Background: an optimization exercise with open tools, aiming at small area and a short achievable clock period. Do not read the settings as production practice. RTL that was checked went through simulation tests only; none was proved equivalent to the original. Some runs may be left out. An edit can pass the tests and still lose a function that they never use. No functional check of the RTL was part of runs 2 to 8. No activity file was given, so power comes from the tool's default toggle rates.

[config.mk]
export PLATFORM = sky130hd
export DESIGN_NAME = complex
export DESIGN_NICKNAME = complex
export VERILOG_FILES = /design/flow/design.v
export SDC_FILE = /design/flow/constraint.sdc
export NUM_CORES = 4
export LEC_CHECK = 0
export CAP_MARGIN = 20
export CORE_MARGIN = 2
export CORE_UTILIZATION = 40
export PLACE_DENSITY = 0.6
export SLEW_MARGIN = 20
[constraint.sdc]
create_clock -name core_clock -period 10.0 [get_ports {clk}]
set_input_delay 2.0000 -clock core_clock [delete_from_list [all_inputs] [get_ports {clk}]]
set_output_delay 2.0000 -clock core_clock [all_outputs]
set_load 0.01 [all_outputs]
[design.v]
module half_adder(x,y,s,c);
   input x,y;
   output s,c;
   assign s=x^y;
   assign c=x&y;
endmodule  
module full_adder(x,y,c_in,s,c_out);
   input x,y,c_in;
   output s,c_out;
 assign s = (x^y) ^ c_in;
 assign c_out = (y&c_in)| (x&y) | (x&c_in);
endmodule  
module ha(a, b, sum, carry);
input a;
input b;
output sum;
output carry;
assign carry=a&b;
assign sum=a^b;
endmodule
module add_4_bit(input1,input2,answer);
parameter N=4;
input [N-1:0] input1,input2;
   output [N-1:0] answer;
   wire  carry_out;
  wire [N-1:0] carry;
   genvar i;
   generate 
   for(i=0;i<N;i=i+1)
     begin: generate_N_bit_Adder
   if(i==0) 
  half_adder f(input1[0],input2[0],answer[0],carry[0]);
   else
  full_adder f(input1[i],input2[i],carry[i-1],answer[i],carry[i]);
     end
  assign carry_out = carry[N-1];
   endgenerate
endmodule 
module add_6_bit(input1,input2,answer);
parameter N=6;
input [N-1:0] input1,input2;
   output [N-1:0] answer;
   wire  carry_out;
  wire [N-1:0] carry;
   genvar i;
   generate 
   for(i=0;i<N;i=i+1)
     begin: generate_N_bit_Adder
   if(i==0) 
  half_adder f(input1[0],input2[0],answer[0],carry[0]);
   else
  full_adder f(input1[i],input2[i],carry[i-1],answer[i],carry[i]);
     end
  assign carry_out = carry[N-1];
   endgenerate
endmodule 
module add_8_bit(input1,input2,answer);
parameter N=8;
input [N-1:0] input1,input2;
   output [N-1:0] answer;
   wire  carry_out;
  wire [N-1:0] carry;
   genvar i;
   generate 
   for(i=0;i<N;i=i+1)
     begin: generate_N_bit_Adder
   if(i==0) 
  half_adder f(input1[0],input2[0],answer[0],carry[0]);
   else
  full_adder f(input1[i],input2[i],carry[i-1],answer[i],carry[i]);
     end
  assign carry_out = carry[N-1];
   endgenerate
endmodule 
module add_12_bit(input1,input2,answer);
parameter N=12;
input [N-1:0] input1,input2;
   output [N-1:0] answer;
   wire  carry_out;
  wire [N-1:0] carry;
   genvar i;
   generate 
   for(i=0;i<N;i=i+1)
     begin: generate_N_bit_Adder
   if(i==0) 
  half_adder f(input1[0],input2[0],answer[0],carry[0]);
   else
  full_adder f(input1[i],input2[i],carry[i-1],answer[i],carry[i]);
     end
  assign carry_out = carry[N-1];
   endgenerate
endmodule 
module add_16_bit(input1,input2,answer);
parameter N=16;
input [N-1:0] input1,input2;
   output [N-1:0] answer;
   wire  carry_out;
  wire [N-1:0] carry;
   genvar i;
   generate 
   for(i=0;i<N;i=i+1)
     begin: generate_N_bit_Adder
   if(i==0) 
  half_adder f(input1[0],input2[0],answer[0],carry[0]);
   else
  full_adder f(input1[i],input2[i],carry[i-1],answer[i],carry[i]);
     end
  assign carry_out = carry[N-1];
   endgenerate
endmodule 
module sub_16_bit(input1,input2,answer);
parameter N=16;
input [N-1:0] input1,input2;
   output [N-1:0] answer;
   wire  carry_out;
   wire M;
   wire [N-1:0] temp;
  wire [N-1:0] carry;
   assign M = 1;
   genvar i;
   for(i=0; i<N; i=i+1)
   begin
       assign temp[i] = input2[i]^M; 
   end
   generate 
   for(i=0;i<N;i=i+1)
     begin: generate_N_bit_Adder
   if(i==0) 
        full_adder f(input1[0],temp[0],M,answer[0],carry[0]);
   else
        full_adder f(input1[i],temp[i],carry[i-1],answer[i],carry[i]);
     end
  assign carry_out = carry[N-1];
   endgenerate
endmodule 
module vedic_2x2(a,b,c);
input [1:0]a;
input [1:0]b;
output [3:0]c;
wire [3:0]c;
wire [3:0]temp;
assign c[0]=a[0]&b[0]; 
assign temp[0]=a[1]&b[0];
assign temp[1]=a[0]&b[1];
assign temp[2]=a[1]&b[1];
ha z1(temp[0],temp[1],c[1],temp[3]);
ha z2(temp[2],temp[3],c[2],c[3]);
endmodule
module vedic_4x4(a,b,c);
input [3:0]a;
input [3:0]b;
output [7:0]c;
wire [3:0]q0;	
wire [3:0]q1;	
wire [3:0]q2;
wire [3:0]q3;	
wire [7:0]c;
wire [3:0]temp1;
wire [5:0]temp2;
wire [5:0]temp3;
wire [5:0]temp4;
wire [3:0]q4;
wire [5:0]q5;
wire [5:0]q6;
vedic_2x2 z1(a[1:0],b[1:0],q0[3:0]);
vedic_2x2 z2(a[3:2],b[1:0],q1[3:0]);
vedic_2x2 z3(a[1:0],b[3:2],q2[3:0]);
vedic_2x2 z4(a[3:2],b[3:2],q3[3:0]);
assign temp1 ={2'b0,q0[3:2]};
add_4_bit z5(q1[3:0],temp1,q4);
assign temp2 ={2'b0,q2[3:0]};
assign temp3 ={q3[3:0],2'b0};
add_6_bit z6(temp2,temp3,q5);
assign temp4={2'b0,q4[3:0]};
add_6_bit z7(temp4,q5,q6);
assign c[1:0]=q0[1:0];
assign c[7:2]=q6[5:0];
endmodule
module vedic_8x8(a,b,c);
input [7:0]a;
input [7:0]b;
output [15:0]c;
wire [15:0]q0;	
wire [15:0]q1;	
wire [15:0]q2;
wire [15:0]q3;	
wire [15:0]c;
wire [7:0]temp1;
wire [11:0]temp2;
wire [11:0]temp3;
wire [11:0]temp4;
wire [7:0]q4;
wire [11:0]q5;
wire [11:0]q6;
vedic_4x4 z1(a[3:0],b[3:0],q0[7:0]);
vedic_4x4 z2(a[7:4],b[3:0],q1[7:0]);
vedic_4x4 z3(a[3:0],b[7:4],q2[7:0]);
vedic_4x4 z4(a[7:4],b[7:4],q3[7:0]);
assign temp1 ={4'b0,q0[7:4]};
add_8_bit z5(q1[7:0],temp1,q4);
assign temp2 ={4'b0,q2[7:0]};
assign temp3 ={q3[7:0],4'b0};
add_12_bit z6(temp2,temp3,q5);
assign temp4={4'b0,q4[7:0]};
add_12_bit z7(temp4,q5,q6);
assign c[3:0]=q0[3:0];
assign c[15:4]=q6[11:0];
endmodule
module complex(clk,a0,a1,b0,b1,im,re);
parameter N = 8;
input clk;
input [N-1:0] a0,a1,b0,b1;
output reg [15:0] im, re;
wire [15:0] im1, re1;
wire [15:0] q0, q1, q2, q3;
vedic_8x8 V1(a0,b0,q0);
vedic_8x8 V2(a1,b1,q1);
vedic_8x8 V3(a0,b1,q2);
vedic_8x8 V4(a1,b0,q3);
sub_16_bit A1(q0,q1,re1);
add_16_bit A2(q2,q3,im1);
always @(posedge clk) begin
    re <= re1;
    im <= im1;    
end
endmodule
[run.sh]
#!/bin/bash
# synth_recipe.tcl (not shown) runs the flow's synth.tcl, then flattens the netlist and writes it again
# the make line also repeats each setting of config.mk as NAME=value (left out here)
make -C /OpenROAD-flow-scripts/flow DESIGN_CONFIG=/design/flow/config.mk WORK_HOME=/design/flow/orfs CLKGATE_MAP_FILE= SYNTH_SCRIPT=/design/flow/synth_recipe.tcl finish
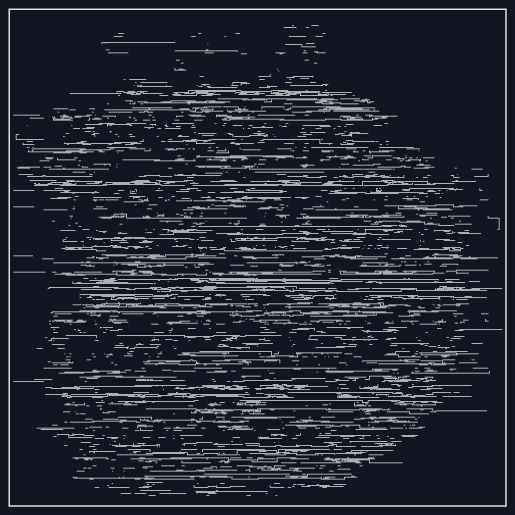
run_1/met1.png
Scale: 3 px per um.
share of all routed wire: 48%
main direction: horizontal

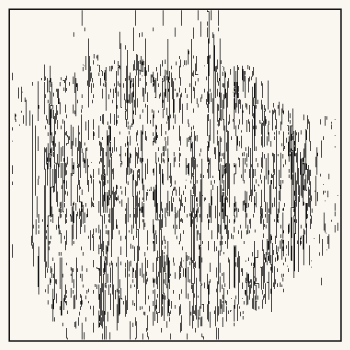
run_1/met2.png
Scale: 2 px per um.
longest straight run: 64.1 um
share of all routed wire: 46%
wire length on this layer: 9770 um

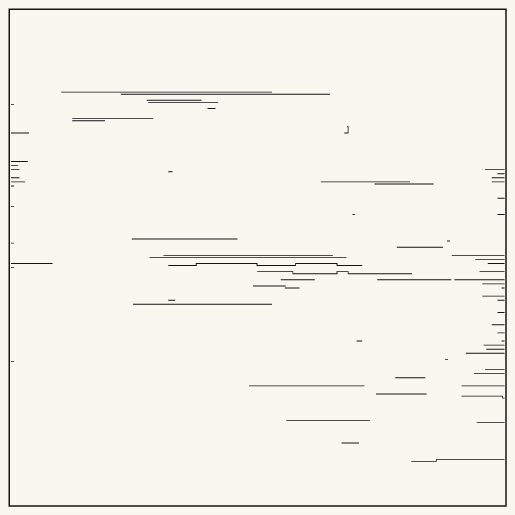
run_1/met3.png
Scale: 3 px per um.
longest straight run: 69.9 um
main direction: horizontal
share of all routed wire: 4.8%

[run 1: layout make-up]
type,count,area [um2]
Clock buffer,7,153
Fill cell,2402,13400
Tap cell,330,413
Inverter,351,1320
Timing Repair Buffer,108,981
Sequential cell,32,641
Multi-Input combinational cell,688,8450
[run 1: Yosys cell counts]
master      n
clkbuf_1   32
inv_1     351
fa_1      192
xnor2_2     2
xnor2_1    13
xor2_1     13
ha_1      210
xnor3_1     2
and2_1    225
nand2_1    31
dfxtp_1    32
[run 1: path summary, 6_finish.rpt]
| check | start | to | depth (start not counted) |
|---|---|---|---|
| min | b0[0] | re[0] | 4 |
| max | a0[1] | im[15] | 29 |
[run 1: cells in the final DEF (no fill, tap or decap)]
cell type / n
nand2_1: 31
xnor2_2: 2
xor2_1: 13
clkdlybuf4s50_1: 52
clkdlybuf4s15_1: 2
ha_1: 206
ha_4: 2
clkbuf_2: 2
xnor2_1: 13
dlygate4sd2_1: 2
fa_2: 43
ha_2: 2
xnor3_1: 2
and2_4: 4
and2_1: 221
buf_6: 2
dlymetal6s2s_1: 6
clkbuf_16: 5
dfxtp_1: 32
fa_1: 149
inv_1: 340
inv_2: 11
clkbuf_8: 2
buf_4: 42
==> results.json, run 1 <==
{
  "grt_max_degree": 17,
  "fin_ws_ns": 0.259,
  "route.detailed.drc": 0,
  "netlist_area_mm2": 0.0104,
  "comb_power_share": 0.814,
  "synth-compound-area-share": 0,
  "cts_tree": "done",
  "cp_max_fo": 3,
  "slew_headroom": 0.508,
  "via_per_inst": 4.46,
  "hold_violations": 0,
  "synthAdderAreaFrac": 0.624,
  "power_density_mw_per_mm2": 192,
  "path_class": "input port to register",
  "clk_pin_slew_worst_paths_ns": 0.06,
  "use_met1": 0.259,
  "clk-power_mw": 0.175,
  "wirelength_um": 21200,
  "p_leak_nw": 6.22,
  "post_cts_buffers": 1,
  "tns_ns": 0,
  "synth_xor_area_frac": 0.0294,
  "fin_crit_ns": 9.74,
  "max_cap_violations": 0,
  "pwr-share-seq": 0.110,
  "die_x_um": 165,
  "met2_usage": 0.279,
  "pg_seq_mw": 0.252,
  "synth_top_family_by_area": "adder cells",
  "finalCritPeriodShare": 0.974,
  "cts_resized": 36,
  "die_y_um": 165,
  "cts_made_buffers": 5,
  "fin_cells": 1516,
  "p_sw_frac": 0.457,
  "synthMuxAreaShare": 0,
  "top_power_group": "combinational cells",
  "holdWs_ns": 2.12,
  "start_util": 0.410,
  "ant_nets": 0,
  "setup_viol_count_final": 0,
  "post-route-util": 0.472,
  "nets": 1621,
  "syn_nets": 1538,
  "hold_class": "input port to register",
  "slowest_stage": "fa_2",
  "p_comb_mw": 1.87,
  "wl_met1_um": 10300,
  "dieArea_mm2": 0.0273,
  "hpwl_um": 18200,
  "antenna_found_initial": 0,
  "worst-path-buf-inv": 6,
  "fin_area_mm2": 0.0120,
  "grt_busiest_layer": "met2",
  "wl_met2_um": 9770,
  "rsz0062_at_grt": "yes",
  "top_signal_layer_used": "met4",
  "synth.area.top_cells": "fa_1, ha_1, and2_1",
  "wl_met3_um": 1020,
  "met3_usage": 0.0167,
  "start_kind": "input port",
  "dp_cells": 1508,
  "grt_overflow": 0,
  "synth-simple-area-share": 0.147,
  "ioPinCount": 65,
  "ys_warn_count": 1,
  "place_ws_ns": -0.763,
  "cts_num_sinks": 32,
  "area.growth.synth_to_final_pct": 15.2,
  "status": "complete, no violations",
  "rows": 58,
  "vias": 6761,
  "core_area_mm2": 0.0253,
  "htreeDepth": 2,
  "yosys.cell_types.count": 11,
  "vdd_drop_max_mv": 0.211,
  "post_drt_wl_per_cell_um": 14.0,
  "grt_pass1_vias": 7330,
  "synthCells": 1103,
  "critPathRequiredTime_ns": 10.18,
  "grt_pass1_wl_um": 36300
}
run_1/final_ir_drop.png
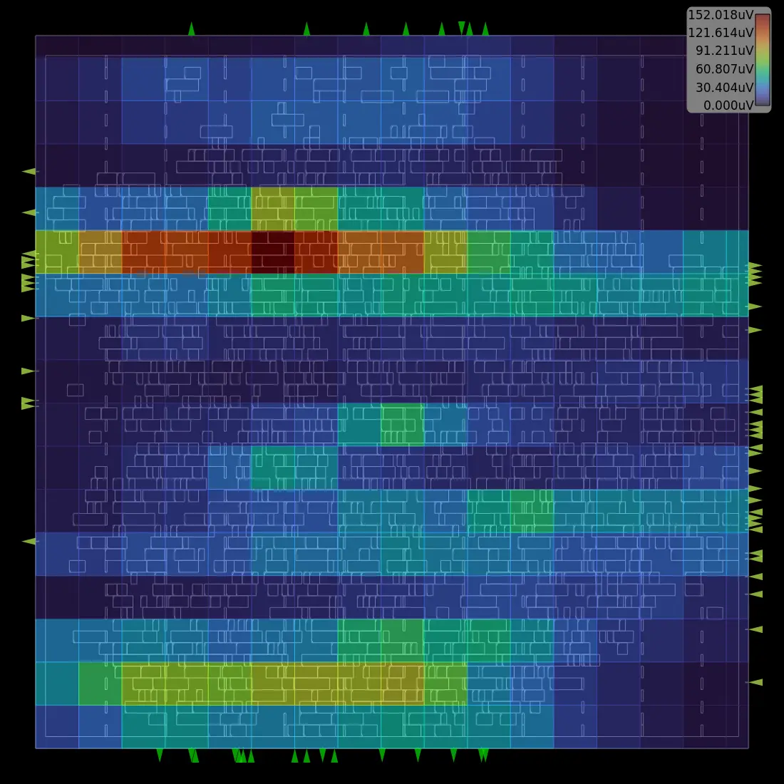

## Run 2: files that changed since run 1, shown whole
==> design.v <==
module HA(input a, input b, output s, output co);
  assign s = a ^ b;
  assign co = a & b;
endmodule
module HAN(input a, input b, output s, output co);
  assign s = ~(a ^ b);
  assign co = a | b;
endmodule
module FA(input a, input b, input c, output s, output co);
  assign s = a ^ b ^ c;
  assign co = (a & b) | (a & c) | (b & c);
endmodule
module FA1(input a, input b, output s, output co);
  assign s = ~(a ^ b);
  assign co = a | b;
endmodule
module complex(clk, a0, a1, b0, b1, im, re);
  input clk;
  input [7:0] a0, a1, b0, b1;
  output reg [15:0] im, re;
  wire [15:0] re_d, im_d;
  wire rs1;
  wire rc2;
  wire rs3;
  wire rc4;
  wire rs5;
  wire rc6;
  wire rs7;
  wire rc8;
  wire rs9;
  wire rc10;
  wire rs11;
  wire rc12;
  wire rs13;
  wire rc14;
  wire rs15;
  wire rc16;
  wire rs17;
  wire rc18;
  wire rs19;
  wire rc20;
  wire rs21;
  wire rc22;
  wire rs23;
  wire rc24;
  wire rs25;
  wire rc26;
  wire rs27;
  wire rc28;
  wire rs29;
  wire rc30;
  wire rs31;
  wire rc32;
  wire rs33;
  wire rc34;
  wire rs35;
  wire rc36;
  wire rs37;
  wire rc38;
  wire rs39;
  wire rc40;
  wire rs41;
  wire rc42;
  wire rs43;
  wire rc44;
  wire rs45;
  wire rc46;
  wire rs47;
  wire rc48;
  wire rs49;
  wire rc50;
  wire rs51;
  wire rc52;
  wire rs53;
  wire rc54;
  wire rs55;
  wire rc56;
  wire rs57;
  wire rc58;
  wire rs59;
  wire rc60;
  wire rs61;
  wire rc62;
  wire rs63;
  wire rc64;
  wire rn65;
  wire rs66;
  wire rc67;
  wire rs68;
  wire rc69;
  wire rs70;
  wire rc71;
  wire rs72;
  wire rc73;
  wire rs74;
  wire rc75;
  wire rs76;
  wire rc77;
  wire rs78;
  wire rc79;
  wire rs80;
  wire rc81;
  wire rs82;
  wire rc83;
  wire rs84;
  wire rc85;
  wire rs86;
  wire rc87;
  wire rs88;
  wire rc89;
  wire rs90;
  wire rc91;
  wire rs92;
  wire rc93;
  wire rs94;
  wire rc95;
  wire rs96;
  wire rc97;
  wire rs98;
  wire rc99;
  wire rs100;
  wire rc101;
  wire rs102;
  wire rc103;
  wire rs104;
  wire rc105;
  wire rs106;
  wire rc107;
  wire rs108;
  wire rc109;
  wire rs110;
  wire rc111;
  wire rs112;
  wire rc113;
  wire rs114;
  wire rc115;
  wire rs116;
  wire rc117;
  wire rs118;
  wire rc119;
  wire rs120;
  wire rc121;
  wire rn122;
  wire rs123;
  wire rc124;
  wire rs125;
  wire rc126;
  wire rs127;
  wire rc128;
  wire rs129;
  wire rc130;
  wire rs131;
  wire rc132;
  wire rs133;
  wire rc134;
  wire rs135;
  wire rc136;
  wire rs137;
  wire rc138;
  wire rs139;
  wire rc140;
  wire rs141;
  wire rc142;
  wire rs143;
  wire rc144;
  wire rs145;
  wire rc146;
  wire rs147;
  wire rc148;
  wire rs149;
  wire rc150;
  wire rs151;
  wire rc152;
  wire rs153;
  wire rc154;
  wire rs155;
  wire rc156;
  wire rs157;
  wire rc158;
  wire rs159;
  wire rc160;
  wire rs161;
  wire rc162;
  wire rs163;
  wire rc164;
  wire rs165;
  wire rc166;
  wire rs167;
  wire rc168;
  wire rs169;
  wire rc170;
  wire rs171;
  wire rc172;
  wire rs173;
  wire rc174;
  wire rs175;
  wire rc176;
  wire rs177;
  wire rc178;
  wire rs179;
  wire rc180;
  wire rs181;
  wire rc182;
  wire rs183;
  wire rc184;
  wire rs185;
  wire rc186;
  wire rs187;
  wire rc188;
  wire rs189;
  wire rc190;
  wire rs191;
  wire rc192;
  wire rs193;
  wire rc194;
  wire rs195;
  wire rc196;
  wire rs197;
  wire rc198;
  wire rs199;
  wire rc200;
  wire rs201;
  wire rc202;
  wire rs203;
  wire rc204;
  wire rs205;
  wire rc206;
  wire rs207;
  wire rc208;
  wire rs209;
  wire rc210;
  wire rs211;
  wire rc212;
  wire rs213;
  wire rc214;
  wire rs215;
  wire rc216;
  wire rs217;
  wire rc218;
  wire rs219;
  wire rc220;
  wire rs221;
  wire rc222;
  wire rs223;
  wire rc224;
  wire rs225;
  wire rc226;
  wire rahs227;
  wire rahc228;
  wire rahs229;
  wire rahc230;
  wire rahs231;
  wire rahc232;
  wire rahs233;
  wire rahc234;
  wire rahs235;
  wire rahc236;
  wire rahs237;
  wire rahc238;
  wire rahs239;
  wire rahc240;
  wire rahs241;
  wire rahc242;
  wire rahs243;
  wire rahc244;
  wire rahs245;
  wire rahc246;
  wire rahs247;
  wire rahc248;
  wire rahs249;
  wire rahc250;
  wire rahs251;
  wire rahc252;
  wire rahs253;
  wire rahc254;
  wire rahs255;
  wire rahc256;
  wire rahs257;
  wire rahc258;
  wire rag259;
  wire rag260;
  wire rap261;
  wire rag262;
  wire rap263;
  wire rag264;
  wire rap265;
  wire rag266;
  wire rap267;
  wire rag268;
  wire rap269;
  wire rag270;
  wire rap271;
  wire rag272;
  wire rap273;
  wire rag274;
  wire rag275;
  wire rap276;
  wire rag277;
  wire rap278;
  wire rag279;
  wire rap280;
  wire rag281;
  wire rag282;
  wire rap283;
  wire rag284;
  wire rag285;
  wire rag286;
  wire rag287;
  wire rag288;
  wire rag289;
  wire rag290;
  wire rag291;
  wire rag292;
  wire rag293;
  wire rag294;
  wire rag295;
  wire is296;
  wire ic297;
  wire is298;
  wire ic299;
  wire is300;
  wire ic301;
  wire is302;
  wire ic303;
  wire is304;
  wire ic305;
  wire is306;
  wire ic307;
  wire is308;
  wire ic309;
  wire is310;
  wire ic311;
  wire is312;
  wire ic313;
  wire is314;
  wire ic315;
  wire is316;
  wire ic317;
  wire is318;
  wire ic319;
  wire is320;
  wire ic321;
  wire is322;
  wire ic323;
  wire is324;
  wire ic325;
  wire is326;
  wire ic327;
  wire is328;
  wire ic329;
  wire is330;
  wire ic331;
  wire is332;
  wire ic333;
  wire is334;
  wire ic335;
  wire is336;
  wire ic337;
  wire is338;
  wire ic339;
  wire is340;
  wire ic341;
  wire is342;
  wire ic343;
  wire is344;
  wire ic345;
  wire is346;
  wire ic347;
  wire is348;
  wire ic349;
  wire is350;
  wire ic351;
  wire is352;
  wire ic353;
  wire is354;
  wire ic355;
  wire is356;
  wire ic357;
  wire is358;
  wire ic359;
  wire is360;
  wire ic361;
  wire is362;
  wire ic363;
  wire is364;
  wire ic365;
  wire is366;
  wire ic367;
  wire is368;
  wire ic369;
  wire is370;
  wire ic371;
  wire is372;
  wire ic373;
  wire is374;
  wire ic375;
  wire is376;
  wire ic377;
  wire is378;
  wire ic379;
  wire is380;
  wire ic381;
  wire is382;
  wire ic383;
  wire is384;
  wire ic385;
  wire is386;
  wire ic387;
  wire is388;
  wire ic389;
  wire is390;
  wire ic391;
  wire is392;
  wire ic393;
  wire is394;
  wire ic395;
  wire is396;
  wire ic397;
  wire is398;
  wire ic399;
  wire is400;
  wire ic401;
  wire is402;
  wire ic403;
  wire is404;
  wire ic405;
  wire is406;
  wire ic407;
  wire is408;
  wire ic409;
  wire is410;
  wire ic411;
  wire is412;
  wire ic413;
  wire is414;
  wire ic415;
  wire is416;
  wire ic417;
  wire is418;
  wire ic419;
  wire is420;
  wire ic421;
  wire is422;
  wire ic423;
  wire is424;
  wire ic425;
  wire is426;
  wire ic427;
  wire is428;
  wire ic429;
  wire is430;
  wire ic431;
  wire is432;
  wire ic433;
  wire is434;
  wire ic435;
  wire is436;
  wire ic437;
  wire is438;
  wire ic439;
  wire is440;
  wire ic441;
  wire is442;
  wire ic443;
  wire is444;
  wire ic445;
  wire is446;
  wire ic447;
  wire is448;
  wire ic449;
  wire is450;
  wire ic451;
  wire is452;
  wire ic453;
  wire is454;
  wire ic455;
  wire is456;
  wire ic457;
  wire is458;
  wire ic459;
  wire is460;
  wire ic461;
  wire is462;
  wire ic463;
  wire is464;
  wire ic465;
  wire is466;
  wire ic467;
  wire is468;
  wire ic469;
  wire is470;
  wire ic471;
  wire is472;
  wire ic473;
  wire is474;
  wire ic475;
  wire is476;
  wire ic477;
  wire is478;
  wire ic479;
  wire is480;
  wire ic481;
  wire is482;
  wire ic483;
  wire is484;
  wire ic485;
  wire is486;
  wire ic487;
  wire is488;
  wire ic489;
  wire is490;
  wire ic491;
  wire is492;
  wire ic493;
  wire is494;
  wire ic495;
  wire is496;
  wire ic497;
  wire is498;
  wire ic499;
  wire is500;
  wire ic501;
  wire is502;
  wire ic503;
  wire is504;
  wire ic505;
  wire iahs506;
  wire iahc507;
  wire iahs508;
  wire iahc509;
  wire iahs510;
  wire iahc511;
  wire iahs512;
  wire iahc513;
  wire iahs514;
  wire iahc515;
  wire iahs516;
  wire iahc517;
  wire iahs518;
  wire iahc519;
  wire iahs520;
  wire iahc521;
  wire iahs522;
  wire iahc523;
  wire iahs524;
  wire iahc525;
  wire iahs526;
  wire iahc527;
  wire iahs528;
  wire iahc529;
  wire iahs530;
  wire iahc531;
  wire iahs532;
  wire iahc533;
  wire iahs534;
  wire iahc535;
  wire iahs536;
  wire iahc537;
  wire iag538;
  wire iag539;
  wire iap540;
  wire iag541;
  wire iap542;
  wire iag543;
  wire iap544;
  wire iag545;
  wire iap546;
  wire iag547;
  wire iap548;
  wire iag549;
  wire iap550;
  wire iag551;
  wire iap552;
  wire iag553;
  wire iag554;
  wire iap555;
  wire iag556;
  wire iap557;
  wire iag558;
  wire iap559;
  wire iag560;
  wire iag561;
  wire iap562;
  wire iag563;
  wire iag564;
  wire iag565;
  wire iag566;
  wire iag567;
  wire iag568;
  wire iag569;
  wire iag570;
  wire iag571;
  wire iag572;
  wire iag573;
  wire iag574;
  FA1 ru2 ((a0[0] & b0[6]), (a0[1] & b0[5]), rs1, rc2);
  FA1 ru4 ((a0[0] & b0[7]), (a0[1] & b0[6]), rs3, rc4);
  FA ru6 ((a0[2] & b0[5]), (a0[3] & b0[4]), (a0[4] & b0[3]), rs5, rc6);
  HA ru8 ((a0[5] & b0[2]), (a0[6] & b0[1]), rs7, rc8);
  FA1 ru10 ((a0[1] & b0[7]), (a0[2] & b0[6]), rs9, rc10);
  FA ru12 ((a0[3] & b0[5]), (a0[4] & b0[4]), (a0[5] & b0[3]), rs11, rc12);
  HA ru14 ((a0[6] & b0[2]), (a0[7] & b0[1]), rs13, rc14);
  FA ru16 ((a0[2] & b0[7]), (a0[3] & b0[6]), (a0[4] & b0[5]), rs15, rc16);
  FA1 ru18 ((a0[0] & b0[4]), (a0[1] & b0[3]), rs17, rc18);
  FA1 ru20 ((a0[0] & b0[5]), (a0[1] & b0[4]), rs19, rc20);
  FA ru22 ((a0[2] & b0[3]), (a0[3] & b0[2]), (a0[4] & b0[1]), rs21, rc22);
  HA ru24 ((a0[5] & b0[0]), ~(a1[0] & b1[5]), rs23, rc24);
  FA ru26 ((a0[2] & b0[4]), (a0[3] & b0[3]), (a0[4] & b0[2]), rs25, rc26);
  FA ru28 ((a0[5] & b0[1]), (a0[6] & b0[0]), ~(a1[0] & b1[6]), rs27, rc28);
  FA ru30 (~(a1[1] & b1[5]), ~(a1[2] & b1[4]), ~(a1[3] & b1[3]), rs29, rc30);
  HA ru32 (~(a1[4] & b1[2]), ~(a1[5] & b1[1]), rs31, rc32);
  FA ru34 ((a0[7] & b0[0]), ~(a1[0] & b1[7]), ~(a1[1] & b1[6]), rs33, rc34);
  FA ru36 (~(a1[2] & b1[5]), ~(a1[3] & b1[4]), ~(a1[4] & b1[3]), rs35, rc36);
  FA ru38 (~(a1[5] & b1[2]), ~(a1[6] & b1[1]), ~(a1[7] & b1[0]), rs37, rc38);
  FA ru40 (rc2, rs3, rs7, rs39, rc40);
  FA ru42 (~(a1[1] & b1[7]), ~(a1[2] & b1[6]), ~(a1[3] & b1[5]), rs41, rc42);
  FA ru44 (~(a1[4] & b1[4]), ~(a1[5] & b1[3]), ~(a1[6] & b1[2]), rs43, rc44);
  FA ru46 (~(a1[7] & b1[1]), rc4, rc8, rs45, rc46);
  FA ru48 (rs9, rs13, rc6, rs47, rc48);
  FA ru50 ((a0[5] & b0[4]), (a0[6] & b0[3]), (a0[7] & b0[2]), rs49, rc50);
  FA ru52 (~(a1[2] & b1[7]), ~(a1[3] & b1[6]), ~(a1[4] & b1[5]), rs51, rc52);
  FA ru54 (~(a1[5] & b1[4]), ~(a1[6] & b1[3]), ~(a1[7] & b1[2]), rs53, rc54);
  FA ru56 (rc10, rc14, rc12, rs55, rc56);
  FA ru58 ((a0[3] & b0[7]), (a0[4] & b0[6]), (a0[5] & b0[5]), rs57, rc58);
  FA ru60 ((a0[6] & b0[4]), (a0[7] & b0[3]), ~(a1[3] & b1[7]), rs59, rc60);
  FA ru62 (~(a1[4] & b1[6]), ~(a1[5] & b1[5]), ~(a1[6] & b1[4]), rs61, rc62);
  FA ru64 ((a0[4] & b0[7]), (a0[5] & b0[6]), (a0[6] & b0[5]), rs63, rc64);
  assign rn65 = ~(a0[0] & b0[2]);
  FA1 ru67 ((a0[0] & b0[3]), (a0[1] & b0[2]), rs66, rc67);
  FA ru69 ((a0[2] & b0[1]), (a0[3] & b0[0]), ~(a1[0] & b1[3]), rs68, rc69);
  FA ru71 ((a0[2] & b0[2]), (a0[3] & b0[1]), (a0[4] & b0[0]), rs70, rc71);
  FA ru73 (~(a1[0] & b1[4]), ~(a1[1] & b1[3]), ~(a1[2] & b1[2]), rs72, rc73);
  HA ru75 (~(a1[3] & b1[1]), ~(a1[4] & b1[0]), rs74, rc75);
  FA ru77 (~(a1[1] & b1[4]), ~(a1[2] & b1[3]), ~(a1[3] & b1[2]), rs76, rc77);
  FA ru79 (~(a1[4] & b1[1]), ~(a1[5] & b1[0]), rc18, rs78, rc79);
  FA ru81 (rs19, rs23, rc75, rs80, rc81);
  FA ru83 (~(a1[6] & b1[0]), rc20, rs1, rs82, rc83);
  FA ru85 (rc24, rs31, rc22, rs84, rc85);
  FA ru87 (rc77, rs25, rs27, rs86, rc87);
  FA ru89 (rc32, rc26, rc28, rs88, rc89);
  FA ru91 (rc30, rs5, rs33, rs90, rc91);
  FA ru93 (rs35, rs37, rc83, rs92, rc93);
  FA ru95 (rc34, rc36, rc38, rs94, rc95);
  FA ru97 (rs11, rs41, rs43, rs96, rc97);
  FA ru99 (rc40, rs45, rc89, rs98, rc99);
  FA ru101 (rc42, rc44, rs15, rs100, rc101);
  FA ru103 (rs49, rs51, rs53, rs102, rc103);
  FA ru105 (rc46, rc48, rc95, rs104, rc105);
  FA ru107 (~(a1[7] & b1[3]), rc16, rc50, rs106, rc107);
  FA ru109 (rc52, rc54, rs57, rs108, rc109);
  FA ru111 (rs59, rs61, rc56, rs110, rc111);
  FA ru113 ((a0[7] & b0[4]), ~(a1[4] & b1[7]), ~(a1[5] & b1[6]), rs112, rc113);
  FA ru115 (~(a1[6] & b1[5]), ~(a1[7] & b1[4]), rc58, rs114, rc115);
  FA ru117 (rc60, rc62, rs63, rs116, rc117);
  FA ru119 ((a0[5] & b0[7]), (a0[6] & b0[6]), (a0[7] & b0[5]), rs118, rc119);
  FA ru121 (~(a1[5] & b1[7]), ~(a1[6] & b1[6]), ~(a1[7] & b1[5]), rs120, rc121);
  assign rn122 = ~(a0[0] & b0[1]);
  FA ru124 ((a0[1] & b0[1]), (a0[2] & b0[0]), ~(a1[0] & b1[2]), rs123, rc124);
  HA ru126 (~(a1[1] & b1[1]), ~(a1[2] & b1[0]), rs125, rc126);
  FA ru128 (~(a1[1] & b1[2]), ~(a1[2] & b1[1]), ~(a1[3] & b1[0]), rs127, rc128);
  FA ru130 ((a0[0] & b0[2]), rs66, rc126, rs129, rc130);
  FA ru132 (rc67, rs17, rs74, rs131, rc132);
  FA ru134 (rc69, rc128, rs70, rs133, rc134);
  FA ru136 (rc71, rc73, rs21, rs135, rc136);
  FA ru138 (rs76, rs78, rc132, rs137, rc138);
  FA ru140 (rs29, rc79, rc81, rs139, rc140);
  FA ru142 (rs82, rs84, rc136, rs141, rc142);
  FA ru144 (rs39, rc85, rc87, rs143, rc144);
  FA ru146 (rs88, rs90, rc140, rs145, rc146);
  FA ru148 (rs47, rc91, rs94, rs147, rc148);
  FA ru150 (rs96, rc93, rs98, rs149, rc150);
  FA ru152 (rs55, rc97, rs100, rs151, rc152);
  FA ru154 (rs102, rc99, rs104, rs153, rc154);
  FA ru156 (rc101, rc103, rs106, rs155, rc156);
  FA ru158 (rs108, rc105, rs110, rs157, rc158);
  FA ru160 (rs112, rc107, rc109, rs159, rc160);
  FA ru162 (rs114, rs116, rc111, rs161, rc162);
  FA ru164 (rc64, rc113, rs118, rs163, rc164);
  FA ru166 (rs120, rc115, rc117, rs165, rc166);
  FA ru168 ((a0[6] & b0[7]), (a0[7] & b0[6]), ~(a1[6] & b1[7]), rs167, rc168);
  FA ru170 (~(a1[7] & b1[6]), rc119, rc121, rs169, rc170);
  HA ru172 ((a0[1] & b0[0]), ~(a1[0] & b1[1]), rs171, rc172);
  FA ru174 ((a0[0] & b0[1]), rn65, rs125, rs173, rc174);
  FA ru176 (rc124, rs68, rs127, rs175, rc176);
  FA ru178 (rs72, rc130, rs131, rs177, rc178);
  FA ru180 (rs80, rc134, rs135, rs179, rc180);
  FA ru182 (rs86, rc138, rs139, rs181, rc182);
  FA ru184 (rs92, rc142, rs143, rs183, rc184);
  FA ru186 (rc144, rs147, rc146, rs185, rc186);
  FA ru188 (rc148, rs151, rc150, rs187, rc188);
  FA ru190 (rc152, rs155, rc154, rs189, rc190);
  FA ru192 (rc156, rs159, rc158, rs191, rc192);
  FA ru194 (rs163, rc160, rs165, rs193, rc194);
  FA ru196 (rs167, rc164, rs169, rs195, rc196);
  FA ru198 ((a0[7] & b0[7]), ~(a1[7] & b1[7]), rc168, rs197, rc198);
  HA ru200 (~(a1[1] & b1[0]), rn122, rs199, rc200);
  FA ru202 (rc172, rc200, rs123, rs201, rc202);
  FA ru204 (rc174, rs129, rc202, rs203, rc204);
  FA ru206 (rc176, rs133, rs177, rs205, rc206);
  FA ru208 (rs137, rc178, rs179, rs207, rc208);
  FA ru210 (rs141, rc180, rs181, rs209, rc210);
  FA ru212 (rc182, rs145, rs183, rs211, rc212);
  FA ru214 (rs149, rc184, rs185, rs213, rc214);
  FA ru216 (rs153, rc186, rs187, rs215, rc216);
  FA ru218 (rs157, rc188, rs189, rs217, rc218);
  FA ru220 (rs161, rc190, rs191, rs219, rc220);
  FA ru222 (rc162, rs193, rc192, rs221, rc222);
  FA ru224 (rc166, rs195, rc194, rs223, rc224);
  FA ru226 (rc170, rs197, rc196, rs225, rc226);
  HA rahu228 ((a0[0] & b0[0]), ~(a1[0] & b1[0]), rahs227, rahc228);
  HA rahu230 (rs171, rs199, rahs229, rahc230);
  HA rahu232 (rs173, rs201, rahs231, rahc232);
  HA rahu234 (rs175, rs203, rahs233, rahc234);
  HA rahu236 (rc204, rs205, rahs235, rahc236);
  HA rahu238 (rc206, rs207, rahs237, rahc238);
  HA rahu240 (rc208, rs209, rahs239, rahc240);
  HA rahu242 (rc210, rs211, rahs241, rahc242);
  HA rahu244 (rc212, rs213, rahs243, rahc244);
  HA rahu246 (rc214, rs215, rahs245, rahc246);
  HA rahu248 (rc216, rs217, rahs247, rahc248);
  HA rahu250 (rc218, rs219, rahs249, rahc250);
  HA rahu252 (rc220, rs221, rahs251, rahc252);
  HA rahu254 (rc222, rs223, rahs253, rahc254);
  HA rahu256 (rc224, rs225, rahs255, rahc256);
  HA rahu258 (rc198, rc226, rahs257, rahc258);
  assign rag259 = rahc228 | (rahs227 & 1'b1);
  assign rag260 = rahc232 | (rahs231 & rahc230);
  assign rap261 = rahs231 & rahs229;
  assign rag262 = rahc236 | (rahs235 & rahc234);
  assign rap263 = rahs235 & rahs233;
  assign rag264 = rahc240 | (rahs239 & rahc238);
  assign rap265 = rahs239 & rahs237;
  assign rag266 = rahc244 | (rahs243 & rahc242);
  assign rap267 = rahs243 & rahs241;
  assign rag268 = rahc248 | (rahs247 & rahc246);
  assign rap269 = rahs247 & rahs245;
  assign rag270 = rahc252 | (rahs251 & rahc250);
  assign rap271 = rahs251 & rahs249;
  assign rag272 = rahc256 | (rahs255 & rahc254);
  assign rap273 = rahs255 & rahs253;
  assign rag274 = rag260 | (rap261 & rag259);
  assign rag275 = rag264 | (rap265 & rag262);
  assign rap276 = rap265 & rap263;
  assign rag277 = rag268 | (rap269 & rag266);
  assign rap278 = rap269 & rap267;
  assign rag279 = rag272 | (rap273 & rag270);
  assign rap280 = rap273 & rap271;
  assign rag281 = rag275 | (rap276 & rag274);
  assign rag282 = rag279 | (rap280 & rag277);
  assign rap283 = rap280 & rap278;
  assign rag284 = rag282 | (rap283 & rag281);
  assign rag285 = rag277 | (rap278 & rag281);
  assign rag286 = rag262 | (rap263 & rag274);
  assign rag287 = rag266 | (rap267 & rag281);
  assign rag288 = rag270 | (rap271 & rag285);
  assign rag289 = rahc230 | (rahs229 & rag259);
  assign rag290 = rahc234 | (rahs233 & rag274);
  assign rag291 = rahc238 | (rahs237 & rag286);
  assign rag292 = rahc242 | (rahs241 & rag281);
  assign rag293 = rahc246 | (rahs245 & rag287);
  assign rag294 = rahc250 | (rahs249 & rag285);
  assign rag295 = rahc254 | (rahs253 & rag288);
  HAN iu297 (~(a0[0] & b1[6]), ~(a0[1] & b1[5]), is296, ic297);
  FA iu299 (~(a0[0] & b1[7]), ~(a0[1] & b1[6]), ~(a0[2] & b1[5]), is298, ic299);
  FA iu301 (~(a0[3] & b1[4]), ~(a0[4] & b1[3]), ~(a0[5] & b1[2]), is300, ic301);
  FA iu303 (~(a0[1] & b1[7]), ~(a0[2] & b1[6]), ~(a0[3] & b1[5]), is302, ic303);
  HAN iu305 (~(a0[4] & b1[4]), ~(a0[5] & b1[3]), is304, ic305);
  HAN iu307 (~(a0[2] & b1[7]), ~(a0[3] & b1[6]), is306, ic307);
  HAN iu309 (~(a0[0] & b1[4]), ~(a0[1] & b1[3]), is308, ic309);
  FA iu311 (~(a0[0] & b1[5]), ~(a0[1] & b1[4]), ~(a0[2] & b1[3]), is310, ic311);
  FA iu313 (~(a0[3] & b1[2]), ~(a0[4] & b1[1]), ~(a0[5] & b1[0]), is312, ic313);
  FA iu315 (~(a0[2] & b1[4]), ~(a0[3] & b1[3]), ~(a0[4] & b1[2]), is314, ic315);
  FA iu317 (~(a0[5] & b1[1]), ~(a0[6] & b1[0]), ~(a1[0] & b0[6]), is316, ic317);
  FA iu319 (~(a1[1] & b0[5]), ~(a1[2] & b0[4]), ~(a1[3] & b0[3]), is318, ic319);
  FA iu321 (~(a0[6] & b1[1]), ~(a0[7] & b1[0]), ~(a1[0] & b0[7]), is320, ic321);
  FA iu323 (~(a1[1] & b0[6]), ~(a1[2] & b0[5]), ~(a1[3] & b0[4]), is322, ic323);
  FA iu325 (~(a1[4] & b0[3]), ~(a1[5] & b0[2]), ~(a1[6] & b0[1]), is324, ic325);
  HAN iu327 (~(a1[7] & b0[0]), ic297, is326, ic327);
  FA iu329 (~(a0[6] & b1[2]), ~(a0[7] & b1[1]), ~(a1[1] & b0[7]), is328, ic329);
  FA iu331 (~(a1[2] & b0[6]), ~(a1[3] & b0[5]), ~(a1[4] & b0[4]), is330, ic331);
  FA iu333 (~(a1[5] & b0[3]), ~(a1[6] & b0[2]), ~(a1[7] & b0[1]), is332, ic333);
  FA iu335 (is304, ic299, ic301, is334, ic335);
  FA iu337 (~(a0[4] & b1[5]), ~(a0[5] & b1[4]), ~(a0[6] & b1[3]), is336, ic337);
  FA iu339 (~(a0[7] & b1[2]), ~(a1[2] & b0[7]), ~(a1[3] & b0[6]), is338, ic339);
  FA iu341 (~(a1[4] & b0[5]), ~(a1[5] & b0[4]), ~(a1[6] & b0[3]), is340, ic341);
  FA iu343 (~(a1[7] & b0[2]), ic305, is306, is342, ic343);
  FA iu345 (~(a0[3] & b1[7]), ~(a0[4] & b1[6]), ~(a0[5] & b1[5]), is344, ic345);
  FA iu347 (~(a0[6] & b1[4]), ~(a0[7] & b1[3]), ~(a1[3] & b0[7]), is346, ic347);
  FA iu349 (~(a1[4] & b0[6]), ~(a1[5] & b0[5]), ~(a1[6] & b0[4]), is348, ic349);
  FA iu351 (~(a0[4] & b1[7]), ~(a0[5] & b1[6]), ~(a0[6] & b1[5]), is350, ic351);
  FA iu353 (~(a0[0] & b1[3]), ~(a0[1] & b1[2]), ~(a0[2] & b1[1]), is352, ic353);
  FA iu355 (~(a0[2] & b1[2]), ~(a0[3] & b1[1]), ~(a0[4] & b1[0]), is354, ic355);
  FA iu357 (~(a1[0] & b0[4]), ~(a1[1] & b0[3]), ~(a1[2] & b0[2]), is356, ic357);
  FA iu359 (~(a1[0] & b0[5]), ~(a1[1] & b0[4]), ~(a1[2] & b0[3]), is358, ic359);
  FA iu361 (~(a1[3] & b0[2]), ~(a1[4] & b0[1]), ~(a1[5] & b0[0]), is360, ic361);
  HAN iu363 (ic309, ic355, is362, ic363);
  FA iu365 (~(a1[4] & b0[2]), ~(a1[5] & b0[1]), ~(a1[6] & b0[0]), is364, ic365);
  FA iu367 (is296, ic311, ic313, is366, ic367);
  FA iu369 (ic359, ic361, is314, is368, ic369);
  FA iu371 (ic315, ic317, ic319, is370, ic371);
  FA iu373 (ic365, is298, is300, is372, ic373);
  FA iu375 (is320, is322, is324, is374, ic375);
  FA iu377 (ic321, ic323, ic325, is376, ic377);
  FA iu379 (is302, is328, is330, is378, ic379);
  FA iu381 (is332, ic327, ic371, is380, ic381);
  FA iu383 (ic303, ic329, ic331, is382, ic383);
  FA iu385 (ic333, is336, is338, is384, ic385);
  FA iu387 (is340, is342, ic335, is386, ic387);
  FA iu389 (~(a1[7] & b0[3]), ic307, ic337, is388, ic389);
  FA iu391 (ic339, ic341, is344, is390, ic391);
  FA iu393 (is346, is348, ic343, is392, ic393);
  FA iu395 (~(a0[7] & b1[4]), ~(a1[4] & b0[7]), ~(a1[5] & b0[6]), is394, ic395);
  FA iu397 (~(a1[6] & b0[5]), ~(a1[7] & b0[4]), ic345, is396, ic397);
  FA iu399 (ic347, ic349, is350, is398, ic399);
  FA iu401 (~(a0[5] & b1[7]), ~(a0[6] & b1[6]), ~(a0[7] & b1[5]), is400, ic401);
  FA iu403 (~(a1[5] & b0[7]), ~(a1[6] & b0[6]), ~(a1[7] & b0[5]), is402, ic403);
  FA iu405 (~(a0[0] & b1[2]), ~(a0[1] & b1[1]), ~(a0[2] & b1[0]), is404, ic405);
  FA iu407 (~(a0[3] & b1[0]), ~(a1[0] & b0[3]), ~(a1[1] & b0[2]), is406, ic407);
  HAN iu409 (~(a1[2] & b0[1]), ~(a1[3] & b0[0]), is408, ic409);
  FA iu411 (~(a1[3] & b0[1]), ~(a1[4] & b0[0]), is308, is410, ic411);
  FA iu413 (ic409, ic353, ic407, is412, ic413);
  FA iu415 (ic357, is310, is312, is414, ic415);
  FA iu417 (is358, is360, is362, is416, ic417);
  FA iu419 (is316, is318, is364, is418, ic419);
  FA iu421 (ic363, is366, ic415, is420, ic421);
  FA iu423 (is326, ic367, ic369, is422, ic423);
  FA iu425 (is370, ic419, is372, is424, ic425);
  FA iu427 (is334, ic373, ic375, is426, ic427);
  FA iu429 (is376, is378, is380, is428, ic429);
  FA iu431 (ic377, ic379, is382, is430, ic431);
  FA iu433 (is384, ic381, is386, is432, ic433);
  FA iu435 (ic383, ic385, is388, is434, ic435);
  FA iu437 (is390, is392, ic387, is436, ic437);
  FA iu439 (is394, ic389, ic391, is438, ic439);
  FA iu441 (is396, is398, ic393, is440, ic441);
  FA iu443 (ic351, ic395, is400, is442, ic443);
  FA iu445 (is402, ic397, ic399, is444, ic445);
  FA iu447 (~(a0[6] & b1[7]), ~(a0[7] & b1[6]), ~(a1[6] & b0[7]), is446, ic447);
  FA iu449 (~(a1[7] & b0[6]), ic401, ic403, is448, ic449);
  HAN iu451 (~(a0[0] & b1[1]), ~(a0[1] & b1[0]), is450, ic451);
  FA iu453 (~(a1[0] & b0[2]), ~(a1[1] & b0[1]), ~(a1[2] & b0[0]), is452, ic453);
  FA iu455 (is408, ic405, ic453, is454, ic455);
  FA iu457 (is354, is356, is410, is456, ic457);
  FA iu459 (ic411, ic413, is414, is458, ic459);
  FA iu461 (is368, is418, ic417, is460, ic461);
  FA iu463 (is374, ic421, is422, is462, ic463);
  FA iu465 (ic423, ic425, is426, is464, ic465);
  FA iu467 (ic427, is430, ic429, is466, ic467);
  FA iu469 (ic431, is434, ic433, is468, ic469);
  FA iu471 (ic435, is438, is440, is470, ic471);
  FA iu473 (is442, ic439, is444, is472, ic473);
  FA iu475 (is446, ic443, is448, is474, ic475);
  FA iu477 (~(a0[7] & b1[7]), ~(a1[7] & b0[7]), ic447, is476, ic477);
  HAN iu479 (~(a1[0] & b0[1]), ~(a1[1] & b0[0]), is478, ic479);
  FA iu481 (ic451, ic479, is404, is480, ic481);
  FA iu483 (is352, is406, is454, is482, ic483);
  FA iu485 (ic455, is412, is456, is484, ic485);
  FA iu487 (is416, ic457, is458, is486, ic487);
  FA iu489 (is420, ic459, is460, is488, ic489);
  FA iu491 (is424, ic461, is462, is490, ic491);
  FA iu493 (is428, ic463, is464, is492, ic493);
  FA iu495 (is432, ic465, is466, is494, ic495);
  FA iu497 (is436, ic467, is468, is496, ic497);
  FA iu499 (ic437, is470, ic469, is498, ic499);
  FA iu501 (ic441, is472, ic471, is500, ic501);
  FA iu503 (ic445, is474, ic473, is502, ic503);
  FA iu505 (ic449, is476, ic475, is504, ic505);
  HA iahu507 (~(a0[0] & b1[0]), ~(a1[0] & b0[0]), iahs506, iahc507);
  HA iahu509 (is450, is478, iahs508, iahc509);
  HA iahu511 (is452, is480, iahs510, iahc511);
  HA iahu513 (ic481, is482, iahs512, iahc513);
  HA iahu515 (ic483, is484, iahs514, iahc515);
  HA iahu517 (ic485, is486, iahs516, iahc517);
  HA iahu519 (ic487, is488, iahs518, iahc519);
  HA iahu521 (ic489, is490, iahs520, iahc521);
  HA iahu523 (ic491, is492, iahs522, iahc523);
  HA iahu525 (ic493, is494, iahs524, iahc525);
  HA iahu527 (ic495, is496, iahs526, iahc527);
  HA iahu529 (ic497, is498, iahs528, iahc529);
  HA iahu531 (ic499, is500, iahs530, iahc531);
  HA iahu533 (ic501, is502, iahs532, iahc533);
  HA iahu535 (ic503, is504, iahs534, iahc535);
  HA iahu537 (ic477, ic505, iahs536, iahc537);
  assign iag538 = iahc507 | (iahs506 & 1'b1);
  assign iag539 = iahc511 | (iahs510 & iahc509);
  assign iap540 = iahs510 & iahs508;
  assign iag541 = iahc515 | (iahs514 & iahc513);
  assign iap542 = iahs514 & iahs512;
  assign iag543 = iahc519 | (iahs518 & iahc517);
  assign iap544 = iahs518 & iahs516;
  assign iag545 = iahc523 | (iahs522 & iahc521);
  assign iap546 = iahs522 & iahs520;
  assign iag547 = iahc527 | (iahs526 & iahc525);
  assign iap548 = iahs526 & iahs524;
  assign iag549 = iahc531 | (iahs530 & iahc529);
  assign iap550 = iahs530 & iahs528;
  assign iag551 = iahc535 | (iahs534 & iahc533);
  assign iap552 = iahs534 & iahs532;
  assign iag553 = iag539 | (iap540 & iag538);
  assign iag554 = iag543 | (iap544 & iag541);
  assign iap555 = iap544 & iap542;
  assign iag556 = iag547 | (iap548 & iag545);
  assign iap557 = iap548 & iap546;
  assign iag558 = iag551 | (iap552 & iag549);
  assign iap559 = iap552 & iap550;
  assign iag560 = iag554 | (iap555 & iag553);
  assign iag561 = iag558 | (iap559 & iag556);
  assign iap562 = iap559 & iap557;
  assign iag563 = iag561 | (iap562 & iag560);
  assign iag564 = iag556 | (iap557 & iag560);
  assign iag565 = iag541 | (iap542 & iag553);
  assign iag566 = iag545 | (iap546 & iag560);
  assign iag567 = iag549 | (iap550 & iag564);
  assign iag568 = iahc509 | (iahs508 & iag538);
  assign iag569 = iahc513 | (iahs512 & iag553);
  assign iag570 = iahc517 | (iahs516 & iag565);
  assign iag571 = iahc521 | (iahs520 & iag560);
  assign iag572 = iahc525 | (iahs524 & iag566);
  assign iag573 = iahc529 | (iahs528 & iag564);
  assign iag574 = iahc533 | (iahs532 & iag567);
  assign re_d[0] = rahs227 ^ 1'b1;
  assign re_d[1] = rahs229 ^ rag259;
  assign re_d[2] = rahs231 ^ rag289;
  assign re_d[3] = rahs233 ^ rag274;
  assign re_d[4] = rahs235 ^ rag290;
  assign re_d[5] = rahs237 ^ rag286;
  assign re_d[6] = rahs239 ^ rag291;
  assign re_d[7] = rahs241 ^ rag281;
  assign re_d[8] = rahs243 ^ rag292;
  assign re_d[9] = rahs245 ^ rag287;
  assign re_d[10] = rahs247 ^ rag293;
  assign re_d[11] = rahs249 ^ rag285;
  assign re_d[12] = rahs251 ^ rag294;
  assign re_d[13] = rahs253 ^ rag288;
  assign re_d[14] = rahs255 ^ rag295;
  assign re_d[15] = rahs257 ^ rag284;
  assign im_d[0] = ~(iahs506 ^ 1'b1);
  assign im_d[1] = ~(iahs508 ^ iag538);
  assign im_d[2] = ~(iahs510 ^ iag568);
  assign im_d[3] = ~(iahs512 ^ iag553);
  assign im_d[4] = ~(iahs514 ^ iag569);
  assign im_d[5] = ~(iahs516 ^ iag565);
  assign im_d[6] = ~(iahs518 ^ iag570);
  assign im_d[7] = ~(iahs520 ^ iag560);
  assign im_d[8] = ~(iahs522 ^ iag571);
  assign im_d[9] = ~(iahs524 ^ iag566);
  assign im_d[10] = ~(iahs526 ^ iag572);
  assign im_d[11] = ~(iahs528 ^ iag564);
  assign im_d[12] = ~(iahs530 ^ iag573);
  assign im_d[13] = ~(iahs532 ^ iag567);
  assign im_d[14] = ~(iahs534 ^ iag574);
  assign im_d[15] = ~(iahs536 ^ iag563);
  always @(posedge clk) begin
    re <= re_d;
    im <= im_d;
  end
endmodule
==> config.mk <==
export PLATFORM = sky130hd
export DESIGN_NAME = complex
export DESIGN_NICKNAME = complex
export VERILOG_FILES = /design/flow/design.v
export SDC_FILE = /design/flow/constraint.sdc
export NUM_CORES = 4
export LEC_CHECK = 0
export CAP_MARGIN = 20
export CORE_MARGIN = 2
export CORE_UTILIZATION = 40
export PLACE_DENSITY = 0.6
export SLEW_MARGIN = 20
export SYNTH_HIERARCHICAL = 1
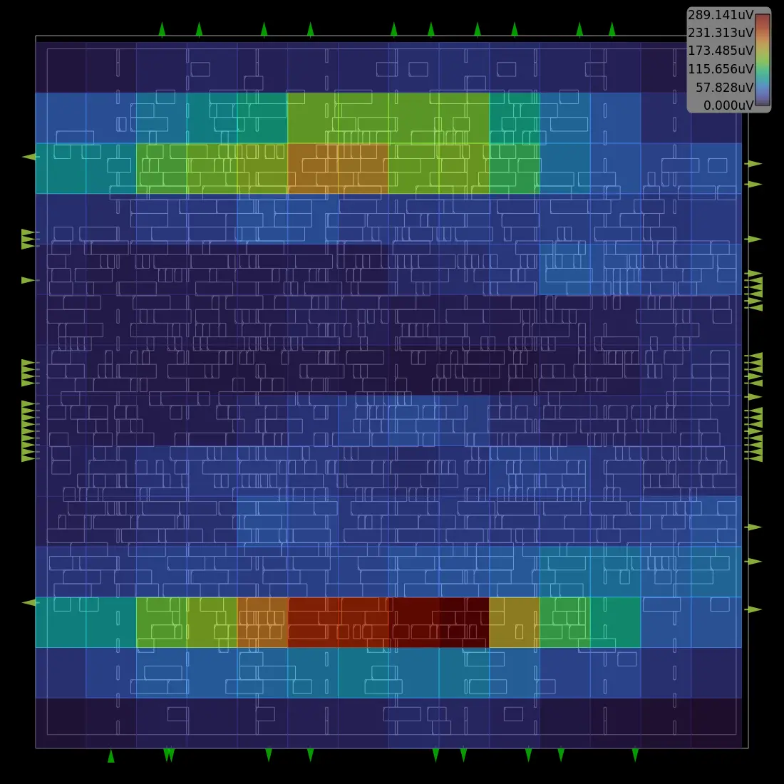
run_2/final_ir_drop.png
switching power total: 1.29 mW
Total Power: 2.74 mW

==> run 2 against run 1 <==
  * Still clean
  * Hold slack gained 0.69 ns
  * Total power grew 19%
  * Design area shrank 29%
  * Critical path depth shrank 13
  * First-iteration DRC count grew 120%
  * Global-route usage grew 0.84 points
  * Combinational power grew 22%
  * Critical path type unchanged
  * Largest power group unchanged
  * Highest routed layer unchanged
==> results.json, run 2 <==
{
  "synth_edf_count": 0,
  "wl_met1_um": 7340,
  "hold_violations": 0,
  "wl_met2_um": 8200,
  "met3_usage": 0.0297,
  "yosys.cell_types.count": 28,
  "max_cap_violations": 0,
  "ioPinCount": 65,
  "antenna_found_initial": 0,
  "place_ws_ns": 2.54,
  "start_util": 0.406,
  "p_leak_nw": 3.54,
  "rsz0062_at_grt": "no",
  "post-route-util": 0.455,
  "pwr-share-seq": 0.095,
  "p_comb_mw": 2.29,
  "mostFrequentLayoutCells": "nand2_1, fa_1, inv_1",
  "power_density_mw_per_mm2": 324,
  "hold_class": "input port to register",
  "core_area_mm2": 0.0186,
  "route.detailed.drc": 0,
  "nets": 1089,
  "top_signal_layer_used": "met4",
  "post_cts_buffers": 0,
  "cpPeakStageDelay_ns": 0.93,
  "ys_warn_count": 7,
  "dp_cells": 1020,
  "netlist_area_mm2": 0.00754,
  "synth_xor_area_frac": 0.0186,
  "synth_commonest_cells": "nand2_1, fa_1, inv_1, ha_1, and2_1",
  "area.growth.synth_to_final_pct": 12.2,
  "fillers": 1782,
  "fin_crit_ns": 7.10,
  "cts_made_buffers": 5,
  "htreeDepth": 2,
  "ant_nets": 0,
  "synth-simple-area-share": 0.173,
  "synthMuxAreaShare": 0,
  "grt_max_degree": 17,
  "comb_power_share": 0.837,
  "status": "complete, no violations",
  "cts_resized": 0,
  "slowest_stage": "clkdlybuf4s50_1",
  "wirelength_um": 16700,
  "vdd_drop_max_mv": 0.243,
  "pg_seq_mw": 0.260,
  "synth-compound-area-share": 0.0335,
  "via_per_inst": 5.11,
  "tns_ns": 0,
  "vias": 5249,
  "diodes": 0,
  "layout_commonest_cell": "nand2_1",
  "path_class": "input port to register",
  "grt_busiest_layer": "met2",
  "cts_tree": "done",
  "clk_pin_slew_worst_paths_ns": 0.06,
  "critPathRequiredTime_ns": 10.19,
  "top_power_group": "combinational cells",
  "grt_overflow": 0,
  "wl_met3_um": 997,
  "setup_viol_count_final": 0,
  "synthAdderAreaFrac": 0.629,
  "start_kind": "input port",
  "fin_cells": 1028,
  "fin_ws_ns": 2.90,
  "synth.area.top_cells": "fa_1, ha_1, nand2_1",
  "clk-power_mw": 0.185,
  "yosys_most_used_dff": "dfxtp_1",
  "synthCells": 770,
  "yosysMostFrequentCell": "nand2_1",
  "grt_pass1_vias": 5726,
  "p_sw_frac": 0.471,
  "use_met1": 0.255,
  "hpwl_um": 12900,
  "synth_top_family_by_area": "adder cells",
  "cts_num_sinks": 32,
  "finalCritPeriodShare": 0.710
}
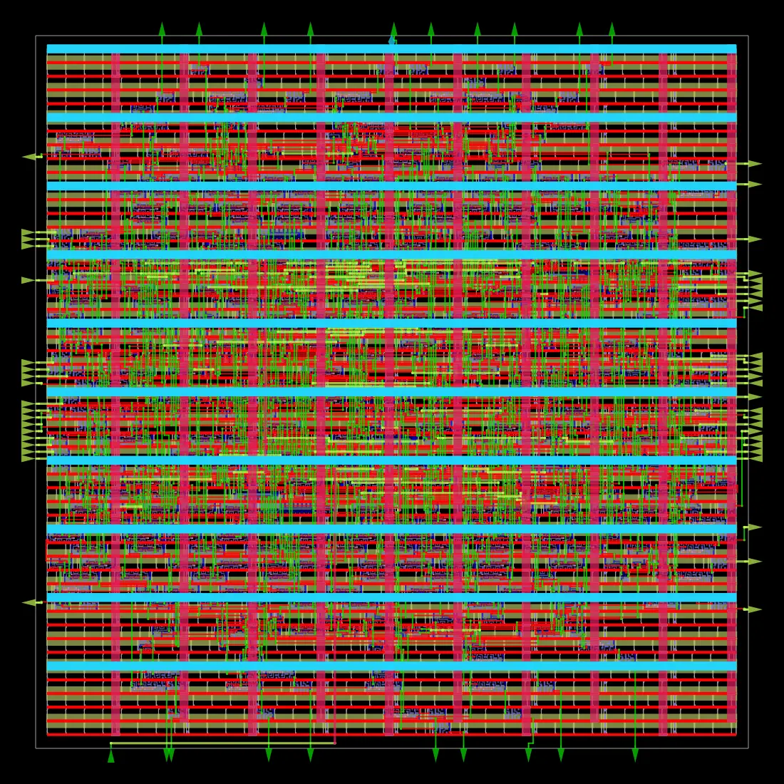
run_2/final_all.png
die area: 0.0200 mm2
Die W: 141 um
post-route cell area: 0.00846 mm2

[run 2: cell count changes in the layout (fill, tap and decap cells not counted), sizes merged, moves of 21 or more]
| cell | change |
|---|---|
| ha | -141 |
| and2 | -161 |
| nand2 | +177 |
| nor2 | +21 |
| buf | -44 |
| inv | -278 |
[run 2: logic make-up (layout without fill, tap and decap cells)]
family	count (synthesis)	count (layout)
compound gates	37	37
xor+xnor	16	16
fa+ha+maj	263	263
buf+inv	122	146
flops	32	32
simple gates	300	300
[run 2: layout make-up]
cell class              instances  area (um2)  area share
inverters                      74         278      0.0328
flip-flops and latches         32         641      0.0757
multi-input cells             616        6450       0.762
clock inverters                 2        35.0     0.00414
clock buffers                   6         129      0.0152
well taps                     234         293      0.0346
repair buffers                 64         641      0.0757
[run 2: path summary, 6_finish.rpt]
kind	start	end	slack (ns)	cells after the start
worst min-delay path	a0[0]	im[0]	2.81	3
worst max-delay path	b1[4]	im[14]	2.90	16
[run 2: worst max-delay path, delay by kind of cell]
family,cells,cell delay [ns]
compound gates,3,0.69
xor+xnor,1,0.13
fa+ha+maj,8,3.26
buf+inv,2,0.98
simple gates,2,0.22
run_2/met3.png
Scale: 4 px per um.
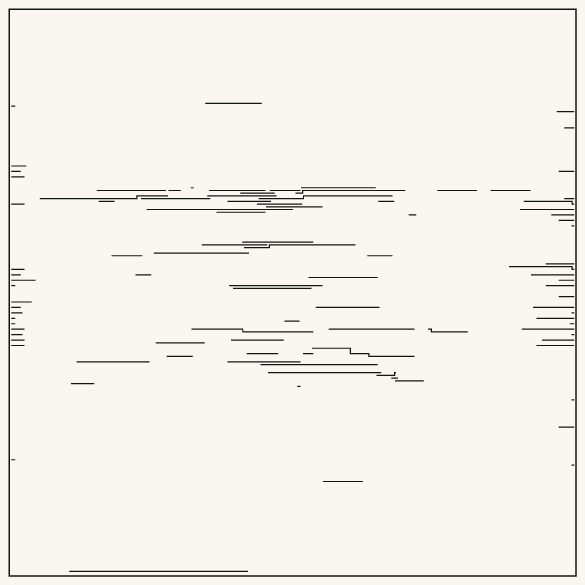

==> inputs of run 3 (changes only) <==
--- a/design.v
+++ b/design.v
@@ -5,5 +5,8 @@
 module HAN(input a, input b, output s, output co);
   assign s = ~(a ^ b);
-  assign co = a | b;
+  OR2 o (a, b, co);
+endmodule
+module OR2(input a, input b, output y);
+  assign y = a | b;
 endmodule
 module FA(input a, input b, input c, output s, output co);
@@ -13,5 +16,5 @@
 module FA1(input a, input b, output s, output co);
   assign s = ~(a ^ b);
-  assign co = a | b;
+  OR2 o (a, b, co);
 endmodule
 module complex(clk, a0, a1, b0, b1, im, re);
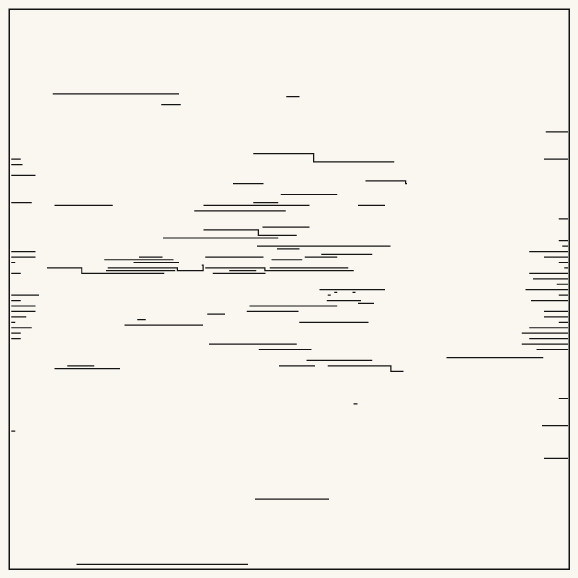
run_3/met3.png
Scale: 4 px per um.
main direction: horizontal
share of all routed wire: 6.1%

==> run 3 against run 2 <==
  * Still clean
  * Cell count shrank 5.2%
  * Via count shrank 2.3%
  * Maximum frequency grew 0.24%
  * Global-route usage grew 0.70 points
  * Sequential share of layout area grew 0.21 points
  * Utilization grew 0.11 points
  * Clock power shrank 21%
  * Critical path type unchanged
==> results.json, run 3 <==
{
  "tns_ns": 0,
  "setup_viol_count_final": 0,
  "layout_commonest_cell": "nand2_1",
  "synth-simple-area-share": 0.190,
  "htreeDepth": 2,
  "syn_nets": 1006,
  "synth_commonest_cells": "nand2_1, fa_1, and2_1, ha_1, clkbuf_1",
  "mostFrequentLayoutCells": "nand2_1, fa_1, and2_1, clkdlybuf4s50_1, ha_1",
  "cts_num_sinks": 32,
  "fin_cells": 975,
  "ioPinCount": 65,
  "synth_top_family_by_area": "adder cells",
  "cts_made_buffers": 5,
  "dp_cells": 970,
  "cts_resized": 0,
  "power_density_mw_per_mm2": 330,
  "fin_ws_ns": 2.92,
  "area.growth.synth_to_final_pct": 11.9,
  "cts_tree": "done",
  "route.detailed.drc": 0,
  "yosysMostFrequentCell": "nand2_1",
  "synth-compound-area-share": 0.0344,
  "yosys_most_used_dff": "dfxtp_1",
  "rsz0062_at_grt": "no",
  "critPathRequiredTime_ns": 10.22,
  "p_leak_nw": 3.18,
  "post_cts_buffers": 0,
  "synth.area.top_cells": "fa_1, nand2_1, ha_1",
  "grt_max_degree": 17,
  "crit_family": "adder cells",
  "die_y_um": 140,
  "met3_usage": 0.0292,
  "multi_input_area_mm2": 0.00648,
  "yosys.cell_types.count": 29,
  "holdWs_ns": 2.89,
  "cp_max_fo": 16,
  "fin_area_mm2": 0.00823,
  "start_util": 0.408,
  "hold_class": "input port to register",
  "vdd_drop_max_mv": 0.188,
  "crit_path_end": "re[14]",
  "synth_xor_area_frac": 0.0369,
  "grt_pass1_wl_um": 29300,
  "rows": 49,
  "cpPeakStageDelay_ns": 0.97,
  "core_area_mm2": 0.0180,
  "path_class": "input port to register",
  "synthAdderAreaFrac": 0.620,
  "use_met1": 0.253,
  "dieArea_mm2": 0.0195,
  "vias": 5129,
  "ant_nets": 0,
  "synthCells": 725,
  "status": "complete, no violations",
  "design_power_total_mw": 2.72,
  "slowest_stage": "clkdlybuf4s50_1",
  "max_cap_violations": 0,
  "netlist_area_mm2": 0.00736
}
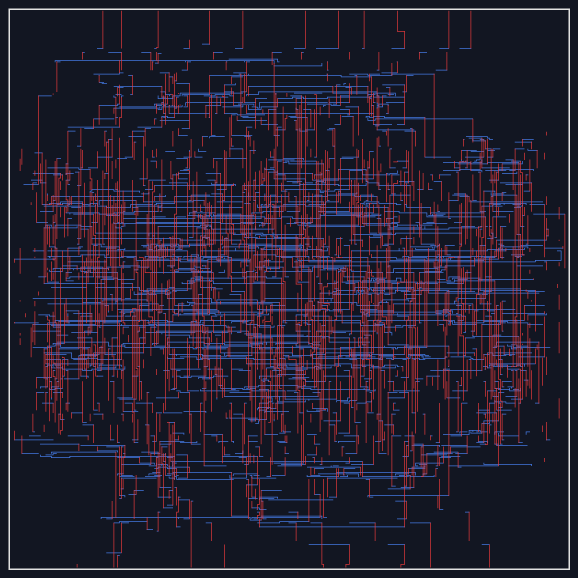
run_3/metal_stack.png
Scale: 4 px per um. Only two layers are drawn.
[red] met2 | wire length: 8560 um
[blue] met1 | wire length: 7040 um

run 3: cell types whose count changed after synthesis:
cell and delta:
ha_1 -15, xnor2_1 +15, inv_1 -60, or2_1 +15
run 3: logic make-up after synthesis:
logic type | Yosys count
and+or+nand+nor | 315
buffers and inverters | 62
xor gates and xnor gates | 31
DFF | 32
AOI/OAI and AO/OA | 37
adders and majority gates | 248
run 3: Yosys stat by module (local to each module, per instance):
module	flops+latches	area, um2	cells	times used
HA	0	12.5	1	40
FA	0	20.0	1	194
complex	32	2750	461	1
OR2	0	6.26	1	15
FA1	0	8.76	1	6
HAN	0	8.76	1	9
run 3: layout make-up:
type                            instances  share of cell area
Multi-Input combinational cell        631               0.788
Tap cell                              229              0.0348
Inverter                               14             0.00639
Timing Repair Buffer                   64              0.0778
Sequential cell                        32              0.0778
Clock buffer                            5              0.0152
run 3: where the power goes:
group	internal, mW	total, mW	switching [mW]
Combinational	1.09	2.31	1.22
Sequential	0.247	0.261	0.0148
Clock	0.0880	0.146	0.0580
Total	1.42	2.72	1.30
run 3: routing by layer:
metal,vias to the layer above,routed length (um)
li1,2274,-
met5,-,0
met1,2678,7040
met3,12,1020
met2,165,8560
met4,0,222
run_3/final_all.png
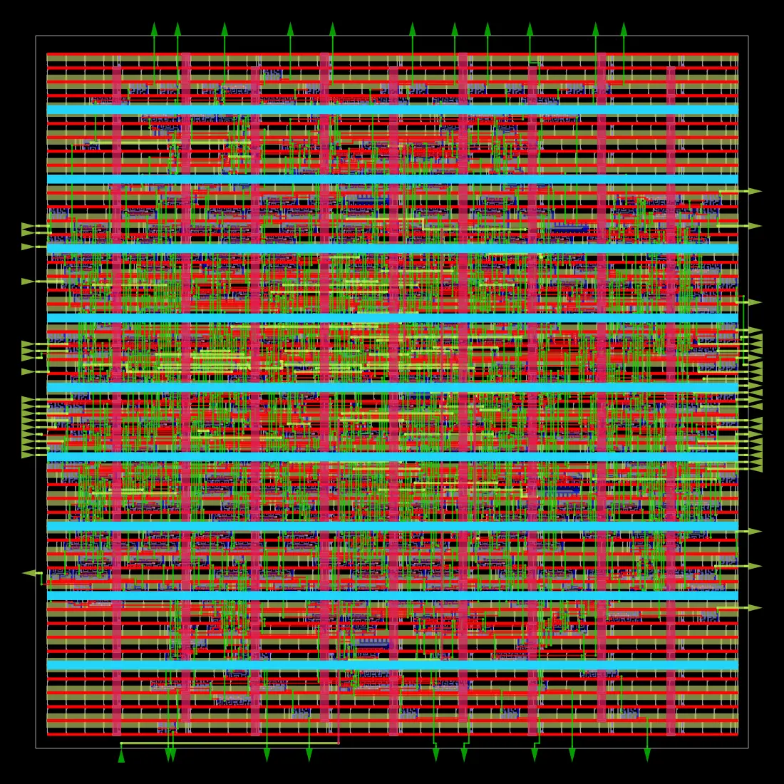

==> inputs of run 4 (changes only) <==
--- a/config.mk
+++ b/config.mk
@@ -10,4 +10,5 @@
 export CORE_UTILIZATION = 40
 export PLACE_DENSITY = 0.6
+export SETUP_SLACK_MARGIN = 3.5
 export SLEW_MARGIN = 20
 export SYNTH_HIERARCHICAL = 1
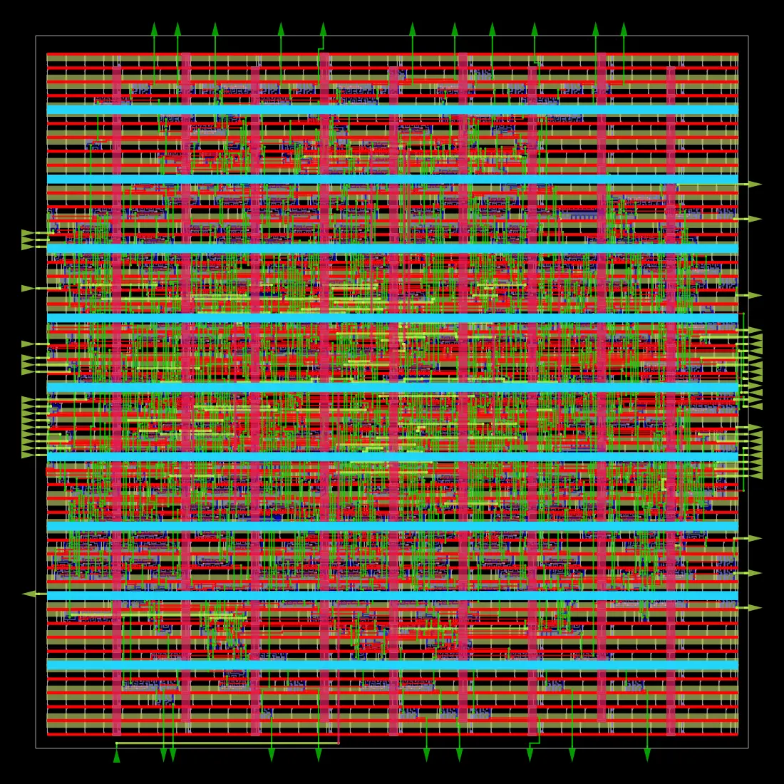
run_4/final_all.png
Top Ports: 65
final core utilization: 0.451

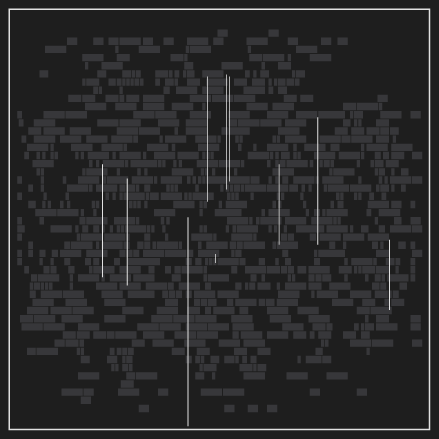
run_4/met4.png
Scale: 3 px per um.
wire length on this layer: 351 um
share of all routed wire: 2.1%
nets with wire on the layer: 9

==> run 4 against run 3 <==
  * Critical endpoint unchanged
  * Critical path type unchanged
  * Cell count increased by 0.31%
  * Combinational power is essentially flat
  * Still clean on timing, DRC and antenna
  * Utilization is 0.58 points lower
  * Highest routed layer unchanged
==> results.json, run 4 <==
{
  "pg_seq_mw": 0.261,
  "hold_violations": 0,
  "wl_met2_um": 8410,
  "status": "complete, no violations",
  "met2_usage": 0.322,
  "fin_area_mm2": 0.00813,
  "dp_cells": 970,
  "post_drt_wl_per_cell_um": 17.4,
  "rows": 49,
  "yosysMostFrequentCell": "nand2_1",
  "nets": 1029,
  "path_class": "input port to register",
  "grt_overflow": 0,
  "cts_num_sinks": 32,
  "start_util": 0.408,
  "yosys_most_used_dff": "dfxtp_1",
  "synthMuxAreaShare": 0,
  "fin_cells": 978,
  "synthCells": 725,
  "layout_commonest_cell": "nand2_1",
  "hold_class": "input port to register",
  "synth-compound-area-share": 0.0344,
  "cts_tree": "done",
  "synth_edf_count": 0,
  "area.growth.synth_to_final_pct": 10.4,
  "diodes": 0,
  "p_leak_nw": 3.20,
  "grt_pass1_vias": 5807,
  "htreeDepth": 2,
  "grt_pass1_wl_um": 29400,
  "die_x_um": 140,
  "clk_pin_slew_worst_paths_ns": 0.06,
  "synth_xor_area_frac": 0.0369,
  "clockPowerShare": 0.066,
  "fin_crit_ns": 6.29,
  "post_cts_buffers": 0,
  "clk-power_mw": 0.181,
  "ys_warn_count": 7,
  "tns_ns": 0,
  "synth.area.top_cells": "fa_1, nand2_1, ha_1",
  "top_power_group": "combinational cells",
  "core_area_mm2": 0.0180,
  "synthAdderAreaFrac": 0.620,
  "async_flop_share": 0,
  "wirelength_um": 17000,
  "fin_ws_ns": 3.71,
  "place_ws_ns": 2.69
}
==> run 4: cell count changes in the layout (fill, tap and decap cells not counted), sizes merged <==
cell,delta
clkbuf,+11
clkdlybuf4s50,-32
bufinv,+1
buf,+22
clkinv,+1
==> run 4: area by class of cell <==
cell class | count | area, um2
clock inverter | 2 | 35.0
timing repair buffer | 64 | 498
multi-input combinational | 631 | 6480
fill | 1759 | 9900
tap | 229 | 287
sequential | 32 | 641
clock buffer | 6 | 129
inverter | 14 | 52.6
==> run 4: path summary, 6_finish.rpt <==
kind / cells past startpoint / end / from
worst max-delay path: 16 / re[14] / b0[4]
worst min-delay path: 3 / im[0] / b0[0]
==> run 4: worst max-delay path, stage by stage <==
cell	delay, ns
buf_2	0.23
and2_1	0.23
fa_1	0.45
fa_1	0.45
fa_1	0.46
fa_1	0.38
fa_1	0.50
fa_1	0.41
ha_1	0.32
inv_1	0.06
o221ai_1	0.13
nand2b_1	0.19
a41o_1	0.26
ha_1	0.18
nor2_1	0.12
xnor2_1	0.12
run_4/met3.png
Scale: 4 px per um.
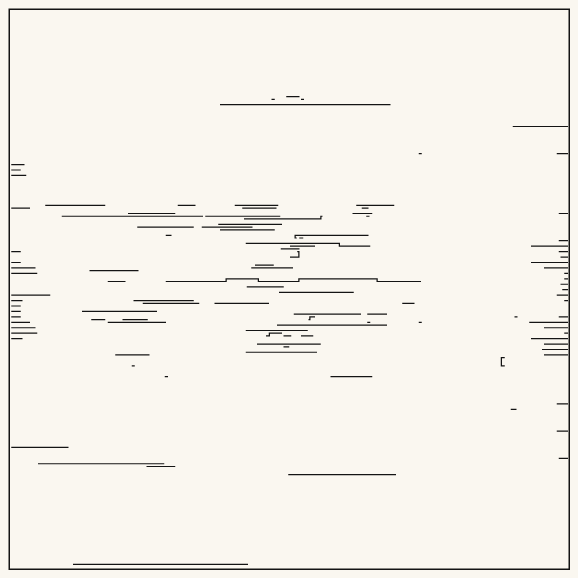

==> inputs of run 5 (changes only) <==
--- a/config.mk
+++ b/config.mk
@@ -10,5 +10,5 @@
 export CORE_UTILIZATION = 40
 export PLACE_DENSITY = 0.6
-export SETUP_SLACK_MARGIN = 3.5
+export SETUP_SLACK_MARGIN = 4.2
 export SLEW_MARGIN = 20
 export SYNTH_HIERARCHICAL = 1
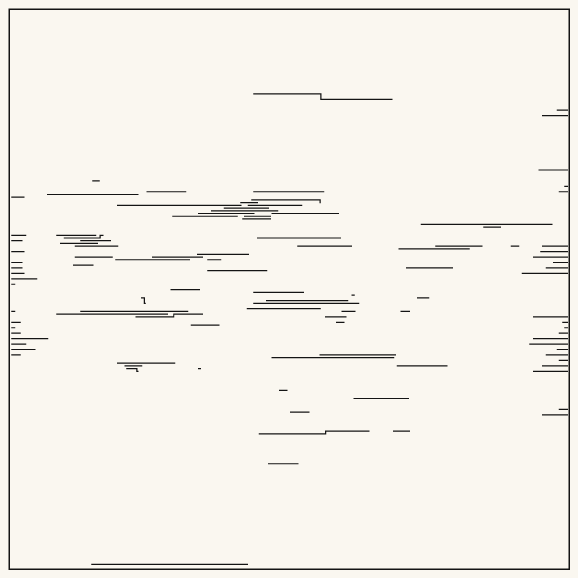
run_5/met3.png
Scale: 4 px per um.
longest straight run: 38.9 um
main direction: horizontal
wire length on this layer: 1010 um
share of all routed wire: 5.6%
nets with wire on the layer: 81

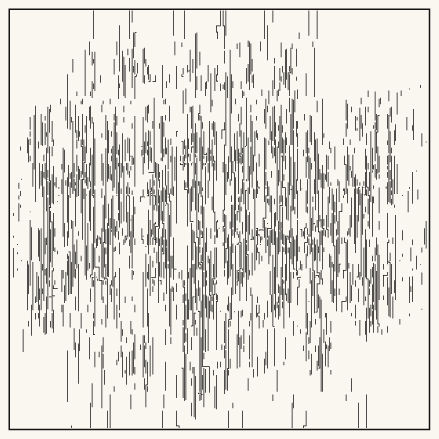
run_5/met2.png
Scale: 3 px per um.
wire length on this layer: 9220 um
nets with wire on the layer: 959

==> run 5 against run 4 <==
  * Combinational power grew 42%
  * Utilization increased by 4.6 points
  * Synthesized cell count unchanged
  * Largest power group unchanged
  * Still clean
  * Largest cell class unchanged
  * Critical path depth is the same
  * Count of clock-buffer cells in the layout is 2 higher
==> results.json, run 5 <==
{
  "core_area_mm2": 0.0180,
  "ys_warn_count": 7,
  "synthCells": 725,
  "mostFrequentLayoutCells": "nand2_1, fa_1, and2_1",
  "hold_violations": 0,
  "wl_met3_um": 1010,
  "synth.area.top_cells": "fa_1, nand2_1, ha_1",
  "synth_edf_count": 0,
  "ioPinCount": 65,
  "critPathLaunch": "b0[3]",
  "antenna_found_initial": 0,
  "die_x_um": 140,
  "clk_pin_slew_worst_paths_ns": 0.06,
  "htreeDepth": 2,
  "power_density_mw_per_mm2": 410,
  "cts_made_buffers": 5,
  "tns_ns": 0,
  "die_y_um": 140,
  "hold_class": "input port to register",
  "status": "complete, no violations",
  "cpPeakStageDelay_ns": 0.54,
  "slew_headroom": 0.789,
  "grt_pass1_vias": 6045,
  "start_kind": "input port",
  "critPathMostFrequentCell": "fa_1",
  "hpwl_um": 13400,
  "cts_tree": "done",
  "yosysMostFrequentCell": "nand2_1",
  "fin_area_mm2": 0.00895,
  "dp_cells": 970,
  "crit_path_end": "re[14]",
  "max_cap_violations": 0,
  "slowest_stage": "fa_1",
  "cp_max_fo": 8,
  "diodes": 0,
  "holdWs_ns": 2.12,
  "via_per_inst": 5.32,
  "syn_nets": 1006,
  "power.internal_mw": 2.00,
  "clockPowerShare": 0.044,
  "ant_nets": 0,
  "root_buffer": "clkbuf_16",
  "p_sw_frac": 0.454,
  "yosys_most_used_dff": "dfxtp_1",
  "comb_power_share": 0.885,
  "gr-usage-all-layers": 0.198,
  "fin_crit_ns": 5.83,
  "rows": 49,
  "area.growth.synth_to_final_pct": 21.6,
  "met3_usage": 0.0289,
  "hold_path.startpoint": "a1[0]",
  "post_drt_wl_per_cell_um": 18.1,
  "crit_family": "adder cells",
  "critPathRequiredTime_ns": 10.23,
  "power_switching_mw": 1.66,
  "wl_met2_um": 9220,
  "holdPathEnd": "im[0]",
  "place_ws_ns": 2.76,
  "grt_overflow": 0,
  "design_power_total_mw": 3.67,
  "grt_pass1_wl_um": 30600,
  "fin_cells": 995,
  "pwr-share-seq": 0.071,
  "grt_max_degree": 17,
  "route.detailed.drc": 0,
  "yosys.cell_types.count": 29,
  "post-route-util": 0.496,
  "dieArea_mm2": 0.0195,
  "hold_path_depth": 3,
  "vias": 5296,
  "p_leak_nw": 3.43,
  "worst_pin_slew_ns": 0.316,
  "met2_usage": 0.341,
  "cp.depth": 16,
  "start_util": 0.408,
  "vdd_drop_max_mv": 0.345,
  "use_met1": 0.265,
  "netlist_area_mm2": 0.00736,
  "grt_busiest_layer": "met2",
  "top_signal_layer_used": "met4",
  "path_class": "input port to register",
  "post_cts_buffers": 11,
  "layout_commonest_cell": "nand2_1",
  "fin_ws_ns": 4.17,
  "cts_resized": 250,
  "setup_viol_count_final": 0,
  "wirelength_um": 18000,
  "async_flop_share": 0,
  "wl_met1_um": 7500,
  "synth_commonest_cells": "nand2_1, fa_1, and2_1, ha_1, clkbuf_1",
  "nets": 1046,
  "worstPathCellList": "buf_12, buf_4, and2_1, fa_1, fa_1, fa_1, fa_1, fa_1, ha_4, nor2_4, o221ai_4, nand2b_4, a41o_1, ha_4, nor2_2, xnor2_1",
  "worst-path-buf-inv": 2,
  "finalCritPeriodShare": 0.583,
  "cts_num_sinks": 32
}
run 5: cell counts after synthesis:
Identical to the previous run, type by type.
run 5: per-module statistics from Yosys (local to each module, per instance):
module   times used  flip-flops and latches
HA               40                       0
HAN               9                       0
OR2              15                       0
complex           1                      32
FA              194                       0
FA1               6                       0
run 5: cells by family (layout without fill, tap and decap cells):
logic type / Yosys count / after routing / share of synthesized area
and+or+nand+nor: 315 / 315 / 0.190
buffers and inverters: 62 / 103 / 0.0316
AOI/OAI and AO/OA: 37 / 37 / 0.0344
DFF: 32 / 32 / 0.0871
adders and majority gates: 248 / 248 / 0.620
xor gates and xnor gates: 31 / 31 / 0.0369
run 5: power groups by stage:
stage,registers [mW],logic [mW],clock network (mW)
final,0.261,3.25,0.160
after global routing,0.269,3.65,0.173
after CTS,0.263,2.79,0.165
after detailed placement,0.265,2.53,0
after global placement,0.265,2.46,0
after floorplan,0.299,1.89,0
run 5: final cells by class:
type / instances / area (um2)
sequential: 32 / 641
timing repair buffer: 81 / 930
clock buffer: 8 / 146
inverter: 14 / 52.6
tap: 229 / 287
fill: 1636 / 9080
multi-input combinational: 631 / 6890
run_5/met4.png
Scale: 3 px per um.
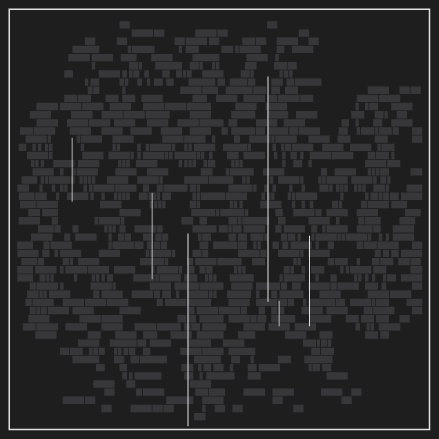

==> inputs of run 6 (changes only) <==
--- a/config.mk
+++ b/config.mk
@@ -10,5 +10,5 @@
 export CORE_UTILIZATION = 40
 export PLACE_DENSITY = 0.6
-export SETUP_SLACK_MARGIN = 4.2
+export SETUP_SLACK_MARGIN = 5.0
 export SLEW_MARGIN = 20
 export SYNTH_HIERARCHICAL = 1
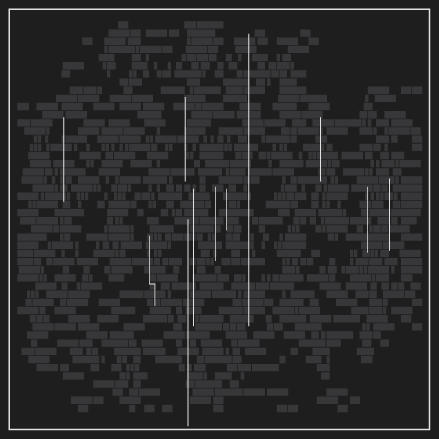
run_6/met4.png
Scale: 3 px per um.
longest straight run: 97.2 um
main direction: vertical
nets with wire on the layer: 10

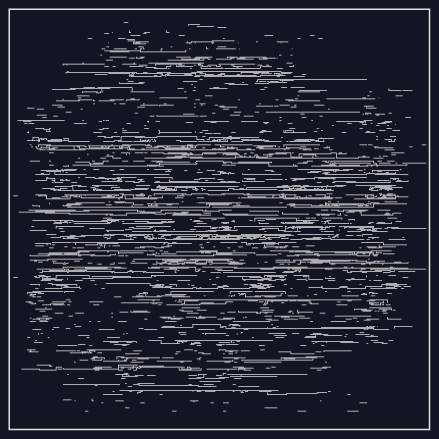
run_6/met1.png
Scale: 3 px per um.
share of all routed wire: 40%
wire length on this layer: 7660 um
main direction: horizontal
nets with wire on the layer: 912

==> run 6 against run 5 <==
  * Design area rose by 9.2%
  * Routed wire length grew 6.8%
  * Global-route usage increased by 0.68 points
  * Sequential power hardly changed
  * Combinational power rose by 8.3%
  * Largest power group unchanged
  * Clock power hardly changed
  * Sequential cell count unchanged
  * Highest routed layer unchanged
  * Setup slack worse by 0.020 ns
  * Maximum frequency decreased by 0.34%
  * Synthesized cell count did not move
  * Non-clock buffer count grew 36
==> results.json, run 6 <==
{
  "synth_top_family_by_area": "adder cells",
  "layout_commonest_cell": "nand2_1",
  "cts_tree": "done",
  "yosys.cell_types.count": 29,
  "hold_path_depth": 3,
  "core_area_mm2": 0.0180,
  "fin_crit_ns": 5.85,
  "drt_iter0_drc": 219,
  "mostFrequentLayoutCells": "nand2_1, fa_1, and2_1",
  "rsz0062_at_grt": "yes",
  "power.internal_mw": 2.20,
  "dp_cells": 970,
  "grt_max_degree": 17,
  "design_power_total_mw": 3.93,
  "nets": 1082,
  "hold_violations": 0,
  "synth_xor_area_frac": 0.0369,
  "synth.area.top_cells": "fa_1, nand2_1, ha_1",
  "synthCells": 725,
  "grt_pass1_wl_um": 31400,
  "post_drt_wl_per_cell_um": 18.6,
  "async_flop_share": 0,
  "ys_warn_count": 7,
  "cp_max_fo": 9,
  "die_y_um": 140,
  "power_density_mw_per_mm2": 403,
  "status": "complete, no violations",
  "fillers": 1557,
  "route.detailed.drc": 0,
  "area.growth.synth_to_final_pct": 32.8,
  "yosysMostFrequentCell": "nand2_1",
  "slew_headroom": 0.753,
  "holdPathEnd": "im[0]",
  "pg_seq_mw": 0.260,
  "worst_pin_slew_ns": 0.367,
  "start_util": 0.408,
  "crit_family": "adder cells",
  "hpwl_um": 13500,
  "syn_nets": 1006,
  "p_comb_mw": 3.52,
  "dieArea_mm2": 0.0195,
  "rows": 49,
  "fin_area_mm2": 0.00977,
  "p_leak_nw": 3.73,
  "root_buffer": "clkbuf_16",
  "ant_nets": 0,
  "die_x_um": 140,
  "max_cap_violations": 0,
  "tns_ns": 0,
  "fin_cells": 1031,
  "slowest_stage": "fa_1",
  "p_sw_frac": 0.442,
  "antenna_found_initial": 0,
  "top_power_group": "combinational cells",
  "ioPinCount": 65,
  "holdWs_ns": 2.12,
  "cts_made_buffers": 5,
  "comb_power_share": 0.894,
  "fin_ws_ns": 4.15,
  "grt_pass1_vias": 6298,
  "synth-simple-area-share": 0.190,
  "pwr-share-seq": 0.066,
  "synth_edf_count": 0,
  "cpPeakStageDelay_ns": 0.54,
  "synth-compound-area-share": 0.0344,
  "finalCritPeriodShare": 0.585,
  "hold_path.startpoint": "b1[0]",
  "worst-path-buf-inv": 2,
  "synthAdderAreaFrac": 0.620,
  "start_kind": "input port",
  "gr-usage-all-layers": 0.205,
  "synth_commonest_cells": "nand2_1, fa_1, and2_1, ha_1, clkbuf_1",
  "clockPowerShare": 0.040,
  "worstPathCellList": "buf_12, and2_4, fa_2, fa_2, fa_1, fa_2, fa_1, fa_1, ha_4, inv_2, o221ai_4, nand2b_4, a41o_1, ha_4, nor2_2, xnor2_1",
  "via_per_inst": 5.32,
  "cts_num_sinks": 32,
  "hold_class": "input port to register",
  "post-route-util": 0.542,
  "clk-power_mw": 0.158,
  "synthMuxAreaShare": 0
}
-- run 6: cell counts after synthesis --
No cell type changed its count.
-- run 6: how the worst max path moves through the flow --
stage               startpoint     end  cells after the start
finish                   a0[6]  re[14]                     16
global route             a0[6]  re[14]                     16
CTS                      a0[6]  re[14]                     16
detailed placement       b1[4]  im[14]                     16
global placement         b1[3]  im[14]                     16
floorplan                a1[0]  im[14]                     17
-- run 6: Yosys stat by module (local to each module, per instance) --
module | cells inside | flip-flops and latches | area, um2
FA1 | 1 | 0 | 8.76
complex | 461 | 32 | 2750
FA | 1 | 0 | 20.0
HA | 1 | 0 | 12.5
HAN | 1 | 0 | 8.76
OR2 | 1 | 0 | 6.26
-- run 6: metal layers --
metal | GRT usage | routed length [um]
met3 | 0.0389 | 1280
met1 | 0.263 | 7660
met4 | 0.0632 | 396
met2 | 0.354 | 9850
met5 | 0 | 0
-- run 6: cell type report --
type                    count  area (um2)  share of cell area
flip-flops and latches     32         641              0.0655
multi-input cells         631        7200               0.737
clock buffers               8         146              0.0150
inverters                  14        56.3             0.00576
well taps                 229         287              0.0293
repair buffers            117        1440               0.148
run_6/final_all.png
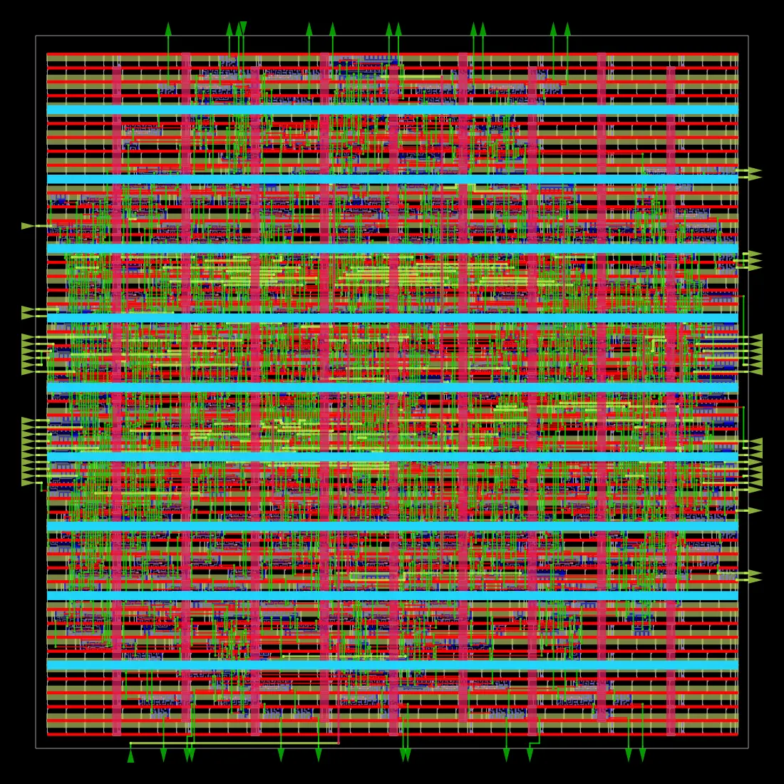

==> inputs of run 7 (changes only) <==
--- a/config.mk
+++ b/config.mk
@@ -10,5 +10,5 @@
 export CORE_UTILIZATION = 40
 export PLACE_DENSITY = 0.6
-export SETUP_SLACK_MARGIN = 5.0
+export SETUP_SLACK_MARGIN = 3.8
 export SLEW_MARGIN = 20
 export SYNTH_HIERARCHICAL = 1
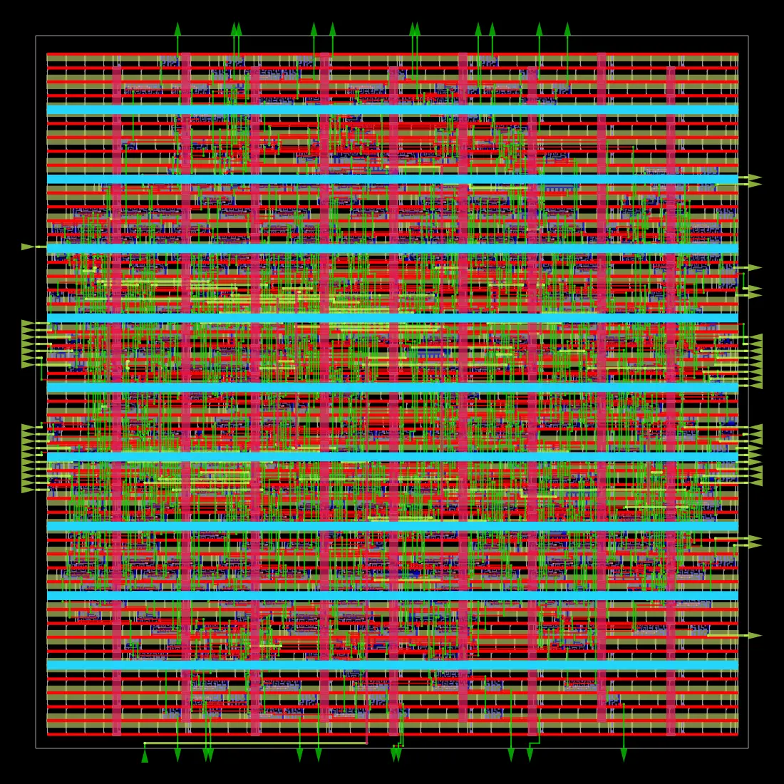
run_7/final_all.png
Cell Rows: 49
die height: 140 um
Die W: 140 um
DRT Wirelength: 17300 um

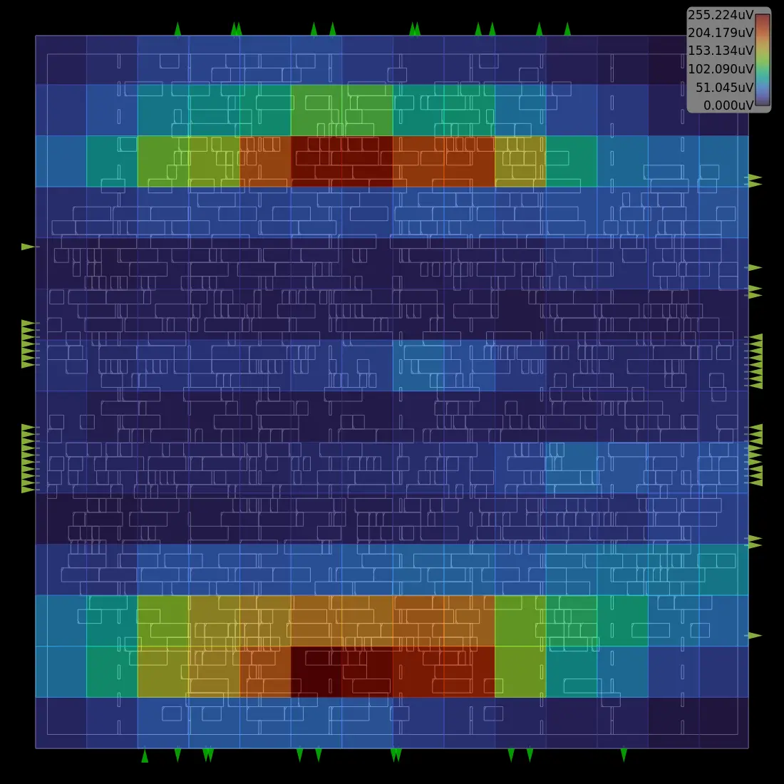
run_7/final_ir_drop.png
Total Power: 2.88 mW
Int Pwr: 1.52 mW

==> run 7 against run 6 <==
  * Sequential cell count stayed put
  * Clock power is 3% higher
  * First-iteration DRC count is 53% higher
  * Cell count is 5.2% lower
  * Global-route usage is 1.5 points lower
  * Critical endpoint is now im[14]
==> results.json, run 7 <==
{
  "vdd_drop_max_mv": 0.245,
  "yosys.cell_types.count": 29,
  "crit_family": "adder cells",
  "post_drt_wl_per_cell_um": 17.7,
  "rsz0062_at_grt": "yes",
  "root_buffer": "clkbuf_16",
  "dp_cells": 970,
  "yosysMostFrequentCell": "nand2_1",
  "clk_pin_slew_worst_paths_ns": 0.05,
  "synth_commonest_cells": "nand2_1, fa_1, and2_1, ha_1, clkbuf_1",
  "synthCells": 725,
  "slowest_stage": "fa_1",
  "cp_max_fo": 16,
  "grt_pass1_wl_um": 29300,
  "synth.area.top_cells": "fa_1, nand2_1, ha_1",
  "diodes": 0,
  "start_kind": "input port",
  "layout_commonest_cell": "nand2_1",
  "multi_input_area_mm2": 0.00656,
  "cts_resized": 181,
  "antenna_found_initial": 0,
  "status": "complete, no violations",
  "finalCritPeriodShare": 0.609,
  "grt_max_degree": 17,
  "fin_area_mm2": 0.00827,
  "syn_nets": 1006,
  "synth_xor_area_frac": 0.0369,
  "nonClkBufAreaFrac": 0.0703,
  "post_cts_buffers": 0,
  "synthMuxAreaShare": 0,
  "p_leak_nw": 3.22,
  "via_per_inst": 5.32,
  "route.detailed.drc": 0,
  "max_cap_violations": 0,
  "ioPinCount": 65,
  "holdWs_ns": 2.15,
  "critPathMostFrequentCell": "fa_1",
  "setup_viol_count_final": 0,
  "power_density_mw_per_mm2": 348,
  "slew_headroom": 0.779,
  "nMultiInputCombCells": 631,
  "core_area_mm2": 0.0180,
  "synth-simple-area-share": 0.190,
  "seq_area_um2": 641,
  "synth-compound-area-share": 0.0344,
  "fillers": 1756,
  "vias": 5202,
  "cts_made_buffers": 5,
  "fin_ws_ns": 3.91,
  "worst_pin_slew_ns": 0.331,
  "area.growth.synth_to_final_pct": 12.4,
  "synthAdderAreaFrac": 0.620,
  "synth_top_family_by_area": "adder cells",
  "post-route-util": 0.459,
  "cts_tree": "done",
  "clkCellAreaFrac": 0.0185,
  "cts_num_sinks": 32,
  "hold_class": "input port to register",
  "multi_input_area_share": 0.793,
  "grt_pass1_vias": 5740,
  "clkbuf_count": 7,
  "cpPeakStageDelay_ns": 0.51,
  "dieArea_mm2": 0.0195,
  "synth_edf_count": 0,
  "sh_seq_area": 0.0775,
  "seq_cell_count": 32,
  "hpwl_um": 13200
}
==> run 7: cell types whose count changed in the layout (fill, tap and decap cells not counted), moves of 9 or more <==
cell	before	now
fa_1	142	186
fa_2	52	8
nand2_1	179	208
buf_12	26	0
buf_4	41	16
ha_1	30	51
nand2_2	20	0
ha_4	18	2
and2_1	53	64
and2_4	11	0
nand2_4	9	0
==> run 7: metal layers <==
layer,GRT usage,vias up,part of all wire
li1,-,2269,-
met1,0.259,2735,0.42
met2,0.323,179,0.50
met3,0.0296,19,0.062
met4,0.0458,0,0.018
met5,0,-,0
==> run 7: where the power goes <==
part,switching [mW],internal [mW],total (mW)
clock network,0.0573,0.104,0.162
logic,1.28,1.17,2.45
registers,0.0139,0.247,0.260
total,1.35,1.52,2.88
==> run 7: kinds of logic (layout without fill, tap and decap cells) <==
kind of cell | Yosys count | count (layout)
flops | 32 | 32
fa+ha+maj | 248 | 248
simple gates | 315 | 315
xor+xnor | 31 | 31
compound gates | 37 | 37
buf+inv | 62 | 85
==> run 7: final timing paths <==
check | endpoint | slack [ns] | cells past startpoint
setup / recovery | im[14] | 3.91 | 16
hold / removal | im[0] | 2.15 | 3
run_7/met2.png
Scale: 3 px per um.
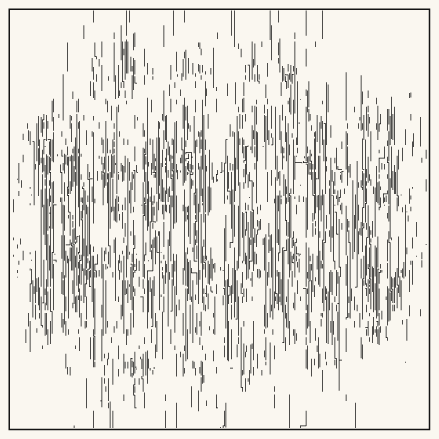

## Run 8: large edit since run 7, in outline
design.v: 960 -> 1005 lines; modules unchanged: 2
  HAN: edited, 4 -> 4 lines
  FA1: edited, 4 -> 4 lines
  complex: edited, 941 -> 989 lines
  removed: OR2
==> module FA1 as of run 8 <==
module FA1(input a, input b, output s, output co);
  assign s = ~(a ^ b);
  assign co = a | b;
endmodule
==> module HAN as of run 8 <==
module HAN(input a, input b, output s, output co);
  assign s = ~(a ^ b);
  assign co = a | b;
endmodule
--- a/config.mk
+++ b/config.mk
@@ -10,5 +10,4 @@
 export CORE_UTILIZATION = 40
 export PLACE_DENSITY = 0.6
-export SETUP_SLACK_MARGIN = 3.8
 export SLEW_MARGIN = 20
 export SYNTH_HIERARCHICAL = 1
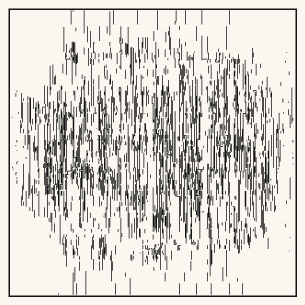
run_8/met2.png
Scale: 2 px per um.
main direction: vertical
share of all routed wire: 49%
wire length on this layer: 8630 um
nets with wire on the layer: 963

==> run 8 against run 7 <==
  * Still clean
  * Critical path depth fell by 2
  * Sequential cell count did not move
  * Cell count rose by 8.1%
  * Maximum frequency fell by 16%
  * Global-route usage rose by 0.21 points
  * Synthesized cell count rose by 10%
  * Combinational power rose by 5%
  * Via count rose by 5.7%
  * Routed wire length rose by 3.0%
  * Synthesized area rose by 4.6%
  * First-iteration DRC count fell by 17%
==> results.json, run 8 <==
{
  "hold_path_depth": 3,
  "max_cap_violations": 0,
  "grt_pass1_wl_um": 30600,
  "hpwl_um": 13800,
  "tns_ns": 0,
  "placed_cell_area_mm2": 0.00845,
  "met3_usage": 0.0208,
  "layout_commonest_cell": "nand2_1",
  "place_ws_ns": 2.52,
  "grt_max_degree": 17,
  "diodes": 0,
  "inverters": 73,
  "synth.area.top_cells": "fa_1, nand2_1, ha_1",
  "async_flop_share": 0,
  "antenna_found_initial": 0,
  "fin_area_mm2": 0.00859,
  "wl_met1_um": 8120,
  "via_per_inst": 5.21,
  "fin_crit_ns": 7.23,
  "wirelength_um": 17800,
  "slowest_stage": "clkdlybuf4s50_1",
  "holdPathEnd": "im[0]",
  "drv_slew": 0,
  "p_sw_frac": 0.482,
  "area.growth.synth_to_final_pct": 11.7,
  "start_kind": "input port",
  "cpPeakStageDelay_ns": 0.94,
  "netlist_area_mm2": 0.00769,
  "critPathLaunch": "b1[1]",
  "ant_nets": 0,
  "nonClkBufAreaFrac": 0.0745,
  "cp.depth": 14,
  "met2_usage": 0.323,
  "post_cts_buffers": 0,
  "pwr-share-seq": 0.087,
  "setup_viol_count_final": 0,
  "gr-usage-all-layers": 0.193,
  "wl_met3_um": 808,
  "fin_ws_ns": 2.77,
  "hold_class": "input port to register",
  "tapCellCount": 234,
  "cts_made_buffers": 5,
  "critPathMostFrequentCell": "fa_1",
  "ioPinCount": 65,
  "hold_violations": 0,
  "ys_warn_count": 7,
  "worstPathCellList": "clkdlybuf4s50_1, nand2_1, fa_1, fa_1, fa_1, fa_1, fa_1, fa_1, ha_1, inv_1, o211ai_1, a211oi_1, o21ai_0, xnor2_1",
  "p_leak_nw": 3.54,
  "wl_met2_um": 8630,
  "status": "complete, no violations",
  "post-route-util": 0.458,
  "die_x_um": 143,
  "clkCellAreaFrac": 0.0170,
  "drt_iter0_drc": 278,
  "seq_cell_count": 32,
  "cts_tree": "done",
  "pg_seq_mw": 0.260,
  "htreeDepth": 2,
  "die_y_um": 143,
  "clkbuf_count": 8,
  "worst-path-buf-inv": 2,
  "grt_busiest_layer": "met2",
  "synth_edf_count": 0,
  "clk_pin_slew_worst_paths_ns": 0.05,
  "yosysMostFrequentCell": "nand2_1",
  "vdd_drop_max_mv": 0.263,
  "top_power_group": "combinational cells",
  "rsz0062_at_grt": "no",
  "clockPowerShare": 0.053,
  "critPathRequiredTime_ns": 10.17,
  "dieArea_mm2": 0.0204,
  "mostFrequentLayoutCells": "nand2_1, fa_1, inv_1",
  "rows": 50,
  "ys_ff_latch": 32,
  "crit_family": "adder cells",
  "fillers": 1797,
  "syn_nets": 1086,
  "p_comb_mw": 2.58,
  "yosys.cell_types.count": 39,
  "vias": 5500,
  "post_drt_wl_per_cell_um": 16.8,
  "grt_pass1_vias": 6033,
  "top_signal_layer_used": "met4",
  "core_area_mm2": 0.0188,
  "nets": 1109,
  "seq_area_um2": 641,
  "cts_resized": 0,
  "yosys_most_used_dff": "dfxtp_1",
  "root_buffer": "clkbuf_16",
  "worst_pin_slew_ns": 0.796,
  "route.detailed.drc": 0,
  "cts_num_sinks": 32,
  "cp_max_fo": 16,
  "slew_headroom": 0.468,
  "clk-power_mw": 0.159,
  "synth_commonest_cells": "nand2_1, fa_1, inv_1, and2_1, ha_1",
  "grt_overflow": 0,
  "finalCritPeriodShare": 0.723,
  "path_class": "input port to register",
  "place_congestion": 0.822,
  "nMultiInputCombCells": 645,
  "sh_seq_area": 0.0745,
  "multi_input_area_mm2": 0.00660,
  "use_met1": 0.272,
  "multi_input_area_share": 0.768,
  "comb_power_share": 0.860,
  "synthCells": 798,
  "hold_path.startpoint": "a0[0]",
  "crit_path_end": "im[14]"
}
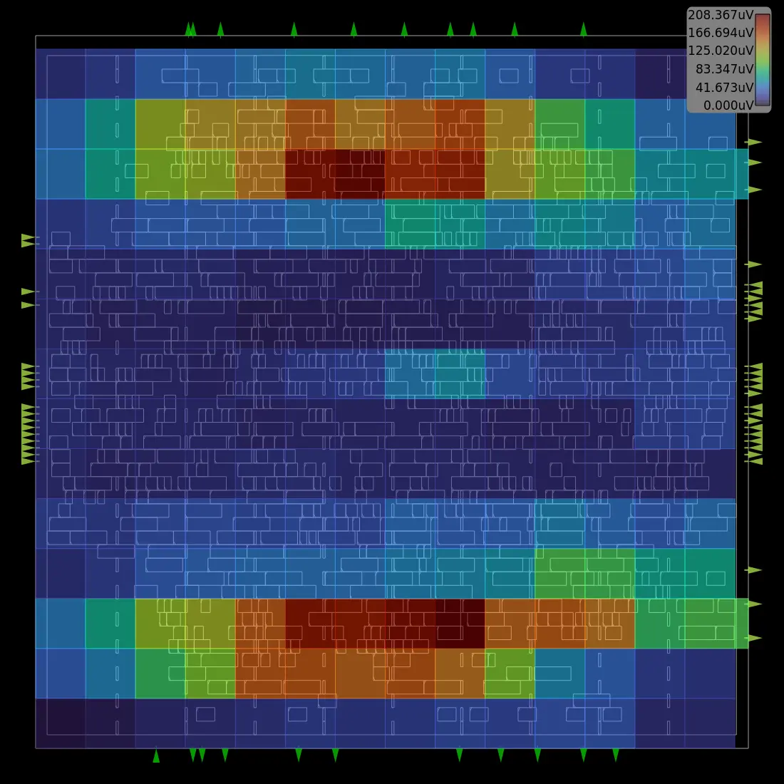
run_8/final_ir_drop.png
Int Pwr: 1.55 mW
power per cell area: 349 mW/mm2
switching power total: 1.44 mW
Total Power: 3.00 mW

[run 8: changes by cell type after synthesis, moves of 6 or more]
cell and change:
nor3_1 +6, ha_1 +7, inv_1 +60, xnor2_1 -12, or2_1 -15, nand3_1 +7
[run 8: per-module statistics from Yosys, one instance, submodules excluded]
module   copies in the design  flops+latches  area (um2)  cells
complex                     1             32        2900    489
FA                        194              0        20.0      1
HA                         40              0        12.5      1
FA1                         6              0        27.5      5
HAN                         9              0        27.5      5
[run 8: logic make-up (layout without fill, tap and decap cells)]
family / after synthesis / count (layout) / share of synthesized area
simple gates: 317 / 317 / 0.183
fa+ha+maj: 255 / 255 / 0.604
buf+inv: 121 / 145 / 0.0590
compound gates: 55 / 55 / 0.0506
flops: 32 / 32 / 0.0833
xor+xnor: 18 / 18 / 0.0205
[run 8: through the flow]
| step | hold WS (ns) | total power [mW] | cells |
|---|---|---|---|
| 3_3_place_gp | 2.74 | 2.82 | 1048 |
| 5_1_grt | 2.98 | 3.40 | 1056 |
| 6_report | 2.90 | 3.00 | 1056 |
| 4_1_cts | 2.89 | 3.04 | 1056 |
| 3_5_place_dp | 2.73 | 2.86 | 1048 |
| 2_1_floorplan | 2.30 | 2.26 | 798 |

## port drivers added, routing unchanged
How much do the figures lean on ideal ports? The routed layouts below were timed once more, with nothing changed but the port constraints. Step 1 (the two cells are an assumption about what drives the block):
set clk [get_ports {clk}]
set_driving_cell -lib_cell sky130_fd_sc_hd__clkbuf_16 $clk
set_driving_cell -lib_cell sky130_fd_sc_hd__buf_2 [delete_from_list [all_inputs] $clk]
Step 2 adds t to the input delays and takes it off the output delays; t is the mean of the earliest and latest rising clock arrival at the registers after step 1. Input paths then give back, and output paths get back, about the clock's delay inside the block. Slacks: ideal / step 1 / step 2; pairs: ideal / step 1.
run | shift t [ns] | slack for setup (ns) | hold WS [ns] | slew at the worst register clock pin (ns) | pins driven straight from the clock port
run 1 | 0.342 | 0.259 / 0.285 / -0.057 | 2.116 / 2.094 / 2.436 | 0.06 / 0.06 | 1
run 2 | 0.335 | 2.904 / 2.918 / 2.583 | 2.808 / 2.796 / 2.751 | 0.06 / 0.06 | 1
run 3 | 0.330 | 2.922 / 2.935 / 2.605 | 2.888 / 2.872 / 2.751 | 0.05 / 0.05 | 1
run 4 | 0.333 | 3.715 / 3.735 / 3.402 | 2.252 / 2.232 / 2.565 | 0.06 / 0.06 | 1
run 5 | 0.336 | 4.166 / 4.162 / 3.826 | 2.115 / 2.120 / 2.456 | 0.06 / 0.06 | 1
run 6 | 0.330 | 4.146 / 4.135 / 3.806 | 2.121 / 2.128 / 2.458 | 0.05 / 0.05 | 1
run 7 | 0.329 | 3.915 / 3.916 / 3.587 | 2.150 / 2.142 / 2.471 | 0.06 / 0.06 | 1
run 8 | 0.330 | 2.773 / 2.793 / 2.463 | 2.897 / 2.885 / 2.751 | 0.06 / 0.06 | 1
With both steps, setup timing fails in run 1, where it was met with ideal ports.
